Source: an optimization exercise on an open RTL-to-GDS flow (aim: small area). Production flows keep margins and buffers that such runs may drop.
In this exercise RTL edits were held to simulation tests only and were not proved equivalent to the original.
Some runs may be left out. An edit can pass the tests and still lose a function that they never use.
In run 9 the design's own scripts or RTL, not TritonCTS, make the clock network.
The clock input has no modelled driver; a real chip could not lean on it and would need a root buffer or a full tree.

==> flow/design.v <==
module segdec(input logic [3:0] in, output logic [6:0] out);
	always_comb
	begin
		case (in)
			4'b0000 :
				out = 7'b0111111;  
			4'b0001 :
				out = 7'b0000110;  
			4'b0010 :
				out = 7'b1011011;  
			4'b0011 :
				out = 7'b1001111;  
			4'b0100 :
				out = 7'b1100110;  
			4'b0101 :
				out = 7'b1101101;  
			4'b0110 :
				out = 7'b1111100;  
			4'b0111 :
				out = 7'b0000111;  
			4'b1000 :
				out = 7'b1111111;  
			4'b1001 :
				out = 7'b1100111;  
			4'b1010 :
				out = 7'b1000000;
			default :
				out = 7'b0000000;
    		endcase
	end
endmodule
module bin_to_bcd(input logic [7:0] in, output logic [3:0][6:0] disp);
logic[3:0] sign_num, units, tens, hundreds;
logic[7:0] num;
logic sign;
always_comb
begin
	sign = in[$high(in)];
	if(sign)  
		num = 0 - in;
	else
		num = in;
	hundreds = num / 100;
	num = num - (hundreds)*100;  
	tens = num / 10;
	num = num - (tens)*10;  
	units = num;
end
always_comb
	if(sign)
		sign_num = 4'hA;
	else
		sign_num = 4'hF;
segdec signdec
(
	.in(sign_num),
	.out(disp[3])
);
segdec hundreddec
(
	.in(hundreds),
	.out(disp[2])
);
segdec tendec
(
	.in(tens),
	.out(disp[1])
);
segdec unitdec
(
	.in(units),
	.out(disp[0])
);
endmodule
module debounce #(parameter int COUNT=500000) (input logic clk, signal_in, output logic signal_out);
logic prev_signal;
int unsigned cnt;
always_ff @(posedge clk)
begin
	if(prev_signal != signal_in)
	begin
		cnt <= 0;  
	end
	else if(cnt >= COUNT)
	begin
		cnt <= 0;  
		signal_out <= signal_in;
	end
	else
	begin
		cnt <= cnt +1;
	end
	prev_signal <= signal_in;
end
endmodule
module read_sm(input logic clk, reset_n, handshake, run, output logic read, done);
enum {HALT, WAIT_1, WAIT_0, DONE} state;
always_ff @(posedge clk, negedge reset_n)
begin
	if(!reset_n)
	begin
		state <= HALT;
		read <= 0;
	end
	else
	begin
		read <= 0;
		unique case(state)
			HALT : if(run) state <= WAIT_1;
			WAIT_1 :
			begin
				if(handshake)
				begin
					state <= WAIT_0;
					read <= '1;  
				end
			end
			WAIT_0 : if(!handshake) state <= DONE;
			DONE : state <= HALT;
		endcase
	end
end
always_comb
	if(state == DONE)
		done = 1;
	else
		done = 0;
endmodule
module sm(input logic clk, input logic [10-1:0] SW, input logic [8-1:0] re_res, im_res, output logic [8-1:0] LED, output logic [8-1:0] re_a, im_a, re_q, im_q);
typedef enum {REAL_A, IMAG_A, REAL_Q, IMAG_Q, DISP_REAL, DISP_IMAG} stateType;
stateType state;
logic reset_n;
logic handshake;
logic [8-1:0] data_in;
always_comb
begin
	reset_n = SW[$high(SW)];
	handshake = SW[$high(SW) -1];
	data_in =  SW[$high(SW) -2 : $low(SW)];
end
logic read_run, read_trigger, read_done;
read_sm re_sm0
(
	.clk(clk),
	.reset_n(reset_n),
	.handshake(handshake),
	.run(read_run),
	.read(read_trigger),
	.done(read_done)
);
always_comb
	read_run = (state == REAL_A) || (state == IMAG_A) || (state == REAL_Q) || (state == IMAG_Q);
always_ff @(posedge clk, negedge reset_n)
begin
	if(!reset_n)
		state <= REAL_A;
	else
	begin
		unique case(state)
			REAL_A: if(read_done) state <= IMAG_A;
			IMAG_A: if(read_done) state <= REAL_Q;
			REAL_Q: if(read_done) state <= IMAG_Q;
			IMAG_Q: if(read_done) state <= DISP_REAL;
			DISP_REAL : if(handshake == 1) state <= DISP_IMAG;
			DISP_IMAG : if(handshake == 0) state <= REAL_A;
		endcase
	end
end
always_ff @(posedge clk)
begin
	if(read_trigger)
	begin
		unique case(state)
			REAL_A: re_a <= data_in;
			IMAG_A: im_a <= data_in;
			REAL_Q: re_q <= data_in;
			IMAG_Q: im_q <= data_in;
			default: ;
		endcase
	end
end
always_comb
begin
	if(state == DISP_REAL)
		LED = re_res;
	else if(state == DISP_IMAG)
		LED = im_res;
	else
		LED = '0;
end
endmodule
module mult(input logic signed [(2*8 -1)-1:0] re_x, im_x, re_y, im_y, output logic signed [2*(2*8 -1)-1:0] re_z, im_z);
logic signed [(2*8 -1)-1:0] a,b,c,d;
always_comb
begin
	a = re_x;
	b = im_x;
	c = re_y;
	d = im_y;
end
logic signed [2*(2*8 -1)-1:0] ac, bd, ad, bc;
always_comb
begin
	ac = a*c;
	bd = b*d;
	ad = a*d;
	bc = b*c;
	re_z = ac - bd;
	im_z = ad + bc;
end
endmodule
module cmplx_mult(
input logic clk,
input logic [10-1:0] switches,
output logic [8-1:0] LED,
output logic [6:0] HEX0,
output logic [6:0] HEX1,
output logic [6:0] HEX2,
output logic [6:0] HEX3,
output logic [6:0] HEX4,
output logic [6:0] HEX5,
output logic [6:0] HEX6,
output logic [6:0] HEX7);
logic [8-1:0] re_a, im_a, re_q, im_q;
logic [8-1:0] re_res, im_res;
logic [10-1:0] SW;
always_comb
	SW[$high(SW)-2:$low(SW)] = switches[$high(switches)-2:$low(switches)];
debounce #(.COUNT(1000)) db0
(
	.clk(clk),
	.signal_in(switches[$high(switches)]),
	.signal_out(SW[$high(SW)])
);
debounce #(.COUNT(1000)) db1
(
	.clk(clk),
	.signal_in(switches[$high(switches)-1]),
	.signal_out(SW[$high(SW)-1])
);
sm sm0 (.*);
logic signed [(2*8 -1)-1:0] re_x, im_x, re_y, im_y;
logic signed [2*(2*8 -1)-1:0] re_z, im_z;
localparam INPUT_SHIFT = (2*8 -1) - 8;
localparam OUTPUT_LOW = 2*INPUT_SHIFT -1;
localparam OUTPUT_HIGH = OUTPUT_LOW + 8 -1;
always_comb
begin
	re_x = $signed(re_a);
	im_x = $signed(im_a);
	re_y = $signed(re_q) << INPUT_SHIFT;
	im_y = $signed(im_q) << INPUT_SHIFT;
	re_res = re_z[OUTPUT_HIGH : OUTPUT_LOW];
	im_res = im_z[OUTPUT_HIGH : OUTPUT_LOW];
end
mult mult0
(.*);
logic [3:0][6:0] sw_hex;
always_comb
begin
	HEX0 = ~ sw_hex[0];  
	HEX1 = ~ sw_hex[1];  
	HEX2 = ~ sw_hex[2];  
	HEX3 = ~ sw_hex[3];  
end
bin_to_bcd sw_disp
(
	.in(SW[7:0]),
	.disp(sw_hex)
);
logic [3:0][6:0] led_hex;
always_comb
begin
	HEX4 = ~ led_hex[0];  
	HEX5 = ~ led_hex[1];  
	HEX6 = ~ led_hex[2];  
	HEX7 = ~ led_hex[3];  
end
bin_to_bcd led_disp
(
	.in(LED),
	.disp(led_hex)
);
endmodule
==> flow/run.sh <==
#!/bin/bash
# synth_recipe.tcl (not shown) runs the flow's synth.tcl, then flattens the netlist and writes it again
# the make line also repeats each setting of config.mk as NAME=value (left out here)
make -C /OpenROAD-flow-scripts/flow DESIGN_CONFIG=/design/flow/config.mk WORK_HOME=/design/flow/orfs CLKGATE_MAP_FILE= SYNTH_SCRIPT=/design/flow/synth_recipe.tcl finish
==> flow/config.mk <==
export PLATFORM = sky130hd
export DESIGN_NAME = cmplx_mult
export DESIGN_NICKNAME = cmplx_mult
export VERILOG_FILES = /design/flow/design.v
export SDC_FILE = /design/flow/constraint.sdc
export NUM_CORES = 4
export LEC_CHECK = 0
export CAP_MARGIN = 20
export CORE_MARGIN = 2
export CORE_UTILIZATION = 40
export PLACE_DENSITY = 0.6
export SLEW_MARGIN = 20
==> flow/constraint.sdc <==
create_clock -name core_clock -period 20.0 [get_ports {clk}]
set_input_delay 4.0000 -clock core_clock [delete_from_list [all_inputs] [get_ports {clk}]]
set_output_delay 4.0000 -clock core_clock [all_outputs]
set_load 0.01 [all_outputs]
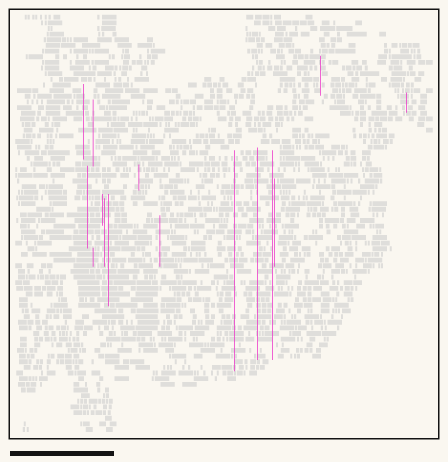
**Above:** run 1 (the metal 4 layer).
Scale bar: 50 um.
- longest straight run: 106 um
- share of all routed wire: 1.8%
- main direction: vertical
- nets with wire on the layer: 13

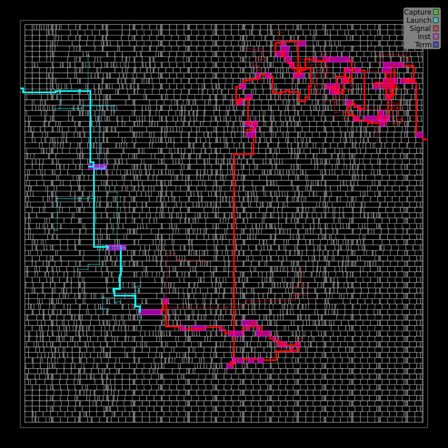
**Above:** run 1 (the worst timing path).
PnR worst setup slack: 1.05 ns
non-filler instance count after layout: 2503

==> run notes, run 1 <==
run status=timing/DRC/antenna clean; Final ANT Viol Nets=0; sequential area share after synthesis=15.3%; Max Buffers Root-to-Sink=2; Synth Register Bits=106; # fillers=3916; clock sinks=106; GR Util All Layers=17.3%; Reg area=2490 um^2; Clock transition at path regs=0.07 ns; antenna fix cells=0; fraction of area in multi-input gates=67.1%; comb_multi_in=1356; Cells after Synth=1837; max-slew headroom at the worst pin=29.6%; dpl ws=0.591 ns; CP top delay family=adder cells; crit path time final=18.95 ns; via count=12100; synth-to-layout area growth=13.1%; Worst R2R Setup Slack=18.06 ns; Post-Place Cell Area=17500 um^2; Hold Vio Cnt, Final=0; chip width=206 um; Signal buffers=131; WS Path Type=reg -> out; Die Height=206 um; fin nets=2356; initial cell density of the core=40.3%; clock latency on the worst-skew pair=0.35 ns; R2R Path Start=sm0.state[2]$_DFFE_PN0P_; r2r endpoint=sm0.im_a[3]$_DFFE_PP_; Max-area cell class=multi-input gates; CP Capture Type=output pin
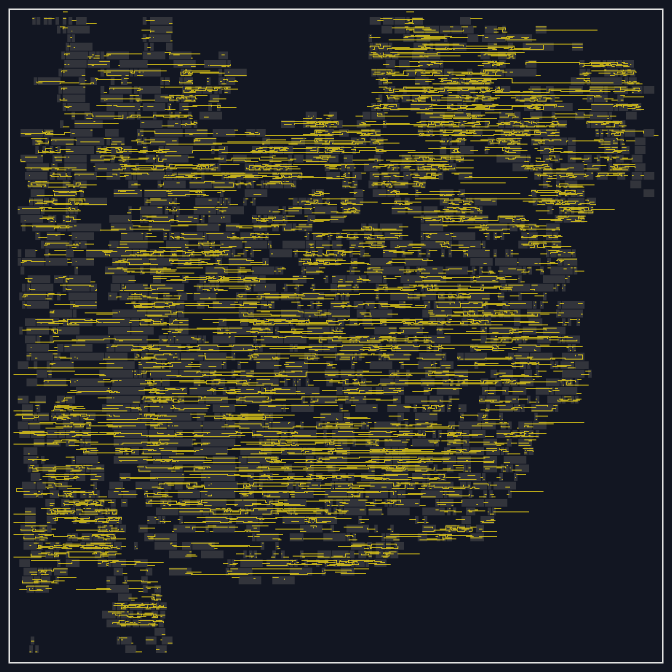
**Above:** run 1 (M1 wires).
- longest straight run: 42.3 um
- main direction: horizontal
- nets with wire on the layer: 2188

==> run 1: worst max-delay path by stage <==
stage | from | to | slack [ns] | cells after the start
after global routing | sm0.re_q[4]$_DFFE_PP_ | HEX4[6] | -0.003 | 61
after floorplan | sm0.im_a[3]$_DFFE_PP_ | HEX4[2] | 2.64 | 64
final | sm0.re_q[1]$_DFFE_PP_ | HEX4[6] | 1.05 | 62
after detailed placement | sm0.re_a[3]$_DFFE_PP_ | HEX4[6] | 0.59 | 59
after CTS | sm0.re_a[3]$_DFFE_PP_ | HEX4[6] | 0.19 | 59
after global placement | sm0.re_a[3]$_DFFE_PP_ | HEX4[6] | 0.90 | 59
==> run 1: cells in the mapped netlist, types with 6 or more instances <==
| library cell | number | area share, % |
|---|---|---|
| a31oi_1 | 7 | 0.27 |
| fa_1 | 196 | 24 |
| dfxtp_1 | 66 | 8.1 |
| nand2_1 | 134 | 3.1 |
| o22ai_1 | 11 | 0.42 |
| nor2b_1 | 16 | 0.61 |
| a21oi_1 | 63 | 1.9 |
| and2_1 | 165 | 6.3 |
| nand2b_1 | 39 | 1.5 |
| xor2_1 | 38 | 2.0 |
| edfxtp_1 | 34 | 6.2 |
| nor4_1 | 13 | 0.50 |
| nor2_1 | 83 | 1.9 |
| ha_1 | 183 | 14 |
| o21bai_1 | 7 | 0.32 |
| nand3_1 | 15 | 0.46 |
| inv_1 | 359 | 8.2 |
| clkbuf_1 | 44 | 1.0 |
| a22oi_1 | 13 | 0.60 |
| or3_1 | 8 | 0.31 |
| dfrtp_1 | 6 | 0.92 |
| a211oi_1 | 6 | 0.28 |
| xnor2_1 | 87 | 4.7 |
| o21ai_0 | 43 | 1.3 |
| mux2i_1 | 7 | 0.43 |
| buf_4 | 18 | 0.83 |
| a21o_1 | 25 | 1.1 |
| and3_1 | 16 | 0.61 |
| nor3_1 | 10 | 0.31 |
| o31a_1 | 6 | 0.32 |
==> run 1: routing by layer <==
layer,vias up,track usage [%],part of all wire (%)
met5,-,0,0
met3,31,0.757,2.0
li1,5986,-,-
met2,167,30.9,50
met4,0,3.75,1.8
met1,5893,23.2,47
==> run 2: a larger rewrite; changed files in full <==
==> flow/design.v <==
module segdec(input logic [3:0] in, output logic [6:0] out);
	always_comb
	begin
		case (in)
			4'b0000 :
				out = 7'b0111111;  
			4'b0001 :
				out = 7'b0000110;  
			4'b0010 :
				out = 7'b1011011;  
			4'b0011 :
				out = 7'b1001111;  
			4'b0100 :
				out = 7'b1100110;  
			4'b0101 :
				out = 7'b1101101;  
			4'b0110 :
				out = 7'b1111100;  
			4'b0111 :
				out = 7'b0000111;  
			4'b1000 :
				out = 7'b1111111;  
			4'b1001 :
				out = 7'b1100111;  
			4'b1010 :
				out = 7'b1000000;
			default :
				out = 7'b0000000;
    		endcase
	end
endmodule
module bin_to_bcd(input logic [7:0] in, output logic [3:0][6:0] disp);
logic[3:0] sign_num, units, tens, hundreds;
logic[7:0] num;
logic sign;
always_comb
begin
	sign = in[$high(in)];
	if(sign)  
		num = 0 - in;
	else
		num = in;
	hundreds = num / 100;
	num = num - (hundreds)*100;  
	tens = num / 10;
	num = num - (tens)*10;  
	units = num;
end
always_comb
	if(sign)
		sign_num = 4'hA;
	else
		sign_num = 4'hF;
segdec signdec
(
	.in(sign_num),
	.out(disp[3])
);
segdec hundreddec
(
	.in(hundreds),
	.out(disp[2])
);
segdec tendec
(
	.in(tens),
	.out(disp[1])
);
segdec unitdec
(
	.in(units),
	.out(disp[0])
);
endmodule
module debounce #(parameter int COUNT=500000) (input logic clk, signal_in, output logic signal_out);
logic [9:0] cnt;
logic neq, fire;
always_comb
begin
	neq = signal_in ^ signal_out;
	fire = (cnt >= 10'(COUNT+1));
end
always_ff @(posedge clk)
begin
	if(!neq || fire)
		cnt <= 0;
	else
		cnt <= cnt + 1'b1;
	if(fire)
		signal_out <= signal_in;
end
endmodule
module cmplx_mult(
input logic clk,
input logic [10-1:0] switches,
output logic [8-1:0] LED,
output logic [6:0] HEX0,
output logic [6:0] HEX1,
output logic [6:0] HEX2,
output logic [6:0] HEX3,
output logic [6:0] HEX4,
output logic [6:0] HEX5,
output logic [6:0] HEX6,
output logic [6:0] HEX7);
logic reset_n, handshake;
debounce #(.COUNT(1000)) db0
(
	.clk(clk),
	.signal_in(switches[9]),
	.signal_out(reset_n)
);
debounce #(.COUNT(1000)) db1
(
	.clk(clk),
	.signal_in(switches[8]),
	.signal_out(handshake)
);
logic [2:0] rd_cnt;
logic [1:0] sub;
logic last, rd;
always_comb
begin
	last = (rd_cnt == 3'd4);
	rd = (sub == 2'd3) && !last && handshake;
end
always_ff @(posedge clk, negedge reset_n)
begin
	if(!reset_n)
	begin
		rd_cnt <= 3'd0;
		sub <= 2'd2;
	end
	else
	begin
		unique case(sub)
			2'd0: if(!handshake) sub <= 2'd1;
			2'd1: sub <= 2'd2;
			2'd2: if(!last || handshake) sub <= 2'd3;
			2'd3:
				if(!last)
				begin
					if(handshake)
					begin
						rd_cnt <= rd_cnt + 1'b1;
						sub <= 2'd0;
					end
				end
				else if(!handshake)
				begin
					rd_cnt <= 3'd0;
					sub <= 2'd2;
				end
		endcase
	end
end
logic [3:0] j, k;
logic idle;
always_comb
	idle = j[3] && (k == 4'd8);
always_ff @(posedge clk)
begin
	if(rd)
	begin
		j <= (rd_cnt == 3'd3) ? 4'd0 : 4'd8;
		k <= 4'd0;
	end
	else if(!idle)
	begin
		if(!j[3] && k == 4'd9)
		begin
			k <= 4'd0;
			j <= j + 1'b1;
		end
		else
			k <= k + 1'b1;
	end
end
logic [2:0] sidx;
logic sbit;
always_comb
begin
	sidx = k[2:0] | {3{k[3]}};
	sbit = switches[sidx];
end
logic [7:0] ra, rb, rc;           
logic [8:0] hre, him;             
logic hpre, hpim;                 
logic cre1, cre2, cim1, cim2;     
logic load, row, row_end, drain, c_rot;
logic neg, first, k0;
logic cb, db, h_re, h_im;
logic t1, t2, u1, u2;
logic ci_re1, ci_re2, ci_im1, ci_im2;
logic s_re1, s_re, s_im1, s_im;
logic co_re1, co_re2, co_im1, co_im2;
always_comb
begin
	load = j[3] && !k[3];
	row = !j[3];
	row_end = row && (k == 4'd9);
	drain = j[3] && (k < 4'd6);
	c_rot = row && (k != 4'd7) && (k != 4'd8);
	neg = (j[2:0] == 3'd7);
	first = (j[2:0] == 3'd0);
	k0 = (k == 4'd0);
	cb = rc[0];
	db = sbit;
	h_re = !first && (k == 4'd9 ? hpre : hre[0]);
	h_im = !first && (k == 4'd9 ? hpim : him[0]);
	t1 = ra[0] && (cb ^ neg);
	t2 = rb[0] && (db ^ !neg);
	u1 = ra[0] && (db ^ neg);
	u2 = rb[0] && (cb ^ neg);
	ci_re1 = k0 ? (ra[0] && neg) : cre1;
	ci_re2 = k0 ? (rb[0] && !neg) : cre2;
	ci_im1 = k0 ? (ra[0] && neg) : cim1;
	ci_im2 = k0 ? (rb[0] && neg) : cim2;
	{co_re1, s_re1} = h_re + t1 + ci_re1;
	{co_re2, s_re} = s_re1 + t2 + ci_re2;
	{co_im1, s_im1} = h_im + u1 + ci_im1;
	{co_im2, s_im} = s_im1 + u2 + ci_im2;
end
always_ff @(posedge clk)
begin
	hre <= {s_re, hre[8:1]};
	him <= {s_im, him[8:1]};
	hpre <= hre[0];
	hpim <= him[0];
	cre1 <= co_re1;
	cre2 <= co_re2;
	cim1 <= co_im1;
	cim2 <= co_im2;
	if((rd_cnt == 3'd1 && load) || (last && (row_end || drain)))
		ra <= {last ? hre[0] : sbit, ra[7:1]};
	if((rd_cnt == 3'd2 && load) || (last && (row_end || drain)))
		rb <= {last ? him[0] : sbit, rb[7:1]};
	if((rd_cnt == 3'd3 && load) || (last && c_rot))
		rc <= {last ? rc[0] : sbit, rc[7:1]};
end
always_comb
begin
	if(last && sub == 2'd2)
		LED = ra;
	else if(last && sub == 2'd3)
		LED = rb;
	else
		LED = '0;
end
logic [3:0][6:0] sw_hex;
always_comb
begin
	HEX0 = ~ sw_hex[0];  
	HEX1 = ~ sw_hex[1];  
	HEX2 = ~ sw_hex[2];  
	HEX3 = ~ sw_hex[3];  
end
bin_to_bcd sw_disp
(
	.in(switches[7:0]),
	.disp(sw_hex)
);
logic [3:0][6:0] led_hex;
always_comb
begin
	HEX4 = ~ led_hex[0];  
	HEX5 = ~ led_hex[1];  
	HEX6 = ~ led_hex[2];  
	HEX7 = ~ led_hex[3];  
end
bin_to_bcd led_disp
(
	.in(LED),
	.disp(led_hex)
);
endmodule
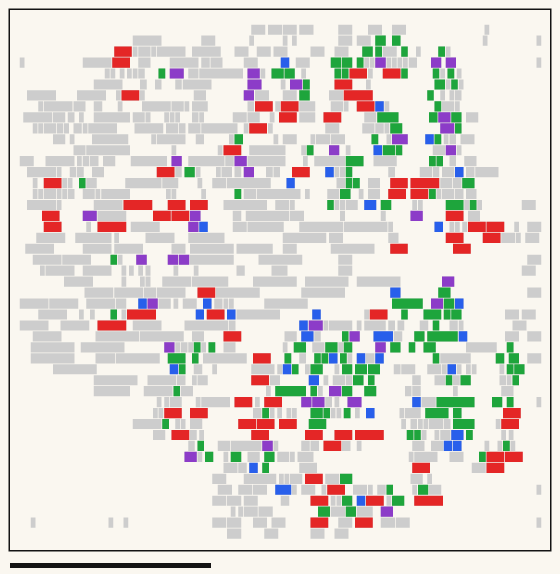
**Above:** run 2 (logic cells by family).
Scale bar: 50 um.
- aoi and oai cells: green (cells 128)
- and/or cells: blue (cells 36)
- non-inverting ao/oa cells: purple (cells 37)
- fa/ha/maj cells: red (cells 70; where all over the die)

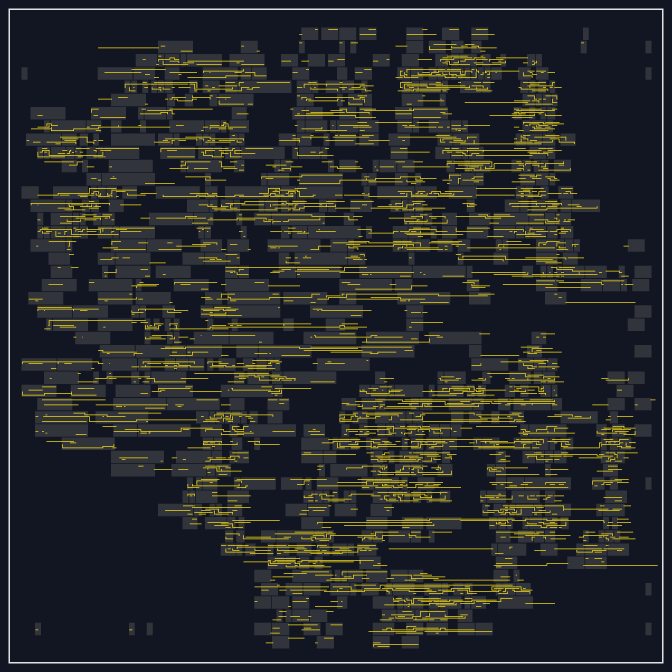
**Above:** run 2 (M1 wires).
- longest straight run: 27.1 um
- share of all routed wire: 45%

==> run notes, run 2 <==
sequential area share after synthesis=29.4% (was 15.3%); most frequent cell after synthesis=nor2_1 (was inv_1); cts bufs inserted=9 (unchanged); most instantiated cells after synthesis=nor2_1, inv_1, ha_1 (was inv_1, fa_1, ha_1); Cells after Synth=755 (was 1837); core area=16600 um^2 (was 40600 um^2); GR Util All Layers=15.7% (was 17.3%); # fillers=1587 (was 3916); Synth Register Bits=83 (was 106); commonest non-fill, non-tap cell in the layout=nor2_1 (was inv_1); dpl hpwl=11100 um (was 28600 um); WS Path Type=in -> out (was reg -> out); Post-Place Cell Area=7450 um^2 (was 17500 um^2); Max Buffers Root-to-Sink=2 (unchanged); non-filler instance count after layout=1023 (was 2503); Die Height=134 um (was 206 um); Final ANT Viol Nets=0 (unchanged); CP Capture Type=output pin (unchanged); Reg area=1990 um^2 (was 2490 um^2); syn_area_per_cell=8.97 um^2 (was 8.89 um^2); dpl ws=2.12 ns (was 0.591 ns); fin nets=879 (was 2356); cell taking the most area after synthesis=dfxtp_1 (was fa_1); initial antenna violation count=0 (unchanged); Met1 Wirelength=6400 um (was 16400 um); crit path time final=17.95 ns (was 18.95 ns); Hold Vio Cnt, Final=0 (unchanged); Residual DRC=0 (unchanged); clock latency on the worst-skew pair=0.33 ns (was 0.35 ns); chip width=134 um (was 206 um); synth-to-layout area growth=14.3% (was 13.1%); max-slew headroom at the worst pin=35.2% (was 29.6%); IO Port Bufs=60 (unchanged); Synth top area share=14.2% (was 24.0%); Highest Signal Layer=met4 (unchanged); Resized cells post-CTS=0 (unchanged); clock sinks=83 (was 106); initial cell density of the core=40.8% (was 40.3%); antenna fix cells=0 (unchanged); top post-synthesis cells by area=dfxtp_1, edfxtp_1, ha_1 (was fa_1, ha_1, inv_1); run status=timing/DRC/antenna clean (unchanged)
-- run 2: changes by cell type after synthesis, moves of 17 or more --
cell,change
a21oi_1,-22
and2_1,-153
clkbuf_1,-31
dfxtp_1,-18
fa_1,-188
ha_1,-121
inv_1,-295
nand2_1,-88
nand2b_1,-30
o21ai_0,-21
xnor2_1,-57
xor2_1,-17
-- run 2: kinds of logic (layout without fill, tap and decap cells) --
logic type               after synthesis  in the layout  synth area share, %
adder cells (fa/ha/maj)               70             70                 13.8
XOR/XNOR                              56             56                 7.80
AO/OA/AOI/OAI                        165            165                 18.0
AND/OR/NAND/NOR                      247            247                 19.4
other                                  2             14                0.111
flip-flops                            83             83                 29.4
multiplexers                          26             26                 4.14
buffers and inverters                106            142                 7.30
-- run 2: per-layer routing --
| layer | GRT usage, % | vias to the layer above |
|---|---|---|
| met2 | 28.0 | 92 |
| met4 | 4.97 | 0 |
| li1 | - | 2711 |
| met1 | 19.7 | 2578 |
| met5 | 0 | - |
| met3 | 2.27 | 20 |
-- run 2: final cells by class --
class | instances | share of cell area (%)
multi-input combinational | 578 | 56.0
sequential | 83 | 25.7
timing repair buffer | 60 | 7.76
tap | 220 | 3.56
inverter | 66 | 3.22
clock buffer | 10 | 3.09
clock inverter | 6 | 0.647
-- run 2: path summary, 6_finish.rpt --
| path | from | to | slack [ns] |
|---|---|---|---|
| setup / recovery | switches[0] | HEX0[5] | 2.05 |
| max in group asynchronous | db0.signal_out$_DFFE_PP_ | sub[1]$_DFFE_PN1P_ | 19.61 |
| setup reg to reg | k[0]$_SDFFE_PP0N_ | him[8]$_DFF_P_ | 16.74 |
| hold / removal | db0.signal_out$_DFFE_PP_ | rd_cnt[2]$_DFFE_PN0P_ | 0.11 |
| min in group core_clock | hre[1]$_DFF_P_ | hre[0]$_DFF_P_ | 0.33 |
| hold reg to reg | db0.signal_out$_DFFE_PP_ | rd_cnt[2]$_DFFE_PN0P_ | 0.11 |
-- run 2: worst max-delay path, delay by kind of cell --
family          cells  cell delay, ns
compound gates      9            2.79
mux                 1            0.37
buf+inv             7            1.81
xor+xnor            2            0.64
simple gates        8            2.24
fa+ha+maj           7            2.09
--- run 3 (changed files replaced; the others as in run 2) ---
==> flow/design.v <==
module bin_to_bcd(input logic [7:0] in, output logic [27:0] o);
wire _000_, _001_, _002_, _003_, _004_, _005_, _006_, _007_, _008_, _009_, _010_, _011_, _012_, _013_, _014_, _015_, _016_, _017_, _018_, _019_, _020_, _021_, _022_, _023_, _024_, _025_, _026_, _027_, _028_, _029_, _030_, _031_, _032_, _033_, _034_, _035_, _036_, _037_, _038_, _039_, _040_, _041_, _042_, _043_, _044_, _045_, _046_, _047_, _048_, _049_, _050_, _051_, _052_, _053_, _054_, _055_, _056_, _057_, _058_, _059_, _060_, _061_, _062_, _063_, _064_, _065_, _066_, _067_, _068_, _069_;
  assign _011_ = ~(in[5] ^ in[6]);
  assign _012_ = in[7] ^ in[6];
  assign _013_ = _012_ & _011_;
  assign _014_ = ~(in[4] ^ in[7]);
  assign _015_ = in[0] & in[7];
  assign _016_ = ~in[1];
  assign _017_ = in[5] & ~(in[3]);
  assign _018_ = in[4] & ~(in[6]);
  assign _019_ = _018_ & ~(in[2]);
  assign _020_ = ~(_019_ & _017_);
  assign _021_ = in[3] & ~(in[5]);
  assign _022_ = ~in[2];
  assign _023_ = in[6] & ~(in[4]);
  assign _024_ = _022_ & ~(_023_);
  assign _025_ = _024_ | _018_;
  assign _026_ = ~(_017_ | _021_);
  assign _027_ = _025_ ? _021_ : _026_;
  assign _028_ = _020_ & ~(_027_);
  assign _029_ = _016_ & ~(_028_);
  assign _030_ = _029_ & ~(_015_);
  assign _031_ = _023_ & ~(_022_);
  assign _032_ = _021_ & ~(_031_);
  assign _033_ = _025_ ? _017_ : _026_;
  assign _034_ = ~(_033_ | _032_);
  assign _035_ = ~(_015_ & in[1]);
  assign _036_ = _034_ & ~(_035_);
  assign _037_ = _031_ ? _017_ : _026_;
  assign _038_ = _019_ ? _021_ : _037_;
  assign _039_ = ~(_038_ | _036_);
  assign _040_ = _039_ & ~(_030_);
  assign _041_ = _014_ ? _040_ : _011_;
  assign _042_ = in[3] ? _018_ : _023_;
  assign _043_ = _042_ & _013_;
  assign o[12] = _041_ & ~(_043_);
  assign _044_ = ~(_012_ | _011_);
  assign _045_ = ~(_044_ | _040_);
  assign _046_ = _011_ & ~(_042_);
  assign _047_ = _040_ & ~(_046_);
  assign _048_ = _047_ | _042_;
  assign _049_ = _048_ & ~(_012_);
  assign o[10] = ~(_049_ | _045_);
  assign _050_ = o[10] & ~(o[12]);
  assign o[14] = _013_ & ~(_050_);
  assign o[27] = ~in[7];
  assign o[11] = o[10] | _040_;
  assign _051_ = _011_ & ~(_014_);
  assign o[9] = _051_ & ~(_040_);
  assign _052_ = _042_ & ~(_011_);
  assign _053_ = _045_ & ~(_052_);
  assign _054_ = _053_ | _041_;
  assign o[8] = ~(_054_ | o[10]);
  assign o[7] = ~(_053_ | _047_);
  assign _055_ = ~_034_;
  assign _056_ = in[1] ? _028_ : _055_;
  assign _057_ = _056_ ^ o[27];
  assign _058_ = _038_ ^ in[1];
  assign _059_ = _058_ | _029_;
  assign _060_ = ~(_059_ | _057_);
  assign _061_ = in[0] & ~(_056_);
  assign _062_ = _016_ & ~(_038_);
  assign _063_ = ~(_062_ | _034_);
  assign _064_ = _063_ & _015_;
  assign _065_ = _064_ | _061_;
  assign _066_ = ~(_065_ | _060_);
  assign o[5] = ~_066_;
  assign _067_ = in[1] & ~(_028_);
  assign _068_ = _063_ & ~(_067_);
  assign o[4] = _068_ | in[0];
  assign _069_ = _063_ | ~(_059_);
  assign _000_ = ~(_056_ & in[0]);
  assign _001_ = _069_ & ~(_000_);
  assign o[3] = o[4] & ~(_001_);
  assign o[2] = _060_ & ~(in[0]);
  assign _002_ = _059_ & ~(_001_);
  assign o[1] = _066_ & ~(_002_);
  assign _003_ = o[1] | o[4];
  assign _004_ = _056_ | in[7];
  assign _005_ = _059_ & ~(_004_);
  assign _006_ = in[0] & ~(_005_);
  assign _007_ = _003_ & ~(_006_);
  assign _008_ = _061_ & _060_;
  assign o[0] = _008_ | _007_;
  assign _009_ = _011_ & ~(o[12]);
  assign o[13] = o[10] ? o[12] : _009_;
  assign _010_ = _057_ & ~(_003_);
  assign o[6] = _010_ | _061_;
  assign o[26:15] = { 7'h7f, o[14], o[14], o[14], 2'h0 };
endmodule
module debounce #(parameter int COUNT=1000) (input logic clk, signal_in, output logic signal_out);
localparam logic [9:0] START = 10'b0010000011;
logic [9:0] lfsr;
logic fire, restart;
always_comb
begin
	fire = (lfsr[8:0] == 9'd0);
	restart = (signal_in == signal_out) || fire;
end
always_ff @(posedge clk)
begin
	if(restart)
		lfsr <= START;
	else
		lfsr <= {lfsr[8:0], lfsr[9] ^ lfsr[6]};
	if(fire)
		signal_out <= signal_in;
end
endmodule
module cmplx_mult(
input logic clk,
input logic [10-1:0] switches,
output logic [8-1:0] LED,
output logic [6:0] HEX0,
output logic [6:0] HEX1,
output logic [6:0] HEX2,
output logic [6:0] HEX3,
output logic [6:0] HEX4,
output logic [6:0] HEX5,
output logic [6:0] HEX6,
output logic [6:0] HEX7);
logic reset_n, handshake;
debounce #(.COUNT(1000)) db0
(
	.clk(clk),
	.signal_in(switches[9]),
	.signal_out(reset_n)
);
debounce #(.COUNT(1000)) db1
(
	.clk(clk),
	.signal_in(switches[8]),
	.signal_out(handshake)
);
logic [2:0] rd_cnt, rd_cnt_inc;
logic [1:0] sub;
logic last, rd;
always_comb
begin
	last = rd_cnt[2];
	rd = (sub == 2'd3) && !last && handshake;
	rd_cnt_inc = {rd_cnt[1] & rd_cnt[0], rd_cnt[1] ^ rd_cnt[0], !rd_cnt[0]};
end
always_ff @(posedge clk, negedge reset_n)
begin
	if(!reset_n)
	begin
		rd_cnt <= 3'd0;
		sub <= 2'd2;
	end
	else
	begin
		unique case(sub)
			2'd0: if(!handshake) sub <= 2'd1;
			2'd1: sub <= 2'd2;
			2'd2: if(!last || handshake) sub <= 2'd3;
			2'd3:
				if(!last)
				begin
					if(handshake)
					begin
						rd_cnt <= rd_cnt_inc;
						sub <= 2'd0;
					end
				end
				else if(!handshake)
				begin
					rd_cnt <= 3'd0;
					sub <= 2'd2;
				end
		endcase
	end
end
logic [3:0] j, k, j_inc, k_inc;
logic idle, k9;
always_comb
begin
	k9 = k[3] && k[0];
	idle = j[3] && k[3] && !k[0];
	k_inc = {k[3] ^ (k[2] & k[1] & k[0]), k[2] ^ (k[1] & k[0]), k[1] ^ k[0], !k[0]};
	j_inc = {j[3] ^ (j[2] & j[1] & j[0]), j[2] ^ (j[1] & j[0]), j[1] ^ j[0], !j[0]};
end
always_ff @(posedge clk)
begin
	if(rd)
	begin
		j <= {!(rd_cnt[1] & rd_cnt[0]), 3'd0};
		k <= 4'd0;
	end
	else if(!idle)
	begin
		if(!j[3] && k9)
		begin
			k <= 4'd0;
			j <= j_inc;
		end
		else
			k <= k_inc;
	end
end
logic [2:0] sidx;
logic sbit;
always_comb
begin
	sidx = k[2:0] | {3{k[3]}};
	sbit = switches[sidx];
end
logic [7:0] ra, rb, rc;           
logic [8:0] hre, him;             
logic hpre, hpim;                 
logic cre1, cre2, cim1, cim2;     
logic load, row, row_end, drain, c_rot;
logic neg, first, k0;
logic cb, db, h_re, h_im;
logic t1, t2, u1, u2;
logic ci_re1, ci_re2, ci_im1, ci_im2;
logic s_re1, s_re, s_im1, s_im;
logic co_re1, co_re2, co_im1, co_im2;
always_comb
begin
	load = j[3] && !k[3];
	row = !j[3];
	row_end = row && k9;
	drain = j[3] && !k[3] && !(k[2] && k[1]);
	c_rot = row && !(k[3] && !k[0]) && !(k[2] && k[1] && k[0]);
	neg = j[2] && j[1] && j[0];
	first = !(j[2] || j[1] || j[0]);
	k0 = !(k[3] || k[2] || k[1] || k[0]);
	cb = rc[0];
	db = sbit;
	h_re = !first && (k9 ? hpre : hre[0]);
	h_im = !first && (k9 ? hpim : him[0]);
	t1 = ra[0] && (cb ^ neg);
	t2 = rb[0] && (db ^ !neg);
	u1 = ra[0] && (db ^ neg);
	u2 = rb[0] && (cb ^ neg);
	ci_re1 = k0 ? (ra[0] && neg) : cre1;
	ci_re2 = k0 ? (rb[0] && !neg) : cre2;
	ci_im1 = k0 ? (ra[0] && neg) : cim1;
	ci_im2 = k0 ? (rb[0] && neg) : cim2;
	s_re1 = h_re ^ t1 ^ ci_re1;
	co_re1 = (h_re & t1) | (h_re & ci_re1) | (t1 & ci_re1);
	s_re = s_re1 ^ t2 ^ ci_re2;
	co_re2 = (s_re1 & t2) | (s_re1 & ci_re2) | (t2 & ci_re2);
	s_im1 = h_im ^ u1 ^ ci_im1;
	co_im1 = (h_im & u1) | (h_im & ci_im1) | (u1 & ci_im1);
	s_im = s_im1 ^ u2 ^ ci_im2;
	co_im2 = (s_im1 & u2) | (s_im1 & ci_im2) | (u2 & ci_im2);
end
always_ff @(posedge clk)
begin
	hre <= {s_re, hre[8:1]};
	him <= {s_im, him[8:1]};
	hpre <= hre[0];
	hpim <= him[0];
	cre1 <= co_re1;
	cre2 <= co_re2;
	cim1 <= co_im1;
	cim2 <= co_im2;
	if((rd_cnt == 3'd1 && load) || (last && (row_end || drain)))
		ra <= {last ? hre[0] : sbit, ra[7:1]};
	if((rd_cnt == 3'd2 && load) || (last && (row_end || drain)))
		rb <= {last ? him[0] : sbit, rb[7:1]};
	if((rd_cnt == 3'd3 && load) || (last && c_rot))
		rc <= {last ? rc[0] : sbit, rc[7:1]};
end
always_comb
begin
	if(last && sub == 2'd2)
		LED = ra;
	else if(last && sub == 2'd3)
		LED = rb;
	else
		LED = '0;
end
bin_to_bcd sw_disp
(
	.in(switches[7:0]),
	.o({HEX3, HEX2, HEX1, HEX0})
);
bin_to_bcd led_disp
(
	.in(LED),
	.o({HEX7, HEX6, HEX5, HEX4})
);
endmodule
==> flow/config.mk <==
export PLATFORM = sky130hd
export DESIGN_NAME = cmplx_mult
export DESIGN_NICKNAME = cmplx_mult
export VERILOG_FILES = /design/flow/design.v
export SDC_FILE = /design/flow/constraint.sdc
export NUM_CORES = 4
export LEC_CHECK = 0
export ABC_AREA = 1
export CAP_MARGIN = 20
export CORE_MARGIN = 2
export CORE_UTILIZATION = 40
export PLACE_DENSITY = 0.6
export SLEW_MARGIN = 20
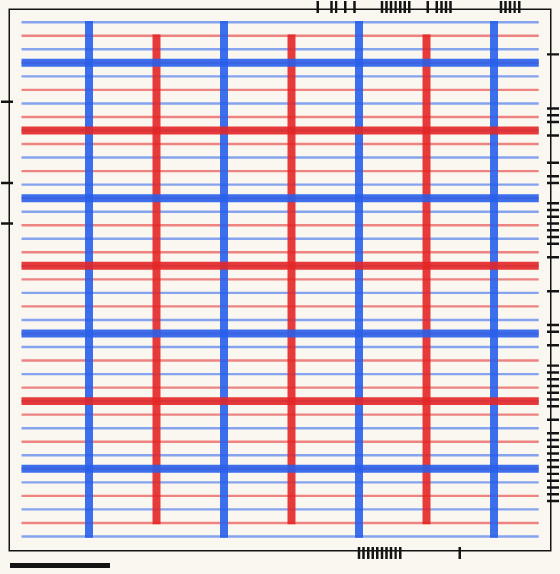
**Above:** run 3 (PDN straps and rails).
Scale bar: 20 um. Pins as bars on the die edge.
- VDD: red
- VSS: blue
- signal pins: 75
- rows: 38

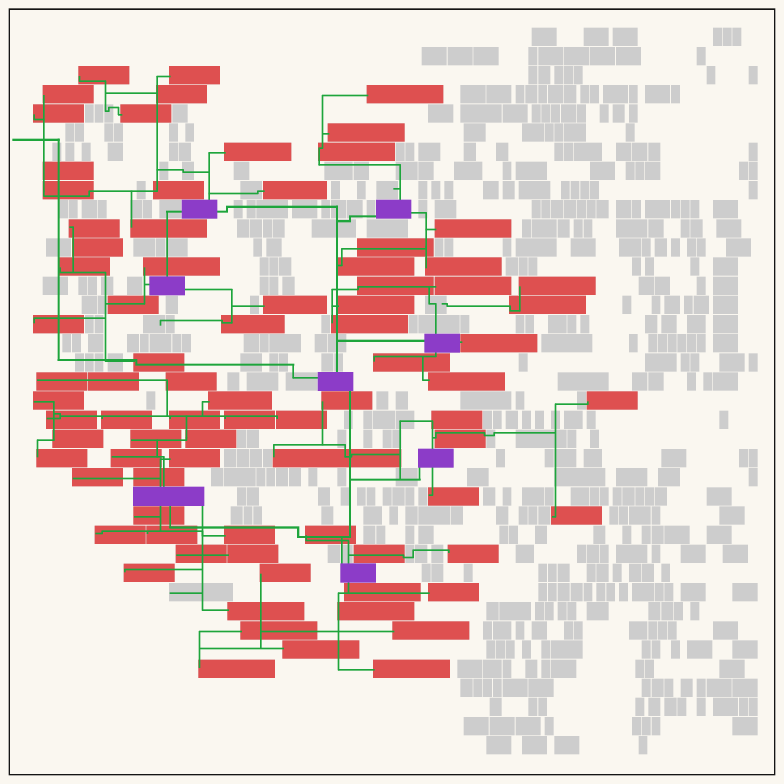
**Above:** run 3 (clock wires, drivers and flops).
- clock wires: green (length 959 um)
- clock-net drivers: purple (count 9)
- flip-flops: red (count 83)
- routed clock nets: 10

==> run notes, run 3 <==
Clock transition at path regs=0.08 ns (was 0.06 ns); Max Buffers Root-to-Sink=2 (unchanged); Final ANT Viol Nets=0 (unchanged); cts bufs inserted=9 (unchanged); most instantiated cells after synthesis=inv_1, nand2_1, nor2_1 (was nor2_1, inv_1, ha_1); commonest non-fill, non-tap cell in the layout=inv_1 (was nor2_1); via count=3370 (was 5401); core area=10700 um^2 (was 16600 um^2); crit path time final=10.92 ns (was 17.95 ns); CP Capture Type=output pin (unchanged); clock sinks=83 (unchanged); dpl hpwl=6390 um (was 11100 um); max-slew headroom at the worst pin=51.4% (was 35.2%); most frequent cell after synthesis=inv_1 (was nor2_1); Die Height=109 um (was 134 um); run status=timing/DRC/antenna clean (unchanged); top post-synthesis cells by area=dfxtp_1, edfxtp_1, inv_1 (was dfxtp_1, edfxtp_1, ha_1); GR Util All Layers=14.1% (was 15.7%); initial cell density of the core=40.7% (was 40.8%); Resized cells post-CTS=0 (unchanged); GRT met1 Usage=18.9% (was 19.7%); Synth Register Bits=83 (unchanged); cell taking the most area after synthesis=dfxtp_1 (unchanged); sequential area share after synthesis=44.8% (was 29.4%); initial antenna violation count=0 (unchanged); met3 GRT Util=3.56% (was 2.27%); clock latency on the worst-skew pair=0.35 ns (was 0.33 ns)
run 3: changes by cell type after synthesis, moves of 17 or more:
cell     before  now
ha_1         62   14
nand2_1      46   88
inv_1        64   92
a21oi_1      41   15
xnor2_1      30    4
mux2i_1      19    0
nor2_1       79   62
run 3: area by class of cell:
| class | count | area [um^2] |
|---|---|---|
| fill | 1038 | 5580 |
| sequential | 83 | 1960 |
| multi-input combinational | 338 | 1900 |
| timing repair buffer | 56 | 561 |
| inverter | 98 | 368 |
| tap | 140 | 175 |
| clock buffer | 10 | 149 |
| clock inverter | 6 | 45.0 |
| antenna | 1 | 2.50 |
run 3: worst paths after layout:
kind / start / to / slack, ns / cells past startpoint
min reg2reg: db0.signal_out$_DFFE_PP_ / rd_cnt[1]$_DFFE_PN0P_ / 0.12 / 0
max reg2reg: j[0]$_SDFFE_PP0P_ / him[8]$_DFF_P_ / 17.20 / 8
min in group core_clock: him[2]$_DFF_P_ / him[1]$_DFF_P_ / 0.33 / 0
max in group asynchronous: db0.signal_out$_DFFE_PP_ / sub[1]$_DFFE_PN1P_ / 19.60 / 0
min: db0.signal_out$_DFFE_PP_ / rd_cnt[1]$_DFFE_PN0P_ / 0.12 / 0
max: switches[6] / HEX0[0] / 9.08 / 18
run 3: routing by layer:
layer | vias to the layer above | wire, um
met5 | - | 0
met4 | 0 | 76
met3 | 9 | 382
met2 | 73 | 3770
met1 | 1524 | 4000
li1 | 1764 | -
run 3: cells by family after synthesis:
kind of cell    Yosys count  share of synthesized area (%)
compound gates           63                           9.70
buf+inv                 124                           13.1
flops                    83                           44.8
simple gates            226                           23.7
xor+xnor                 13                           2.78
other cells               2                          0.172
fa+ha+maj                18                           5.84
run 3: per-stage QoR:
step                      setup slack, ns  instances  area (um^2)  hold slack (ns)
after CTS                            9.13        731         5160            0.121
after detailed placement             9.14        715         4960            0.121
after floorplan                     10.30        545         4430           0.0769
after global routing                 8.82        731         5160            0.137
final                                9.08        732         5160            0.120
after global placement               9.29        715         4960            0.114
run 3: critical path: cells and delay by family:
kind                       cells  cell delay, ns
AOI/OAI and AO/OA              4            0.57
adders and majority gates      1            0.25
buffers and inverters          4            1.28
and+or+nand+nor                9            0.82
--- run 4 (diff from run 3) ---
==> flow/flow/run.sh (new file) <==
#!/bin/bash
# Own layout flow: the standard flow (standard.sh), with two changes.
#  1. After the standard synthesis, its combinational logic is mapped again
#     with a stronger ABC script (remap.abc). Every register stays as the
#     standard synthesis made it: same instance, name and cell.
#  2. The port buffers are made with sky130_fd_sc_hd__buf_1.
# Each tool's full output goes to a log file in the work folder.
set -euo pipefail
W=$PWD
F=$W/flow
R=$W/orfs/results/${FLOW_PLATFORM}/cmplx_mult/base
LIB=$FLOW_HOME/platforms/${FLOW_PLATFORM}/lib/sky130_fd_sc_hd__tt_025C_1v80.lib

# 1. standard synthesis (to 1_2_yosys.v)
bash standard.sh $R/1_2_yosys.v > $W/synth.log 2>&1
cp $R/1_2_yosys.v $W/standard_synth.v

# 2. re-map the combinational logic; registers are black boxes
FFS=$(grep -oE "sky130_fd_sc_hd__[a-z0-9_]*(df|dl|sdf|edf)[a-z0-9_]*" $W/standard_synth.v | sort -u | tr '\n' ' ')
DONT=""
for c in probe_p_8 probec_p_8 lpflow_bleeder_1 lpflow_clkbufkapwr_1 lpflow_clkbufkapwr_16 \
  lpflow_clkbufkapwr_2 lpflow_clkbufkapwr_4 lpflow_clkbufkapwr_8 lpflow_clkinvkapwr_1 \
  lpflow_clkinvkapwr_16 lpflow_clkinvkapwr_2 lpflow_clkinvkapwr_4 lpflow_clkinvkapwr_8 \
  lpflow_inputiso0n_1 lpflow_inputiso0p_1 lpflow_inputiso1n_1 lpflow_inputiso1p_1 \
  lpflow_inputisolatch_1 lpflow_isobufsrc_1 lpflow_isobufsrc_16 lpflow_isobufsrc_2 \
  lpflow_isobufsrc_4 lpflow_isobufsrc_8 lpflow_isobufsrckapwr_16; do
  DONT="$DONT -dont_use sky130_fd_sc_hd__$c"
done
cat > $W/remap.ys <<EOF
read_liberty -ignore_miss_func $LIB
blackbox $FFS
read_verilog $W/standard_synth.v
hierarchy -top $FLOW_TOP
flatten
opt_clean
abc -liberty $LIB $DONT -script $F/remap.abc
opt_clean -purge
hilomap -singleton -hicell sky130_fd_sc_hd__conb_1 HI -locell sky130_fd_sc_hd__conb_1 LO
insbuf -buf sky130_fd_sc_hd__buf_4 A X
splitnets
opt_clean -purge
tee -o $W/remap_stat.txt stat -liberty $LIB
write_verilog -noattr -nohex -nodec $W/remapped.v
EOF
yosys -s $W/remap.ys > $W/remap.log 2>&1
cp $W/remapped.v $R/1_2_yosys.v

# 3. the rest of the standard flow
export BUFFER_PORTS_ARGS="-buffer_cell sky130_fd_sc_hd__buf_1"
bash standard.sh > $W/layout.log 2>&1
==> flow/flow/remap.abc (new file) <==
strash
dc2
balance; rewrite; refactor; balance; rewrite; rewrite -z; balance; refactor -z; rewrite -z; balance
balance; resub -K 6; rewrite; resub -K 6 -N 2; refactor; resub -K 8; balance; resub -K 8 -N 2; rewrite; resub -K 10; rewrite -z; resub -K 10 -N 2; balance; resub -K 12; refactor -z; resub -K 12 -N 2; rewrite -z; balance
dc2
&get -n
&deepsyn -T 30
&put
dch -f
amap
&get -n
&nf -R 1000
&put
topo
==> flow/standard.sh (new file) <==
#!/bin/bash
# synth_recipe.tcl (not shown) runs the flow's synth.tcl, then flattens the netlist and writes it again
# the make line also repeats each setting of config.mk as NAME=value (left out here)
make -C /OpenROAD-flow-scripts/flow DESIGN_CONFIG=/design/flow/config.mk WORK_HOME=/design/flow/orfs CLKGATE_MAP_FILE= SYNTH_SCRIPT=/design/flow/synth_recipe.tcl "${@:-finish}"
removed: flow/run.sh
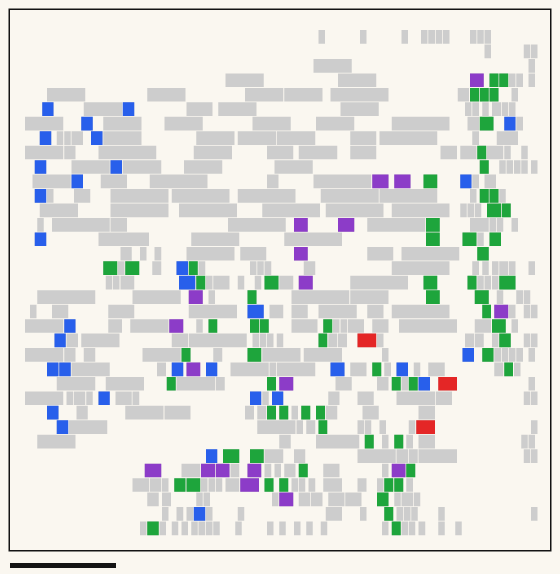
**Above:** run 4 (logic cells by family).
Scale bar: 20 um.
- and/or cells: blue (cells 32)
- fa/ha/maj cells: red (cells 3)
- aoi and oai cells: green (cells 67)
- non-inverting ao/oa cells: purple (cells 19)

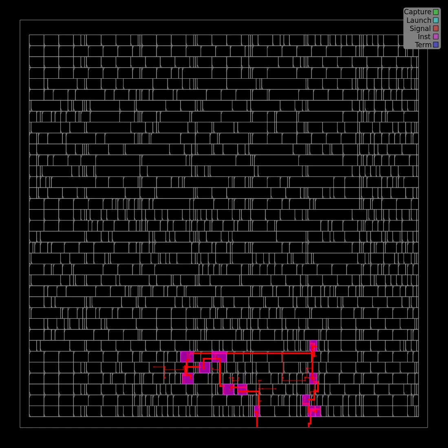
**Above:** run 4 (the worst timing path).
crit path time final: 10.87 ns
fin util: 46.3%

==> run notes, run 4 <==
run status=timing/DRC/antenna clean (unchanged); max-slew headroom at the worst pin=44.7% (was 51.4%); fin nets=467 (was 615); dpl hpwl=5160 um (was 6390 um); Resized cells post-CTS=0 (unchanged); clock sinks=83 (unchanged); commonest non-fill, non-tap cell in the layout=buf_1 (was inv_1); Slew @ Worst Pin=0.823 ns (was 0.724 ns); CP Capture Type=output pin (unchanged); Worst Path Buf+Inv=2 (was 4); antenna fix cells=0 (was 1); core area=9240 um^2 (was 10700 um^2); # fillers=911 (was 1038); WS Path Type=in -> out (unchanged); initial antenna violation count=0 (unchanged); Residual DRC=0 (unchanged); CP top delay family=compound AO/OA/AOI/OAI gates (was buffers and inverters); initial cell density of the core=41.3% (was 40.7%); syn_area_per_cell=9.63 um^2 (was 8.26 um^2); DR iter-0 viols=133 (was 186); cts bufs inserted=9 (unchanged); Die Height=102 um (was 109 um); Max Buffers Root-to-Sink=2 (unchanged); GR Util All Layers=14.3% (was 14.1%); Reg area=1960 um^2 (unchanged); Hold Vio Cnt, Final=0 (unchanged); chip width=102 um (was 109 um); synth-to-layout area growth=12.2% (was 18.1%); via count=2806 (was 3370); Multi-input gate area=1680 um^2 (was 1900 um^2); Final ANT Viol Nets=0 (unchanged); Clock transition at path regs=0.08 ns (about the same)
run 4: final timing paths:
path | startpoint | endpoint | slack [ns] | cells after the start
max | switches[6] | HEX1[6] | 9.13 | 12
max reg2reg | k[0]$_SDFFE_PP0N_ | cim2$_DFF_P_ | 17.68 | 7
min reg2reg | db0.signal_out$_DFFE_PP_ | rd_cnt[0]$_DFFE_PN0P_ | 0.11 | 0
max in group asynchronous | db0.signal_out$_DFFE_PP_ | sub[1]$_DFFE_PN1P_ | 19.62 | 0
min in group core_clock | him[2]$_DFF_P_ | him[1]$_DFF_P_ | 0.32 | 0
min | db0.signal_out$_DFFE_PP_ | rd_cnt[0]$_DFFE_PN0P_ | 0.11 | 0
run 4: routing by layer:
layer | up-vias | part of all wire, % | track usage [%]
met5 | - | 0 | 0
met4 | 0 | 1.5 | 5.20
met3 | 11 | 4.7 | 4.14
met2 | 61 | 45 | 21.1
met1 | 1260 | 49 | 19.8
li1 | 1474 | - | -
run 4: through the flow:
stage / std cells / instance area, um^2 / worst slack (ns) / hold WS, ns
final: 590 / 4280 / 9.13 / 0.114
after global routing: 590 / 4280 / 8.89 / 0.133
after CTS: 590 / 4280 / 9.18 / 0.122
after detailed placement: 574 / 4070 / 9.18 / 0.116
after global placement: 574 / 4070 / 9.32 / 0.111
after floorplan: 412 / 3870 / 9.91 / 0.0769
run 4: cell type report:
| type | instances | area share (%) |
|---|---|---|
| flip-flops and latches | 83 | 45.8 |
| multi-input cells | 290 | 39.2 |
| repair buffers | 57 | 5.09 |
| well taps | 129 | 3.77 |
| clock buffers | 10 | 3.22 |
| clock inverters | 6 | 1.64 |
| inverters | 15 | 1.32 |
--- run 5 (diff from run 4) ---
--- a/flow/design.v
+++ b/flow/design.v
@@ -171,31 +171,32 @@
 		endcase
 	end
 end
-logic [3:0] j, k, j_inc, k_inc;
-logic idle, k9;
-always_comb
-begin
+logic [3:0] k, k_inc, seq, seq_inc;
+logic k8, k9, row, drain, load, wait0;
+always_comb
+begin
+	k8 = k[3] && !k[0];
 	k9 = k[3] && k[0];
-	idle = j[3] && k[3] && !k[0];
 	k_inc = {k[3] ^ (k[2] & k[1] & k[0]), k[2] ^ (k[1] & k[0]), k[1] ^ k[0], !k[0]};
-	j_inc = {j[3] ^ (j[2] & j[1] & j[0]), j[2] ^ (j[1] & j[0]), j[1] ^ j[0], !j[0]};
+	seq_inc = {seq[2] & seq[1] & seq[0], seq[2] ^ (seq[1] & seq[0]), seq[1] ^ seq[0], !seq[0]};
+	row = !seq[3];
+	drain = (seq == 4'd8);
+	load = (seq == 4'd9);
+	wait0 = (seq == 4'd10);
 end
 always_ff @(posedge clk)
 begin
+	k <= k9 ? 4'd0 : k_inc;
 	if(rd)
+		seq <= 4'd10;
+	else if(k9)
 	begin
-		j <= {!(rd_cnt[1] & rd_cnt[0]), 3'd0};
-		k <= 4'd0;
-	end
-	else if(!idle)
-	begin
-		if(!j[3] && k9)
-		begin
-			k <= 4'd0;
-			j <= j_inc;
-		end
+		if(row)
+			seq <= seq_inc;
+		else if(wait0)
+			seq <= last ? 4'd0 : 4'd9;
 		else
-			k <= k_inc;
+			seq <= 4'd11;
 	end
 end
 logic [2:0] sidx;
@@ -205,64 +206,58 @@
 	sidx = k[2:0] | {3{k[3]}};
 	sbit = switches[sidx];
 end
-logic [7:0] ra, rb, rc;           
+logic [7:0] ra, rb;               
+logic [9:0] rc;                   
 logic [8:0] hre, him;             
-logic hpre, hpim;                 
 logic cre1, cre2, cim1, cim2;     
-logic load, row, row_end, drain, c_rot;
-logic neg, first, k0;
+logic neg, first, k0, shift_ab;
 logic cb, db, h_re, h_im;
-logic t1, t2, u1, u2;
+logic t1, t2, u1, u2, t2x, u2x;
 logic ci_re1, ci_re2, ci_im1, ci_im2;
 logic s_re1, s_re, s_im1, s_im;
 logic co_re1, co_re2, co_im1, co_im2;
 always_comb
 begin
-	load = j[3] && !k[3];
-	row = !j[3];
-	row_end = row && k9;
-	drain = j[3] && !k[3] && !(k[2] && k[1]);
-	c_rot = row && !(k[3] && !k[0]) && !(k[2] && k[1] && k[0]);
-	neg = j[2] && j[1] && j[0];
-	first = !(j[2] || j[1] || j[0]);
-	k0 = !(k[3] || k[2] || k[1] || k[0]);
+	neg = (seq[2:0] == 3'd7);
+	first = (seq[2:0] == 3'd0);
+	k0 = (k == 4'd0);
+	shift_ab = last && ((row && k9) || (drain && !k[3] && !(k[2] && k[1])));
 	cb = rc[0];
 	db = sbit;
-	h_re = !first && (k9 ? hpre : hre[0]);
-	h_im = !first && (k9 ? hpim : him[0]);
+	h_re = !k9 && (first ? k8 : hre[0]);
+	h_im = !k9 && (first ? k8 : him[0]);
 	t1 = ra[0] && (cb ^ neg);
 	t2 = rb[0] && (db ^ !neg);
 	u1 = ra[0] && (db ^ neg);
 	u2 = rb[0] && (cb ^ neg);
+	t2x = (t2 ^ k8) && !k9;
+	u2x = (u2 ^ k8) && !k9;
 	ci_re1 = k0 ? (ra[0] && neg) : cre1;
 	ci_re2 = k0 ? (rb[0] && !neg) : cre2;
 	ci_im1 = k0 ? (ra[0] && neg) : cim1;
 	ci_im2 = k0 ? (rb[0] && neg) : cim2;
 	s_re1 = h_re ^ t1 ^ ci_re1;
 	co_re1 = (h_re & t1) | (h_re & ci_re1) | (t1 & ci_re1);
-	s_re = s_re1 ^ t2 ^ ci_re2;
-	co_re2 = (s_re1 & t2) | (s_re1 & ci_re2) | (t2 & ci_re2);
+	s_re = s_re1 ^ t2x ^ ci_re2;
+	co_re2 = (s_re1 & t2x) | (s_re1 & ci_re2) | (t2x & ci_re2);
 	s_im1 = h_im ^ u1 ^ ci_im1;
 	co_im1 = (h_im & u1) | (h_im & ci_im1) | (u1 & ci_im1);
-	s_im = s_im1 ^ u2 ^ ci_im2;
-	co_im2 = (s_im1 & u2) | (s_im1 & ci_im2) | (u2 & ci_im2);
+	s_im = s_im1 ^ u2x ^ ci_im2;
+	co_im2 = (s_im1 & u2x) | (s_im1 & ci_im2) | (u2x & ci_im2);
 end
 always_ff @(posedge clk)
 begin
 	hre <= {s_re, hre[8:1]};
 	him <= {s_im, him[8:1]};
-	hpre <= hre[0];
-	hpim <= him[0];
 	cre1 <= co_re1;
 	cre2 <= co_re2;
 	cim1 <= co_im1;
 	cim2 <= co_im2;
-	if((rd_cnt == 3'd1 && load) || (last && (row_end || drain)))
+	if((rd_cnt == 3'd1 && load && !k[3]) || shift_ab)
 		ra <= {last ? hre[0] : sbit, ra[7:1]};
-	if((rd_cnt == 3'd2 && load) || (last && (row_end || drain)))
+	if((rd_cnt == 3'd2 && load && !k[3]) || shift_ab)
 		rb <= {last ? him[0] : sbit, rb[7:1]};
-	if((rd_cnt == 3'd3 && load) || (last && c_rot))
-		rc <= {last ? rc[0] : sbit, rc[7:1]};
+	rc <= {(rd_cnt == 3'd3 && load) ? sbit : rc[0], rc[9:1]};
 end
 always_comb
 begin
--- a/flow/flow/run.sh
+++ b/flow/flow/run.sh
@@ -4,6 +4,8 @@
 #     with a stronger ABC script (remap.abc). Every register stays as the
 #     standard synthesis made it: same instance, name and cell.
 #  2. The port buffers are made with sky130_fd_sc_hd__buf_1.
+#  3. Clock tree synthesis uses smaller buffers, larger sink clusters and no
+#     dummy loads; constant outputs may share tie cells.
 # Each tool's full output goes to a log file in the work folder.
 set -euo pipefail
 W=$PWD
@@ -47,4 +49,6 @@
 
 # 3. the rest of the standard flow
 export BUFFER_PORTS_ARGS="-buffer_cell sky130_fd_sc_hd__buf_1"
+export CTS_ARGS="${X_CTS_ARGS:--sink_clustering_enable -repair_clock_nets -dont_use_dummy_load -buf_list sky130_fd_sc_hd__clkbuf_4 -sink_clustering_size 30 -sink_clustering_max_diameter 100}"
+export SKIP_REPAIR_TIE_FANOUT=${X_SKIP_TIE:-1}
 bash standard.sh > $W/layout.log 2>&1
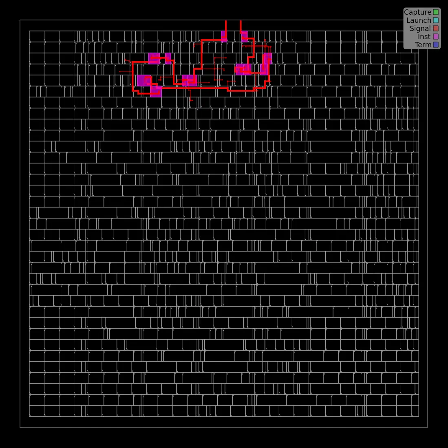
**Above:** run 5 (the worst timing path).
non-filler instance count after layout: 554
crit path time final: 10.86 ns
Setup TNS Final: 0 ns
PnR worst setup slack: 9.14 ns

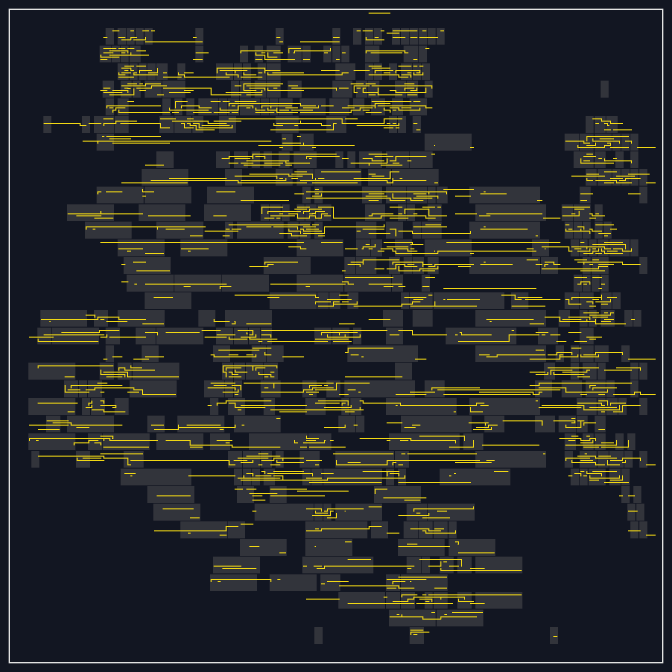
**Above:** run 5 (M1 wires).
- longest straight run: 31.3 um
- main direction: horizontal
- share of all routed wire: 51%
- nets with wire on the layer: 419
- wire length on this layer: 3360 um

==> run notes, run 5 <==
clock latency on the worst-skew pair=0.40 ns (was 0.35 ns); Worst R2R Setup Slack=17.37 ns (was 17.68 ns); grt met2 use=21.2% (was 21.1%); fin nets=456 (was 467); CP Capture Type=output pin (unchanged); IO Port Bufs=56 (unchanged); WS Path Type=in -> out (unchanged); worst reg2reg path depth=7 (unchanged); Resized cells post-CTS=0 (unchanged); run status=timing/DRC/antenna clean (unchanged); Residual DRC=0 (unchanged); via count=2796 (was 2806); syn_area_per_cell=9.29 um^2 (was 9.63 um^2); dpl ws=9.24 ns (was 9.18 ns); synth-to-layout area growth=6.33% (was 12.2%); Final ANT Viol Nets=0 (unchanged); Hold Vio Cnt, Final=0 (unchanged); GRT met1 Usage=18.9% (was 19.8%); antenna fix cells=0 (unchanged); core area=9150 um^2 (was 9240 um^2); r2r endpoint=cim2$_DFF_P_ (unchanged); DR iter-0 viols=112 (was 133); cts bufs inserted=9 (unchanged); Max Buffers Root-to-Sink=2 (unchanged); GR Util All Layers=13.9% (was 14.3%); Slew @ Worst Pin=0.778 ns (was 0.823 ns); clock sinks=83 (unchanged); chip width=101 um (was 102 um); R2R Path Start=k[0]$_SDFF_PP0_ (was k[0]$_SDFFE_PP0N_); CP startpoint=switches[6] (unchanged); layer with the highest usage=met2 (unchanged)
-- run 5: cell types whose count changed in the layout (fill, tap and decap cells not counted), sizes merged, moves of 7 or more --
| cell | change |
|---|---|
| conb | -16 |
| dfxtp | +9 |
| edfxtp | -9 |
| o21ai | +7 |
-- run 5: how the worst max path moves through the flow --
stage                     endpoint  cells past startpoint
after CTS                  HEX1[6]                     12
final                      HEX1[6]                     12
after global routing       HEX1[6]                     12
after floorplan            HEX1[6]                     11
after detailed placement   HEX1[6]                     12
after global placement     HEX1[6]                     12
-- run 5: layer usage --
layer / up-vias / share of wire (%)
met1: 1285 / 51
li1: 1464 / -
met3: 4 / 3.5
met2: 43 / 45
met4: 0 / 0.74
met5: - / 0
-- run 5: through the flow --
step	hold WS [ns]	instance area, um^2	utilization (%)	std cells
2_1_floorplan	0.0769	3730	-	402
3_3_place_gp	0.113	3900	42.7	545
3_5_place_dp	0.111	3900	42.7	545
4_1_cts	0.123	3970	43.4	554
5_1_grt	0.148	3970	43.4	554
6_report	0.113	3970	43.4	554
-- run 5: worst max-delay path: cells and delay by family --
family	cells	cell delay (ns)
and+or+nand+nor	4	0.65
buffers and inverters	2	0.44
AOI/OAI and AO/OA	6	1.78
-- run 5: final cells by class --
| type | count | area (um^2) |
|---|---|---|
| repair buffers | 56 | 210 |
| flip-flops and latches | 83 | 1870 |
| fillers | 901 | 5180 |
| multi-input cells | 277 | 1620 |
| well taps | 111 | 139 |
| inverters | 18 | 67.6 |
| clock buffers | 9 | 67.6 |
--- run 6 (diff from run 5) ---
--- a/flow/design.v
+++ b/flow/design.v
@@ -90,19 +90,21 @@
 endmodule
 module debounce #(parameter int COUNT=1000) (input logic clk, signal_in, output logic signal_out);
 localparam logic [9:0] START = 10'b0010000011;
-logic [9:0] lfsr;
+localparam logic [9:0] POL = 10'b0101010101;
+logic [9:0] y, s;
 logic fire, restart;
 always_comb
 begin
-	fire = (lfsr[8:0] == 9'd0);
+	s = y ^ POL;
+	fire = (s[8:0] == 9'd0);
 	restart = (signal_in == signal_out) || fire;
 end
 always_ff @(posedge clk)
 begin
 	if(restart)
-		lfsr <= START;
+		y <= START ^ POL;
 	else
-		lfsr <= {lfsr[8:0], lfsr[9] ^ lfsr[6]};
+		y <= {s[8:0], s[9] ^ s[6]} ^ POL;
 	if(fire)
 		signal_out <= signal_in;
 end
--- a/flow/flow/run.sh
+++ b/flow/flow/run.sh
@@ -5,7 +5,8 @@
 #     standard synthesis made it: same instance, name and cell.
 #  2. The port buffers are made with sky130_fd_sc_hd__buf_1.
 #  3. Clock tree synthesis uses smaller buffers, larger sink clusters and no
-#     dummy loads; constant outputs may share tie cells.
+#     dummy loads; clock buffers whose flip-flops would see a slow clock
+#     edge are then upsized (post_cts.tcl); constant outputs may share tie cells.
 # Each tool's full output goes to a log file in the work folder.
 set -euo pipefail
 W=$PWD
@@ -17,8 +18,9 @@
 bash standard.sh $R/1_2_yosys.v > $W/synth.log 2>&1
 cp $R/1_2_yosys.v $W/standard_synth.v
 
-# 2. re-map the combinational logic; registers are black boxes
-FFS=$(grep -oE "sky130_fd_sc_hd__[a-z0-9_]*(df|dl|sdf|edf)[a-z0-9_]*" $W/standard_synth.v | sort -u | tr '\n' ' ')
+# 2. re-map the combinational logic; registers and full adders are black boxes
+# (full adders stay too: ABC maps a full adder to larger separate gates)
+FFS=$(grep -oE "sky130_fd_sc_hd__([a-z0-9_]*(df|dl|sdf|edf)[a-z0-9_]*|fa_[0-9])" $W/standard_synth.v | sort -u | tr '\n' ' ')
 DONT=""
 for c in probe_p_8 probec_p_8 lpflow_bleeder_1 lpflow_clkbufkapwr_1 lpflow_clkbufkapwr_16 \
   lpflow_clkbufkapwr_2 lpflow_clkbufkapwr_4 lpflow_clkbufkapwr_8 lpflow_clkinvkapwr_1 \
@@ -51,4 +53,5 @@
 export BUFFER_PORTS_ARGS="-buffer_cell sky130_fd_sc_hd__buf_1"
 export CTS_ARGS="${X_CTS_ARGS:--sink_clustering_enable -repair_clock_nets -dont_use_dummy_load -buf_list sky130_fd_sc_hd__clkbuf_4 -sink_clustering_size 30 -sink_clustering_max_diameter 100}"
 export SKIP_REPAIR_TIE_FANOUT=${X_SKIP_TIE:-1}
+export POST_CTS_TCL=$F/post_cts.tcl
 bash standard.sh > $W/layout.log 2>&1
==> flow/flow/post_cts.tcl (new file) <==
proc my_clock_sink_slew { inst } {
  set out [get_pins -of_objects $inst -filter "direction == output"]
  set net [get_nets -of_objects $out]
  set mx 0.0
  foreach p [get_pins -of_objects $net -filter "direction == input"] {
    if { [get_property $p lib_pin_name] ne "CLK" } { continue }
    set s [get_property $p slew_max]
    if { $s > $mx } { set mx $s }
  }
  return $mx
}
foreach step {sky130_fd_sc_hd__clkbuf_8 sky130_fd_sc_hd__clkbuf_16} {
  set changed 0
  foreach inst [get_cells *] {
    set rn [get_property $inst ref_name]
    if { ![string match "sky130_fd_sc_hd__clkbuf_*" $rn] } { continue }
    set s [my_clock_sink_slew $inst]
    if { $s > 0.110 && $rn ne $step && $rn ne "sky130_fd_sc_hd__clkbuf_16" } {
      puts "post_cts: [get_full_name $inst] $rn sink slew $s -> $step"
      replace_cell $inst [get_lib_cells $step]
      incr changed
    }
  }
  if { $changed > 0 } {
    detailed_placement
    estimate_parasitics -placement
  }
}
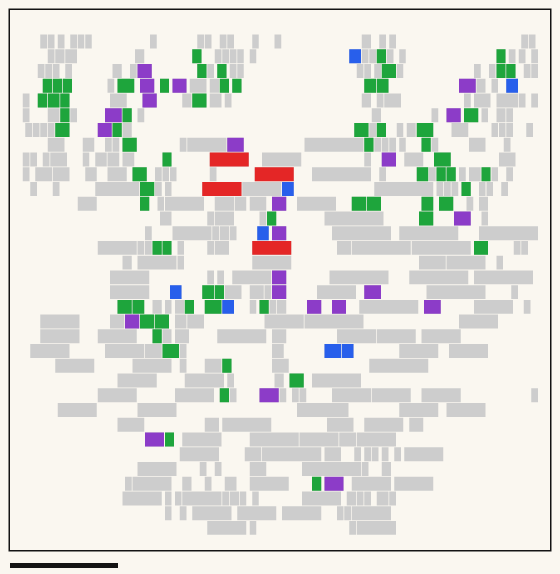
**Above:** run 6 (logic cells by family).
Scale bar: 20 um.
- non-inverting ao/oa cells: purple (cells 23)
- fa/ha/maj cells: red (cells 4)
- and/or cells: blue (cells 8)
- aoi and oai cells: green (cells 67)

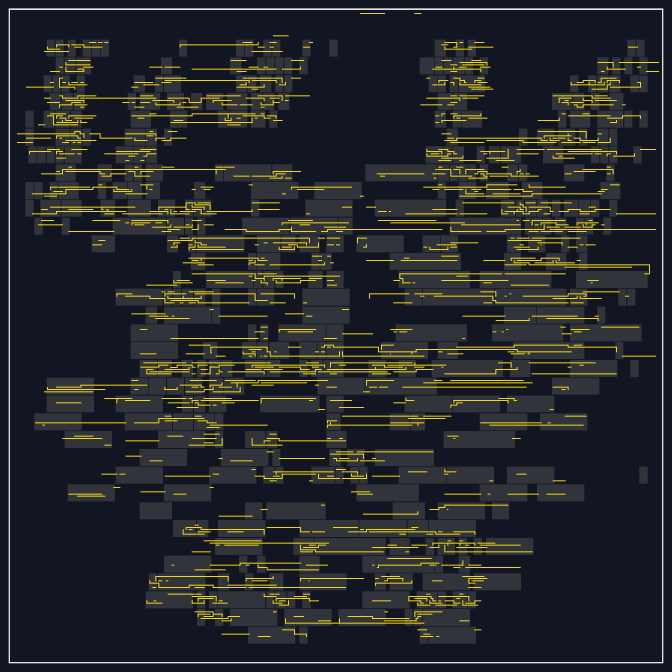
**Above:** run 6 (M1 wires).
- longest straight run: 24.8 um
- share of all routed wire: 47%
- main direction: horizontal

==> run notes, run 6 <==
clock latency on the worst-skew pair=0.41 ns (was 0.40 ns); Met3 Routed Length=357 um (was 228 um); Die Height=99.7 um (was 101 um); run status=timing/DRC/antenna clean (unchanged); antenna fix cells=0 (unchanged); worst setup path end=HEX1[6] (unchanged); dpl hpwl=5090 um (was 5000 um); non-filler instance count after layout=531 (was 554); crit path time final=10.70 ns (was 10.86 ns); max-slew headroom at the worst pin=51.5% (was 47.8%); chip width=99.7 um (was 101 um); fin nets=440 (was 456); initial antenna violation count=0 (unchanged); met2 WL=3180 um (was 2960 um); Slew @ Worst Pin=0.722 ns (was 0.778 ns); core area=8810 um^2 (was 9150 um^2); CP startpoint=switches[6] (unchanged); WS Path Type=in -> out (unchanged); clock sinks=83 (unchanged); initial cell density of the core=41.6% (was 40.8%); commonest non-fill, non-tap cell in the layout=dfxtp_1 (unchanged); syn_area_per_cell=9.58 um^2 (was 9.29 um^2); DR iter-0 viols=63 (was 112); Hold Vio Cnt, Final=0 (unchanged); placed cells=522 (was 545); Min Hold Slack=0.0971 ns (was 0.113 ns); GR Util All Layers=14.2% (was 13.9%); worst reg2reg path depth=7 (unchanged); Worst Path Buf+Inv=2 (unchanged); Residual DRC=0 (unchanged)
## run 6: worst min-delay path by stage
stage | startpoint | end | slack, ns | depth (start not counted)
2_1_floorplan | db0.signal_out$_DFFE_PP_ | rd_cnt[0]$_DFFE_PN0P_ | 0.1 | 0
3_3_place_gp | db0.signal_out$_DFFE_PP_ | sub[0]$_DFFE_PN0P_ | 0.13 | 0
3_5_place_dp | db0.signal_out$_DFFE_PP_ | rd_cnt[2]$_DFFE_PN0N_ | 0.13 | 0
5_1_grt | db0.signal_out$_DFFE_PP_ | rd_cnt[1]$_DFFE_PN0P_ | 0.13 | 0
6_report | db0.signal_out$_DFFE_PP_ | rd_cnt[1]$_DFFE_PN0P_ | 0.1 | 0
## run 6: layout make-up
| cell class | instances | area [um^2] |
|---|---|---|
| Timing Repair Buffer | 56 | 210 |
| Fill cell | 858 | 4890 |
| Multi-Input combinational cell | 258 | 1550 |
| Clock buffer | 9 | 86.3 |
| Tap cell | 108 | 135 |
| Inverter | 17 | 63.8 |
| Sequential cell | 83 | 1870 |
## run 6: stage by stage
| step | cell area [um^2] | setup WS (ns) |
|---|---|---|
| after floorplan | 3660 | 10.03 |
| after global placement | 3830 | 9.53 |
| after detailed placement | 3830 | 9.36 |
| after global routing | 3910 | 8.91 |
| final | 3910 | 9.30 |
## run 6: metal layers
layer / global-route usage, % / vias up
li1: - / 1408
met1: 18.3 / 1313
met2: 23.0 / 72
met3: 4.57 / 6
met4: 3.90 / 0
met5: 0 / -
## run 6: worst register-to-register path, cell delays in order, from the launching register on
cell and delay, ns:
dfxtp_1 0.41, nor2_1 0.31, mux4_2 0.54, a21oi_1 0.37, xor2_1 0.22, and2_0 0.18
fa_1 0.46, fa_1 0.54
--- run 7 (diff from run 6) ---
--- a/flow/design.v
+++ b/flow/design.v
@@ -1,91 +1,84 @@
 module bin_to_bcd(input logic [7:0] in, output logic [27:0] o);
-wire _000_, _001_, _002_, _003_, _004_, _005_, _006_, _007_, _008_, _009_, _010_, _011_, _012_, _013_, _014_, _015_, _016_, _017_, _018_, _019_, _020_, _021_, _022_, _023_, _024_, _025_, _026_, _027_, _028_, _029_, _030_, _031_, _032_, _033_, _034_, _035_, _036_, _037_, _038_, _039_, _040_, _041_, _042_, _043_, _044_, _045_, _046_, _047_, _048_, _049_, _050_, _051_, _052_, _053_, _054_, _055_, _056_, _057_, _058_, _059_, _060_, _061_, _062_, _063_, _064_, _065_, _066_, _067_, _068_, _069_;
-  assign _011_ = ~(in[5] ^ in[6]);
-  assign _012_ = in[7] ^ in[6];
-  assign _013_ = _012_ & _011_;
-  assign _014_ = ~(in[4] ^ in[7]);
-  assign _015_ = in[0] & in[7];
-  assign _016_ = ~in[1];
-  assign _017_ = in[5] & ~(in[3]);
-  assign _018_ = in[4] & ~(in[6]);
-  assign _019_ = _018_ & ~(in[2]);
-  assign _020_ = ~(_019_ & _017_);
-  assign _021_ = in[3] & ~(in[5]);
-  assign _022_ = ~in[2];
-  assign _023_ = in[6] & ~(in[4]);
-  assign _024_ = _022_ & ~(_023_);
-  assign _025_ = _024_ | _018_;
-  assign _026_ = ~(_017_ | _021_);
-  assign _027_ = _025_ ? _021_ : _026_;
-  assign _028_ = _020_ & ~(_027_);
-  assign _029_ = _016_ & ~(_028_);
-  assign _030_ = _029_ & ~(_015_);
-  assign _031_ = _023_ & ~(_022_);
-  assign _032_ = _021_ & ~(_031_);
-  assign _033_ = _025_ ? _017_ : _026_;
-  assign _034_ = ~(_033_ | _032_);
-  assign _035_ = ~(_015_ & in[1]);
-  assign _036_ = _034_ & ~(_035_);
-  assign _037_ = _031_ ? _017_ : _026_;
-  assign _038_ = _019_ ? _021_ : _037_;
-  assign _039_ = ~(_038_ | _036_);
-  assign _040_ = _039_ & ~(_030_);
-  assign _041_ = _014_ ? _040_ : _011_;
-  assign _042_ = in[3] ? _018_ : _023_;
-  assign _043_ = _042_ & _013_;
-  assign o[12] = _041_ & ~(_043_);
-  assign _044_ = ~(_012_ | _011_);
-  assign _045_ = ~(_044_ | _040_);
-  assign _046_ = _011_ & ~(_042_);
-  assign _047_ = _040_ & ~(_046_);
-  assign _048_ = _047_ | _042_;
-  assign _049_ = _048_ & ~(_012_);
-  assign o[10] = ~(_049_ | _045_);
-  assign _050_ = o[10] & ~(o[12]);
-  assign o[14] = _013_ & ~(_050_);
+wire _000_, _001_, _002_, _003_, _004_, _005_, _006_, _007_, _008_, _009_, _010_, _011_, _012_, _013_, _014_, _015_, _016_, _017_, _018_, _019_, _020_, _021_, _022_, _023_, _024_, _025_, _026_, _027_, _028_, _029_, _030_, _031_, _032_, _033_, _034_, _035_, _036_, _037_, _038_, _039_, _040_, _041_, _042_, _043_, _044_, _045_, _046_, _047_, _048_, _049_, _050_, _051_, _052_, _053_, _054_, _055_, _056_, _057_, _058_, _059_, _060_, _061_, _062_;
+  assign _002_ = in[6] ^ in[5];
+  assign _003_ = in[4] ^ in[3];
+  assign _004_ = _003_ & ~(_002_);
+  assign _005_ = in[2] & ~(in[4]);
+  assign _006_ = ~_005_;
+  assign _007_ = in[2] | ~(in[4]);
+  assign _008_ = in[6] ? _006_ : _007_;
+  assign _009_ = ~(in[3] ^ in[5]);
+  assign _010_ = ~_009_;
+  assign _011_ = ~(_003_ | _002_);
+  assign _012_ = ~_011_;
+  assign _013_ = _008_ ? _010_ : _012_;
+  assign _014_ = _007_ & ~(_005_);
+  assign _015_ = _014_ | _002_;
+  assign _016_ = _008_ & ~(_015_);
+  assign _017_ = ~_002_;
+  assign _018_ = _014_ & ~(_017_);
+  assign _019_ = _018_ | _016_;
+  assign _020_ = _013_ & ~(_019_);
+  assign _021_ = _010_ & ~(_019_);
+  assign _022_ = ~in[1];
+  assign _023_ = ~(_005_ | in[6]);
+  assign _024_ = _007_ & ~(_023_);
+  assign _025_ = _024_ ^ _022_;
+  assign _026_ = _025_ ? _009_ : _021_;
+  assign _027_ = _020_ & ~(_026_);
+  assign _028_ = in[0] & in[7];
+  assign _029_ = _028_ ^ in[1];
+  assign _030_ = _027_ & ~(_029_);
+  assign _031_ = _030_ | ~(_013_);
+  assign _032_ = ~(_031_ | _004_);
+  assign _033_ = in[7] ^ in[6];
+  assign _034_ = _032_ & ~(_033_);
+  assign _035_ = _003_ | ~(_002_);
+  assign _036_ = _009_ & ~(_035_);
+  assign _037_ = _002_ & ~(_033_);
+  assign _038_ = _037_ & ~(_036_);
+  assign o[11] = _038_ | ~(_031_);
+  assign o[10] = o[11] & ~(_034_);
+  assign _039_ = _036_ | _034_;
+  assign _040_ = ~(in[4] ^ in[7]);
+  assign _041_ = ~(_040_ | _002_);
+  assign _042_ = _011_ | ~(_040_);
+  assign _043_ = ~(_042_ | _031_);
+  assign o[12] = _043_ | _041_;
+  assign o[8] = _039_ & ~(o[12]);
+  assign _044_ = ~(o[11] | _036_);
+  assign o[7] = ~(_044_ | _032_);
+  assign _045_ = ~in[0];
+  assign _046_ = _013_ ^ _022_;
+  assign _047_ = _045_ & ~(_046_);
+  assign _048_ = ~(_026_ | _020_);
+  assign _049_ = _045_ & ~(_048_);
+  assign o[4] = ~(_049_ | _047_);
+  assign _050_ = in[0] | ~(in[7]);
+  assign _051_ = ~(_050_ & _026_);
+  assign _052_ = _047_ & ~(_051_);
+  assign _053_ = _046_ & ~(in[0]);
+  assign _054_ = _048_ & ~(_053_);
   assign o[27] = ~in[7];
-  assign o[11] = o[10] | _040_;
-  assign _051_ = _011_ & ~(_014_);
-  assign o[9] = _051_ & ~(_040_);
-  assign _052_ = _042_ & ~(_011_);
-  assign _053_ = _045_ & ~(_052_);
-  assign _054_ = _053_ | _041_;
-  assign o[8] = ~(_054_ | o[10]);
-  assign o[7] = ~(_053_ | _047_);
-  assign _055_ = ~_034_;
-  assign _056_ = in[1] ? _028_ : _055_;
-  assign _057_ = _056_ ^ o[27];
-  assign _058_ = _038_ ^ in[1];
-  assign _059_ = _058_ | _029_;
-  assign _060_ = ~(_059_ | _057_);
-  assign _061_ = in[0] & ~(_056_);
-  assign _062_ = _016_ & ~(_038_);
-  assign _063_ = ~(_062_ | _034_);
-  assign _064_ = _063_ & _015_;
-  assign _065_ = _064_ | _061_;
-  assign _066_ = ~(_065_ | _060_);
-  assign o[5] = ~_066_;
-  assign _067_ = in[1] & ~(_028_);
-  assign _068_ = _063_ & ~(_067_);
-  assign o[4] = _068_ | in[0];
-  assign _069_ = _063_ | ~(_059_);
-  assign _000_ = ~(_056_ & in[0]);
-  assign _001_ = _069_ & ~(_000_);
-  assign o[3] = o[4] & ~(_001_);
-  assign o[2] = _060_ & ~(in[0]);
-  assign _002_ = _059_ & ~(_001_);
-  assign o[1] = _066_ & ~(_002_);
-  assign _003_ = o[1] | o[4];
-  assign _004_ = _056_ | in[7];
-  assign _005_ = _059_ & ~(_004_);
-  assign _006_ = in[0] & ~(_005_);
-  assign _007_ = _003_ & ~(_006_);
-  assign _008_ = _061_ & _060_;
-  assign o[0] = _008_ | _007_;
-  assign _009_ = _011_ & ~(o[12]);
-  assign o[13] = o[10] ? o[12] : _009_;
-  assign _010_ = _057_ & ~(_003_);
-  assign o[6] = _010_ | _061_;
+  assign _055_ = _046_ ^ o[27];
+  assign _056_ = _054_ & ~(_055_);
+  assign o[1] = _056_ | _052_;
+  assign _057_ = _026_ & ~(_055_);
+  assign _058_ = _057_ | _045_;
+  assign _059_ = ~(o[1] | o[4]);
+  assign o[0] = _058_ & ~(_059_);
+  assign o[3] = _048_ ? _053_ : in[0];
+  assign _060_ = o[1] | _027_;
+  assign o[2] = _047_ & ~(_060_);
+  assign _061_ = _033_ & ~(_002_);
+  assign o[14] = _061_ & ~(_032_);
+  assign o[9] = _044_ & o[12];
+  assign o[5] = ~(_060_ | _053_);
+  assign _062_ = _017_ & ~(o[12]);
+  assign o[13] = o[10] ? o[12] : _062_;
+  assign _000_ = _027_ & ~(_050_);
+  assign _001_ = ~(_051_ | _047_);
+  assign o[6] = _001_ | _000_;
   assign o[26:15] = { 7'h7f, o[14], o[14], o[14], 2'h0 };
 endmodule
 module debounce #(parameter int COUNT=1000) (input logic clk, signal_in, output logic signal_out);
--- a/flow/flow/remap.abc
+++ b/flow/flow/remap.abc
@@ -11,4 +11,33 @@
 &get -n
 &nf -R 1000
 &put
+mfs3 -ae -K 7 -H 4 -R 3
 topo
+&get -n
+&st
+&dch -f
+&nf -R 1000
+&put
+mfs3 -ae -K 7 -H 4 -R 3
+topo
+&get -n
+&st
+&dch -f
+&nf -R 1000
+&put
+mfs3 -ae -K 7 -H 4 -R 3
+topo
+&get -n
+&st
+&dch -f
+&nf -R 1000
+&put
+mfs3 -ae -K 7 -H 4 -R 3
+topo
+&get -n
+&st
+&dch -f
+&nf -R 1000
+&put
+mfs3 -ae -K 7 -H 4
+topo
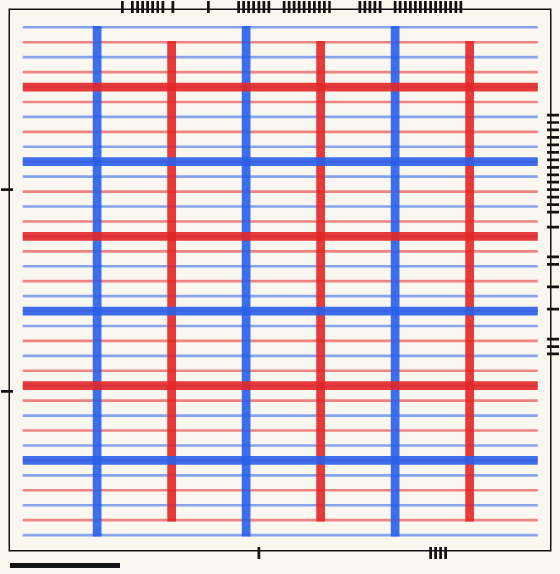
**Above:** run 7 (PDN straps and rails).
Scale bar: 20 um. Pins as bars on the die edge.
- VSS: blue
- VDD: red
- met4 straps: 6
- met1 rails: 35
- met5 straps: 6
- signal pins: 75

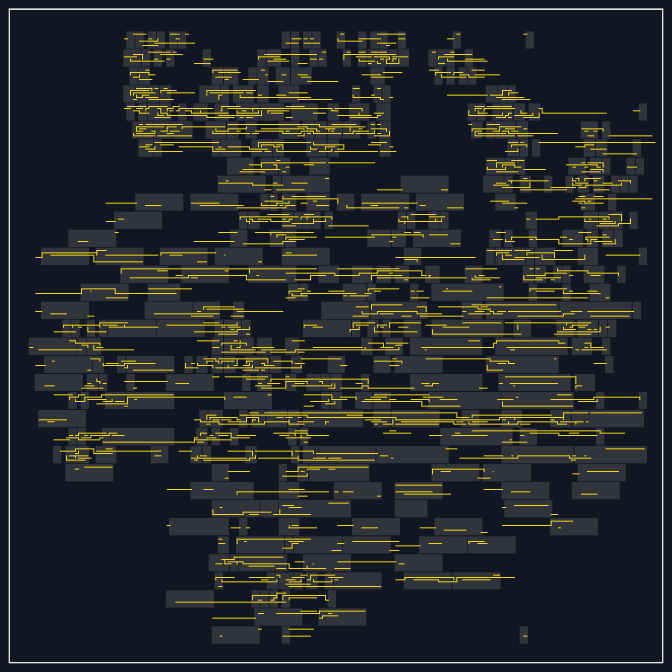
**Above:** run 7 (M1 wires).
- main direction: horizontal
- share of all routed wire: 48%
- longest straight run: 29.4 um
- wire length on this layer: 3110 um
- nets with wire on the layer: 395

==> run notes, run 7 <==
run status=timing/DRC/antenna clean (unchanged); GRT met1 Usage=19.0% (was 18.3%); Clock transition at path regs=0.10 ns (about the same); max-slew headroom at the worst pin=53.1% (was 51.5%); R2R Path Start=k[0]$_SDFF_PP0_ (was k[3]$_SDFF_PP0_); Setup TNS Final=0 ns (unchanged); most frequent cells in the layout=dfxtp_1, buf_1, nand2_1, nor2_1, a21oi_1 (unchanged); Residual DRC=0 (unchanged); Hold WC Path Type=reg -> async (unchanged); die area=9670 um^2 (was 9930 um^2); CP top delay family=compound AO/OA/AOI/OAI gates (unchanged); Post-Route WL=6420 um (was 6810 um); GR Util All Layers=14.0% (was 14.2%); grt met2 use=21.7% (was 23.0%); via count=2568 (was 2799); antenna fix cells=0 (unchanged); WS Path Type=in -> out (unchanged); critical path depth=14 (was 12); Die Height=98.4 um (was 99.7 um); core area=8680 um^2 (was 8810 um^2); Max-Cap Viols=0 (unchanged); Slew @ Worst Pin=0.699 ns (was 0.722 ns); IO Port Bufs=56 (unchanged); fin nets=431 (was 440); Worst R2R Setup Slack=17.25 ns (was 16.95 ns); chip width=98.4 um (was 99.7 um); Cells after Synth=371 (was 382); Hold Vio Cnt, Final=0 (unchanged); layer with the highest usage=met2 (unchanged); DR iter-0 viols=91 (was 63); clock sinks=83 (unchanged); initial antenna violation count=0 (unchanged); Finished Cell Area=3820 um^2 (was 3910 um^2); worst setup path end=HEX1[6] (unchanged); CP startpoint=switches[4] (was switches[6]); commonest non-fill, non-tap cell in the layout=dfxtp_1 (unchanged); WL/cell=12.3 um (was 12.8 um); Post-Place Cell Area=3740 um^2 (was 3830 um^2); fin util=44.0% (was 44.4%); clock latency on the worst-skew pair=0.40 ns (was 0.41 ns); Placement Rows=34 (unchanged); worst reg2reg path depth=8 (was 7); CP Capture Type=output pin (unchanged); synth-to-layout area growth=7.31% (was 6.87%); syn_area_per_cell=9.60 um^2 (was 9.58 um^2); Worst Path Buf+Inv=2 (unchanged); dpl hpwl=4790 um (was 5090 um); # fillers=881 (was 858); Final ANT Viol Nets=0 (unchanged); met3 GRT Util=4.51% (was 4.57%); r2r endpoint=him[8]$_DFF_P_ (unchanged); initial cell density of the core=41.0% (was 41.6%); crit path time final=10.63 ns (was 10.70 ns)
-- run 7: cell count changes in the layout (fill, tap and decap cells not counted), moves of 5 or more --
cell / previous run / this run
xnor2_1: 12 / 19
nor3_1: 8 / 13
o31ai_1: 5 / 0
o21ai_0: 14 / 23
-- run 7: routing by layer --
metal	wire length [um]	part of all wire, %
met5	0	0
met4	63	0.98
met3	220	3.4
met2	3030	47
met1	3110	48
-- run 7: area by class of cell --
| type | count | area, um^2 | share of cell area, % |
|---|---|---|---|
| Clock buffer | 9 | 80.1 | 2.10 |
| Tap cell | 108 | 135 | 3.54 |
| Inverter | 14 | 52.6 | 1.38 |
| Multi-Input combinational cell | 250 | 1460 | 38.2 |
| Sequential cell | 83 | 1870 | 48.9 |
| Timing Repair Buffer | 58 | 225 | 5.89 |
-- run 7: worst min path at each step --
stage | from | slack (ns) | to | cells after the start
after floorplan | db0.signal_out$_DFFE_PP_ | 0.1 | rd_cnt[0]$_DFFE_PN0P_ | 0
after global placement | db0.signal_out$_DFFE_PP_ | 0.13 | rd_cnt[2]$_DFFE_PN0N_ | 0
after detailed placement | db0.signal_out$_DFFE_PP_ | 0.13 | rd_cnt[0]$_DFFE_PN0P_ | 0
after global routing | db0.signal_out$_DFFE_PP_ | 0.16 | rd_cnt[1]$_DFFE_PN0P_ | 0
final | db0.signal_out$_DFFE_PP_ | 0.13 | rd_cnt[1]$_DFFE_PN0P_ | 0
-- run 7: metrics by stage --
| stage | std cells | hold WS (ns) | setup slack, ns |
|---|---|---|---|
| 2_1_floorplan | 371 | 0.0954 | 9.81 |
| 5_1_grt | 522 | 0.162 | 9.04 |
| 6_report | 522 | 0.128 | 9.37 |
| 3_3_place_gp | 513 | 0.129 | 9.49 |
| 3_5_place_dp | 513 | 0.127 | 9.39 |
--- run 8 (diff from run 7) ---
--- a/flow/flow/run.sh
+++ b/flow/flow/run.sh
@@ -54,4 +54,5 @@
 export CTS_ARGS="${X_CTS_ARGS:--sink_clustering_enable -repair_clock_nets -dont_use_dummy_load -buf_list sky130_fd_sc_hd__clkbuf_4 -sink_clustering_size 30 -sink_clustering_max_diameter 100}"
 export SKIP_REPAIR_TIE_FANOUT=${X_SKIP_TIE:-1}
 export POST_CTS_TCL=$F/post_cts.tcl
+export REMOVE_ABC_BUFFERS=1
 bash standard.sh > $W/layout.log 2>&1
==> flow/flow/post_cts.tcl (replaced) <==
proc my_clock_sink_slew { inst } {
  set out [get_pins -of_objects $inst -filter "direction == output"]
  set net [get_nets -of_objects $out]
  set mx 0.0
  foreach p [get_pins -of_objects $net -filter "direction == input"] {
    if { [get_property $p lib_pin_name] ne "CLK" } { continue }
    set s [get_property $p slew_max]
    if { $s > $mx } { set mx $s }
  }
  return $mx
}
array set my_next {
  sky130_fd_sc_hd__clkbuf_1 sky130_fd_sc_hd__clkbuf_2
  sky130_fd_sc_hd__clkbuf_2 sky130_fd_sc_hd__clkbuf_4
  sky130_fd_sc_hd__clkbuf_4 sky130_fd_sc_hd__clkbuf_8
  sky130_fd_sc_hd__clkbuf_8 sky130_fd_sc_hd__clkbuf_16
}
for { set round 0 } { $round < 4 } { incr round } {
  set changed 0
  foreach inst [get_cells *] {
    set rn [get_property $inst ref_name]
    if { ![info exists my_next($rn)] } { continue }
    set s [my_clock_sink_slew $inst]
    if { $s > 0.112 } {
      puts "post_cts: [get_full_name $inst] $rn sink slew $s -> $my_next($rn)"
      replace_cell $inst [get_lib_cells $my_next($rn)]
      incr changed
    }
  }
  if { $changed == 0 } { break }
  detailed_placement
  estimate_parasitics -placement
}
--- a/flow/config.mk
+++ b/flow/config.mk
@@ -9,5 +9,6 @@
 export CAP_MARGIN = 20
 export CORE_MARGIN = 2
 export CORE_UTILIZATION = 40
+export GPL_TIMING_DRIVEN = 0
 export PLACE_DENSITY = 0.6
 export SLEW_MARGIN = 20
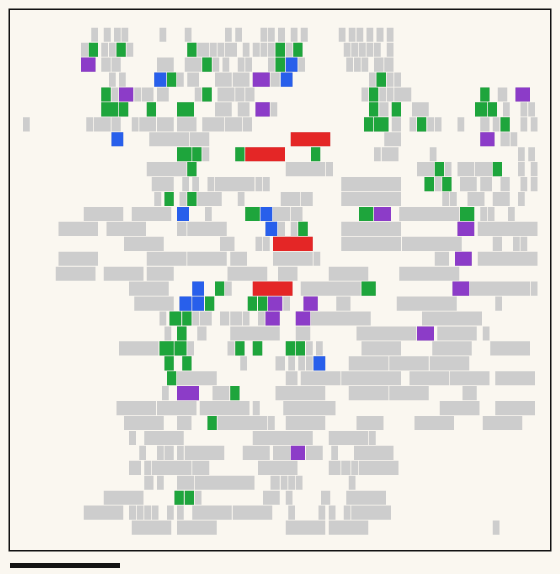
**Above:** run 8 (logic cells by family).
Scale bar: 20 um.
- and/or cells: blue (cells 11)
- aoi and oai cells: green (cells 61)
- fa/ha/maj cells: red (cells 4)
- non-inverting ao/oa cells: purple (cells 17)

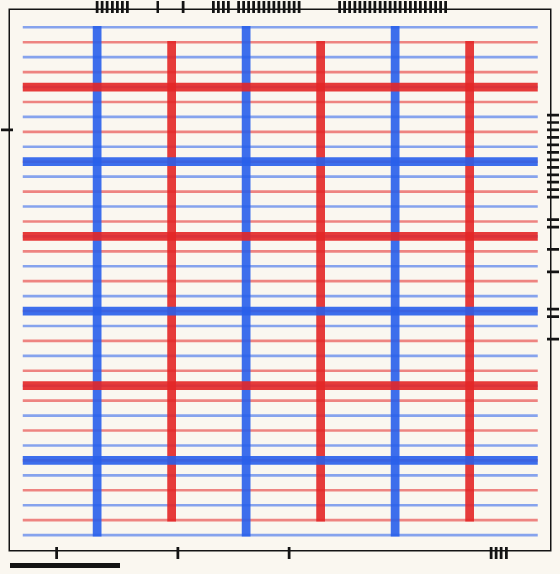
**Above:** run 8 (PDN straps and rails).
Scale bar: 20 um. Pins as bars on the die edge.
- VSS: blue
- VDD: red
- signal pins: 75
- met5 straps: 6
- met1 rails: 35
- rows: 34

==> run notes, run 8 <==
run status=timing/DRC/antenna clean (unchanged); commonest non-fill, non-tap cell in the layout=dfxtp_1 (unchanged); initial cell density of the core=41.0% (unchanged); crit path time final=10.61 ns (was 10.63 ns); initial antenna violation count=0 (unchanged); Residual DRC=0 (unchanged); PnR worst setup slack=9.39 ns (was 9.37 ns); clock latency on the worst-skew pair=0.42 ns (was 0.40 ns); IO Port Bufs=56 (unchanged); antenna fix cells=0 (unchanged); Setup TNS Final=0 ns (unchanged); Cells after Synth=371 (unchanged); chip width=98.4 um (unchanged); Min Hold Slack=0.0941 ns (was 0.128 ns); fin nets=429 (was 431); DR iter-0 viols=104 (was 91); layer with the highest usage=met2 (unchanged); die area=9670 um^2 (unchanged); core area=8680 um^2 (unchanged); Slew @ Worst Pin=0.773 ns (was 0.699 ns); max-slew headroom at the worst pin=48.1% (was 53.1%); met3 GRT Util=5.44% (was 4.51%); Post-Route WL=6340 um (was 6420 um); Die Height=98.4 um (unchanged); grt met2 use=22.2% (was 21.7%); worst reg2reg path depth=8 (unchanged)
[run 8: per-stage QoR]
step                utilization (%)  area [um^2]
detailed placement             42.9         3730
finish                         44.0         3820
global placement               42.9         3730
global route                   44.0         3820
floorplan                         -         3380
[run 8: cell type report]
cell class,instances,area [um^2],share of cell area (%)
clock buffer,9,86.3,2.26
sequential,83,1870,48.9
timing repair buffer,56,210,5.50
multi-input combinational,250,1470,38.4
inverter,14,52.6,1.38
tap,108,135,3.54
[run 8: critical path, stage by stage]
cell	delay [ns]
buf_1	0.19
nor2b_1	0.20
nor2_1	0.07
a21oi_1	0.23
xor2_1	0.17
nand2b_1	0.09
a21oi_1	0.24
nor2b_1	0.31
a21oi_1	0.19
a31o_1	0.25
and2_0	0.17
or2_0	0.19
o21ai_0	0.13
buf_1	0.17
[run 8: worst paths after layout]
| kind | startpoint | end | slack (ns) |
|---|---|---|---|
| min in group core_clock | him[7]$_DFF_P_ | him[6]$_DFF_P_ | 0.30 |
| min | db0.signal_out$_DFFE_PP_ | rd_cnt[1]$_DFFE_PN0P_ | 0.09 |
| max reg2reg | k[0]$_SDFF_PP0_ | him[8]$_DFF_P_ | 17.29 |
| max in group asynchronous | db0.signal_out$_DFFE_PP_ | sub[1]$_DFFE_PN1P_ | 19.59 |
| min reg2reg | db0.signal_out$_DFFE_PP_ | rd_cnt[1]$_DFFE_PN0P_ | 0.09 |
| max | switches[4] | HEX1[6] | 9.39 |
[run 8: per-layer routing]
metal / vias to the layer above / wire length (um)
met3: 9 / 259
met4: 0 / 87
met2: 43 / 3040
met5: - / 0
met1: 1197 / 2960
li1: 1335 / -
--- run 9 (diff from run 8) ---
--- a/flow/flow/run.sh
+++ b/flow/flow/run.sh
@@ -1,13 +1,11 @@
 #!/bin/bash
-# Own layout flow: the standard flow (standard.sh), with two changes.
+# Own layout flow: the standard flow (standard.sh), with these changes.
 #  1. After the standard synthesis, its combinational logic is mapped again
 #     with a stronger ABC script (remap.abc). Every register stays as the
-#     standard synthesis made it: same instance, name and cell.
+#     standard synthesis made it (same instance, name and cell); so do the
+#     full adders. The few buffers Yosys adds for outputs that repeat another
+#     net are removed again at floorplan (REMOVE_ABC_BUFFERS).
 #  2. The port buffers are made with sky130_fd_sc_hd__buf_1.
-#  3. Clock tree synthesis uses smaller buffers, larger sink clusters and no
-#     dummy loads; clock buffers whose flip-flops would see a slow clock
-#     edge are then upsized (post_cts.tcl); constant outputs may share tie cells.
-# Each tool's full output goes to a log file in the work folder.
 set -euo pipefail
 W=$PWD
 F=$W/flow
@@ -50,9 +48,11 @@
 cp $W/remapped.v $R/1_2_yosys.v
 
 # 3. the rest of the standard flow
+if [[ -n "${X_SKIP_LAYOUT:-}" ]]; then exit 0; fi
 export BUFFER_PORTS_ARGS="-buffer_cell sky130_fd_sc_hd__buf_1"
 export CTS_ARGS="${X_CTS_ARGS:--sink_clustering_enable -repair_clock_nets -dont_use_dummy_load -buf_list sky130_fd_sc_hd__clkbuf_4 -sink_clustering_size 30 -sink_clustering_max_diameter 100}"
 export SKIP_REPAIR_TIE_FANOUT=${X_SKIP_TIE:-1}
 export POST_CTS_TCL=$F/post_cts.tcl
+export X_CLK_PORT=clk
 export REMOVE_ABC_BUFFERS=1
 bash standard.sh > $W/layout.log 2>&1
--- a/flow/flow/post_cts.tcl
+++ b/flow/flow/post_cts.tcl
@@ -1,3 +1,72 @@
+set my_groups [expr { [info exists ::env(X_CLK_GROUPS)] ? $::env(X_CLK_GROUPS) : 4 }]
+set my_buf [expr { [info exists ::env(X_CLK_BUF)] ? $::env(X_CLK_BUF) : "sky130_fd_sc_hd__clkbuf_8" }]
+set block [ord::get_db_block]
+set db [ord::get_db]
+set clk_net [$block findNet [expr { [info exists ::env(X_CLK_PORT)] ? $::env(X_CLK_PORT) : "clk" }]]
+
+# the flip-flop clock pins, and the buffers and nets TritonCTS made
+set sinks {}
+set old_insts {}
+set old_nets {}
+foreach inst [$block getInsts] {
+  if { [string match "clkbuf_*" [$inst getName]] } {
+    lappend old_insts $inst
+    set onet [[$inst findITerm X] getNet]
+    if { $onet ne "NULL" } { lappend old_nets $onet }
+    continue
+  }
+  set it [$inst findITerm CLK]
+  if { $it ne "NULL" && [[$it getMTerm] getSigType] eq "CLOCK" || ($it ne "NULL" && [$it getNet] ne "NULL" && [[$it getNet] getSigType] eq "CLOCK") } {
+    lappend sinks $it
+  }
+}
+puts "post_cts: [llength $sinks] clock sinks, [llength $old_insts] old buffers"
+foreach it $sinks { $it disconnect }
+foreach inst $old_insts { odb::dbInst_destroy $inst }
+foreach net $old_nets { if { [$net getName] ne [$clk_net getName] } { odb::dbNet_destroy $net } }
+
+# split the sinks into groups of equal size: by x into X_CLK_COLS (default 2)
+# columns, then each column by y
+set my_cols [expr { [info exists ::env(X_CLK_COLS)] ? $::env(X_CLK_COLS) : 2 }]
+set keyed {}
+foreach it $sinks {
+  set loc [[$it getInst] getLocation]
+  lappend keyed [list [lindex $loc 0] [lindex $loc 1] $it]
+}
+set keyed [lsort -integer -index 0 $keyed]
+set n [llength $keyed]
+set groups {}
+set per_col [expr { $my_groups / $my_cols }]
+for { set c 0 } { $c < $my_cols } { incr c } {
+  set col [lrange $keyed [expr { $c * $n / $my_cols }] [expr { ($c + 1) * $n / $my_cols - 1 }]]
+  set col [lsort -integer -index 1 $col]
+  set m [llength $col]
+  for { set r 0 } { $r < $per_col } { incr r } {
+    lappend groups [lrange $col [expr { $r * $m / $per_col }] [expr { ($r + 1) * $m / $per_col - 1 }]]
+  }
+}
+set master [$db findMaster $my_buf]
+set g 0
+foreach grp $groups {
+  set net [odb::dbNet_create $block "clknet_g$g"]
+  $net setSigType CLOCK
+  set sx 0; set sy 0
+  foreach e $grp {
+    [lindex $e 2] connect $net
+    incr sx [lindex $e 0]; incr sy [lindex $e 1]
+  }
+  set cnt [llength $grp]
+  set buf [odb::dbInst_create $block $master "clkbuf_g$g"]
+  [$buf findITerm A] connect $clk_net
+  [$buf findITerm X] connect $net
+  $buf setLocation [expr { $sx / $cnt }] [expr { $sy / $cnt }]
+  $buf setPlacementStatus PLACED
+  puts "post_cts: group $g: $cnt sinks"
+  incr g
+}
+detailed_placement
+estimate_parasitics -placement
+
 proc my_clock_sink_slew { inst } {
   set out [get_pins -of_objects $inst -filter "direction == output"]
   set net [get_nets -of_objects $out]
@@ -17,12 +86,12 @@
 }
 for { set round 0 } { $round < 4 } { incr round } {
   set changed 0
-  foreach inst [get_cells *] {
+  foreach inst [get_cells clkbuf_g*] {
     set rn [get_property $inst ref_name]
-    if { ![info exists my_next($rn)] } { continue }
     set s [my_clock_sink_slew $inst]
-    if { $s > 0.112 } {
-      puts "post_cts: [get_full_name $inst] $rn sink slew $s -> $my_next($rn)"
+    puts "post_cts: [get_full_name $inst] $rn sink slew $s"
+    if { $s > 0.120 && [info exists my_next($rn)] } {
+      puts "post_cts: [get_full_name $inst] -> $my_next($rn)"
       replace_cell $inst [get_lib_cells $my_next($rn)]
       incr changed
     }
==> run notes, run 9 <==
IO Port Bufs=56 (unchanged); placed cells=511 (unchanged); Hold Vio Cnt, Final=0 (unchanged); Max-Cap Viols=0 (unchanged); commonest non-fill, non-tap cell in the layout=dfxtp_1 (unchanged); core area=8680 um^2 (unchanged); CP Capture Type=output pin (unchanged); Setup TNS Final=0 ns (unchanged); crit path time final=10.61 ns (about the same); initial antenna violation count=0 (unchanged); Clock transition at path regs=0.11 ns (was 0.10 ns); dpl hpwl=4780 um (unchanged); non-filler instance count after layout=515 (was 520); syn_area_per_cell=9.60 um^2 (unchanged); # fillers=847 (was 850); Hold WC Path Type=reg -> async (unchanged); via count=2556 (was 2584); CP top delay family=compound AO/OA/AOI/OAI gates (unchanged); run status=timing/DRC/antenna clean (unchanged); fin nets=424 (was 429); Slew @ Worst Pin=0.774 ns (was 0.773 ns); clock latency on the worst-skew pair=0.16 ns (was 0.42 ns); initial cell density of the core=41.0% (unchanged); CP cell instances=buf_1 > nor2b_1 > nor2_1 > a21oi_1 > xor2_1 > nand2b_1 > a21oi_1 > nor2b_1 > a21oi_1 > a31o_1 > and2_0 > or2_0 > o21ai_0 > buf_1 (unchanged); max incr delay on CP=0.31 ns (about the same); fin util=43.8% (was 44.0%); Die Height=98.4 um (unchanged); most frequent CP cell=a21oi_1 (unchanged); clock sinks=83 (unchanged); met2 WL=3000 um (was 3040 um); Highest Signal Layer=met4 (unchanged); DR iter-0 viols=66 (was 104); chip width=98.4 um (unchanged); Worst Path Buf+Inv=2 (unchanged); Final ANT Viol Nets=0 (unchanged); WS Path Type=in -> out (unchanged)
run 9: worst paths after layout:
check | startpoint | endpoint | slack (ns) | cells past startpoint
worst max-delay path | switches[4] | HEX1[6] | 9.39 | 14
worst min-delay path | db0.signal_out$_DFFE_PP_ | rd_cnt[0]$_DFFE_PN0P_ | 0.13 | 0
worst max register to register | k[0]$_SDFF_PP0_ | him[8]$_DFF_P_ | 17.35 | 8
worst min register to register | db0.signal_out$_DFFE_PP_ | rd_cnt[0]$_DFFE_PN0P_ | 0.13 | 0
max in group asynchronous | db0.signal_out$_DFFE_PP_ | sub[1]$_DFFE_PN1P_ | 19.59 | 0
min in group core_clock | rc[1]$_DFF_P_ | rc[0]$_DFF_P_ | 0.33 | 0
run 9: per-layer routing:
metal	track usage, %	up-vias
met4	3.79	0
met5	0	-
met2	21.9	39
li1	-	1330
met1	17.6	1179
met3	2.43	8
run 9: cell type report:
class                   count  area, um^2  share of cell area [%]
flip-flops and latches     83        1870                    49.2
multi-input cells         250        1470                    38.6
inverters                  14        52.6                    1.38
repair buffers             56         210                    5.53
plain buffers               4        66.3                    1.75
well taps                 108         135                    3.56
run 9: through the flow:
step | hold WS [ns]
floorplan | 0.0954
global placement | 0.124
detailed placement | 0.129
global route | 0.155
finish | 0.132

## Gallery

Clock wires, drivers and flops.
picture 1
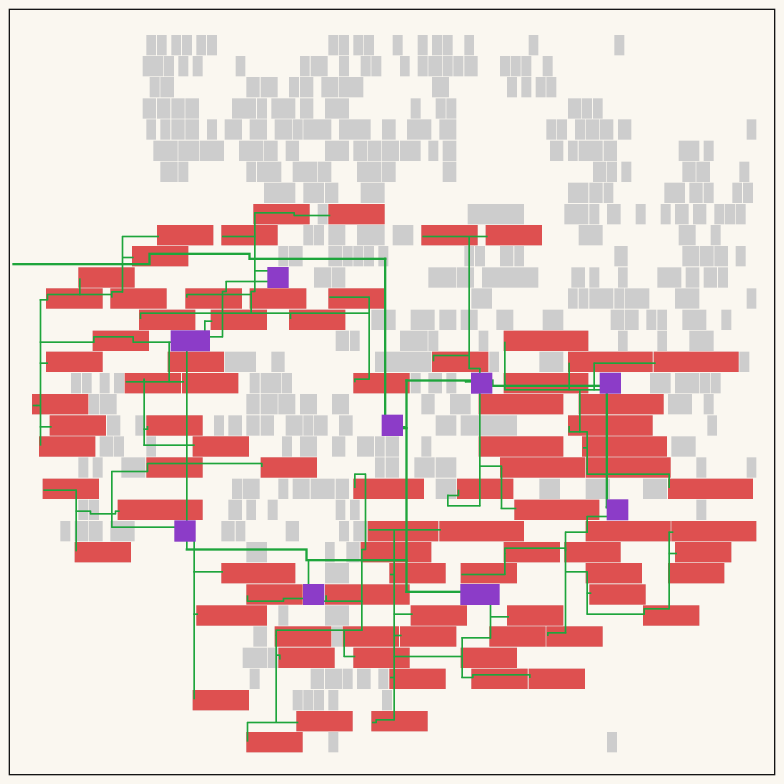
picture 2
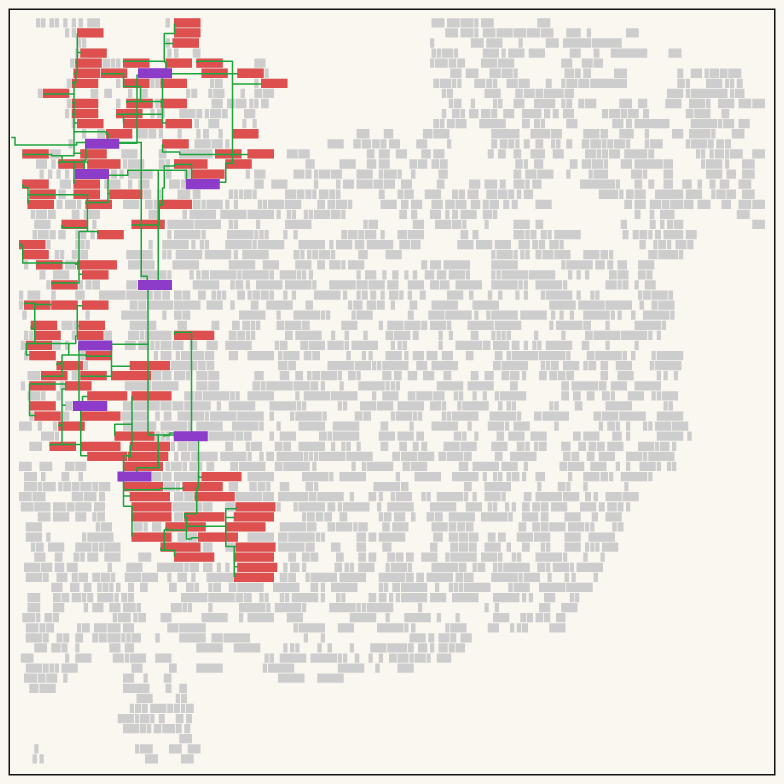
picture 3
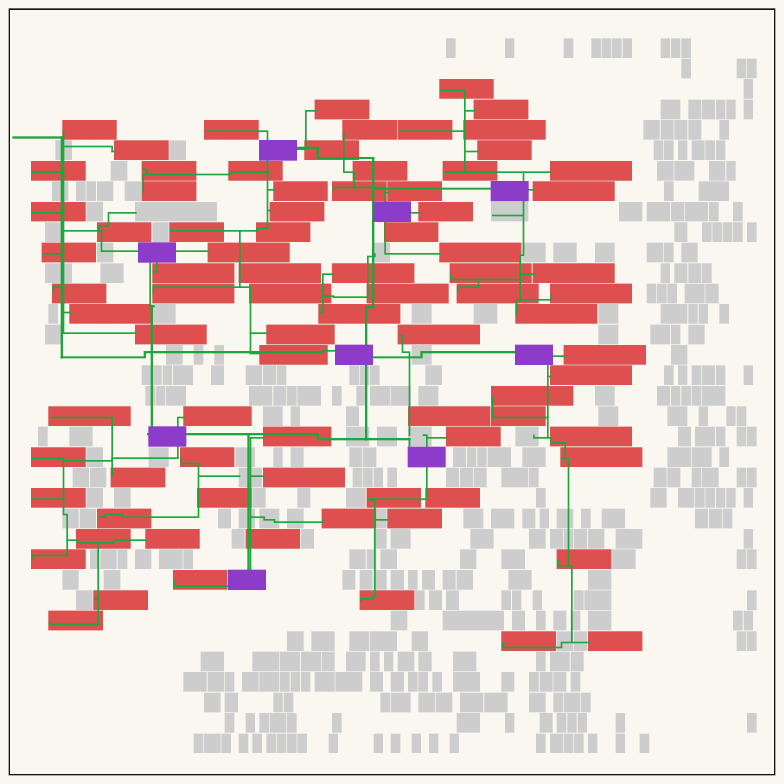
picture 4
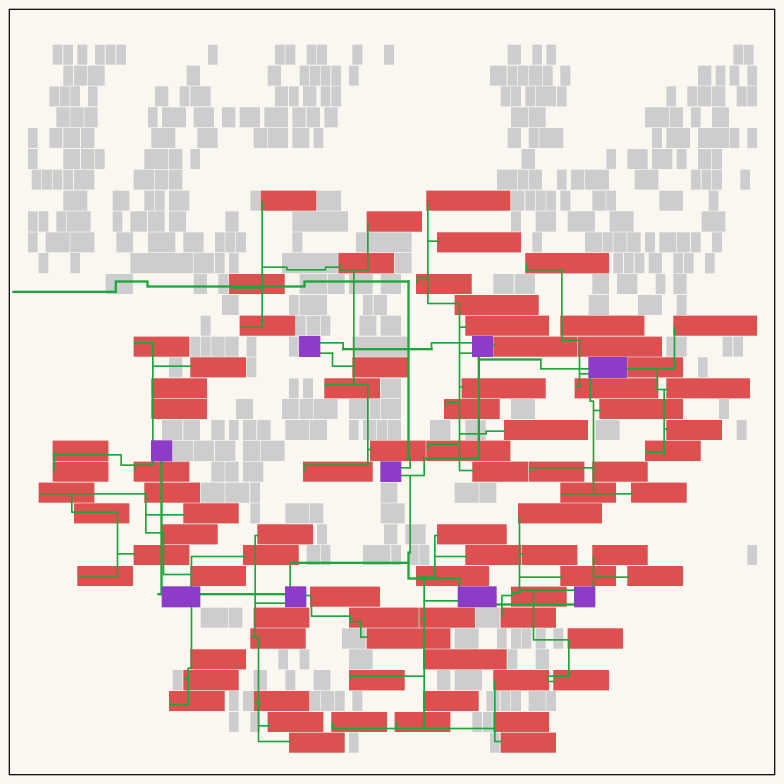
picture 5
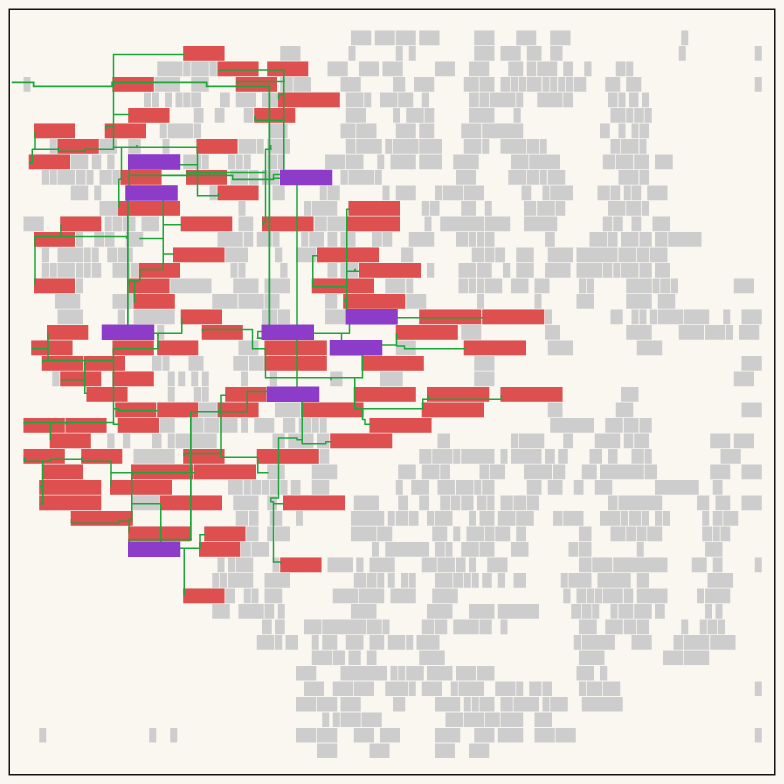
picture 6
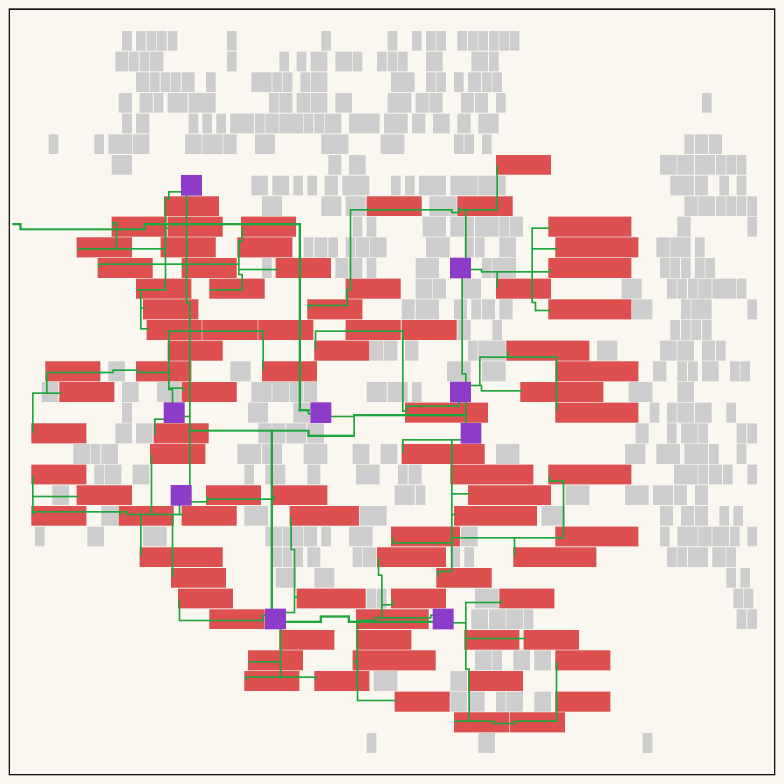
Run 5 is picture 6.
Run 7 is picture 1.
Run 6 is picture 4.
Run 4 is picture 3.
Run 1 is picture 2.
Run 2 is picture 5.

Key to picture 5:
- clock-net drivers: purple (count 9)
- flip-flops: red (count 83)
- clock wires: green (length 929 um)
- routed clock nets: 10


==> screenshots <==
M1 wires.
(a)
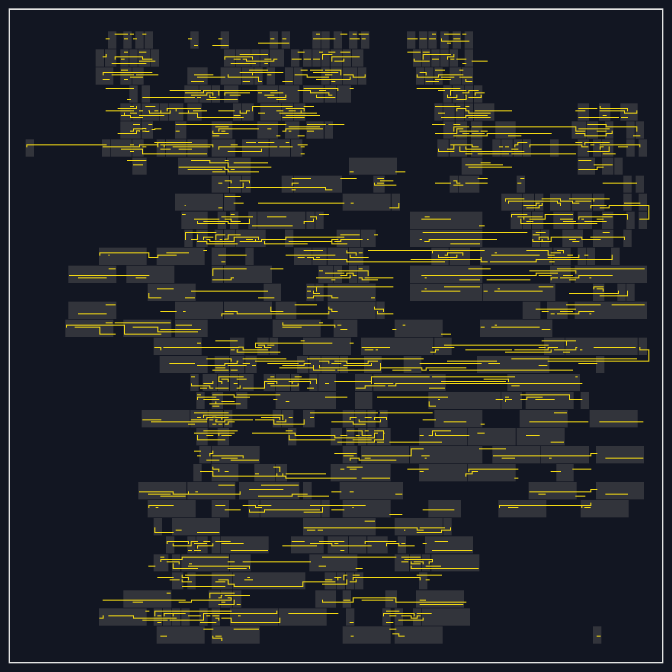
(b)
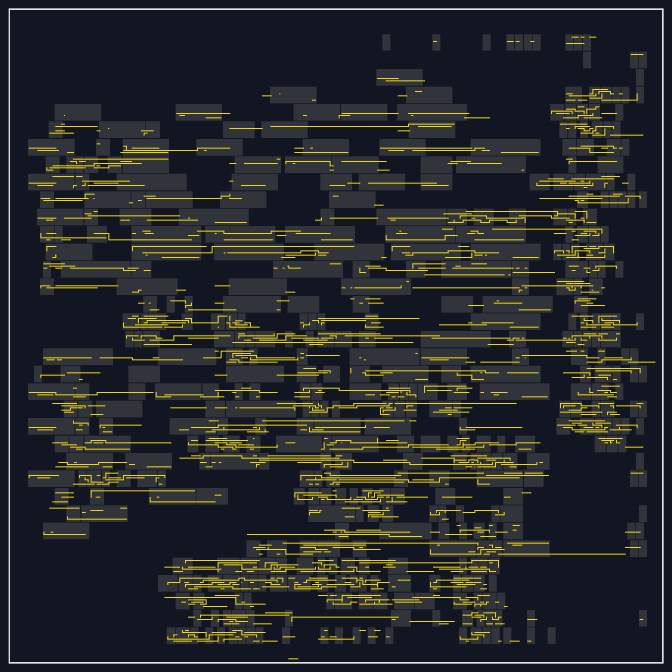
(c)
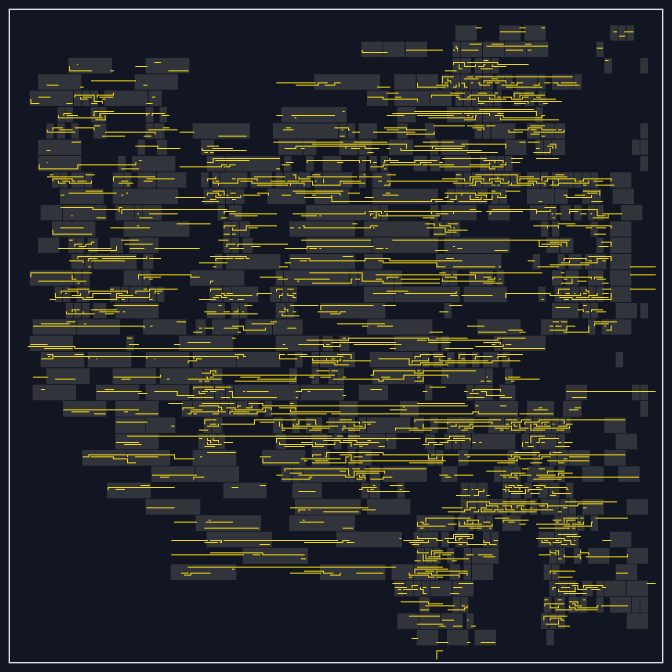
For run 3, see (c).
For run 8, see (a).
For run 4, see (b).

Key to (c):
- share of all routed wire: 49%
- main direction: horizontal
- longest straight run: 35.4 um
- wire length on this layer: 4000 um
- nets with wire on the layer: 553

## what the ideal ports hide
No port has a modelled driver above. Below, the same layouts with a new extraction and two added sets of constraints. Step 1 assumes that a clkbuf_16 drives the clock port and a buf_2 every other input. Step 2 moves the port delays by t, midway between the first and last clock arrival at a register: inputs arrive t later, outputs are due t later. That takes back most of the time a late clock gives input paths. Three values: ideal, step 1, step 2; two values: the first two.
run	t (ns)	setup slack, ns	worst setup path at the end	slew at the worst register clock pin (ns)
run 1	0.373	1.046 / 1.012 / 1.385	register to output	0.07 / 0.07
run 2	0.366	2.053 / 2.031 / 2.031	input to output	0.06 / 0.06
run 3	0.373	9.083 / 9.060 / 9.060	input to output	0.09 / 0.09
run 4	0.374	9.127 / 9.106 / 9.106	input to output	0.08 / 0.08
run 5	0.411	9.145 / 9.122 / 9.122	input to output	0.12 / 0.12
run 6	0.421	9.302 / 9.280 / 9.280	input to output	0.10 / 0.10
run 7	0.412	9.366 / 9.345 / 9.345	input to output	0.10 / 0.10
run 8	0.430	9.389 / 9.365 / 9.365	input to output	0.11 / 0.11
run 9	0.215	9.390 / 9.366 / 9.366	input to output	0.11 / 0.11
After both steps every run listed still meets setup and hold.
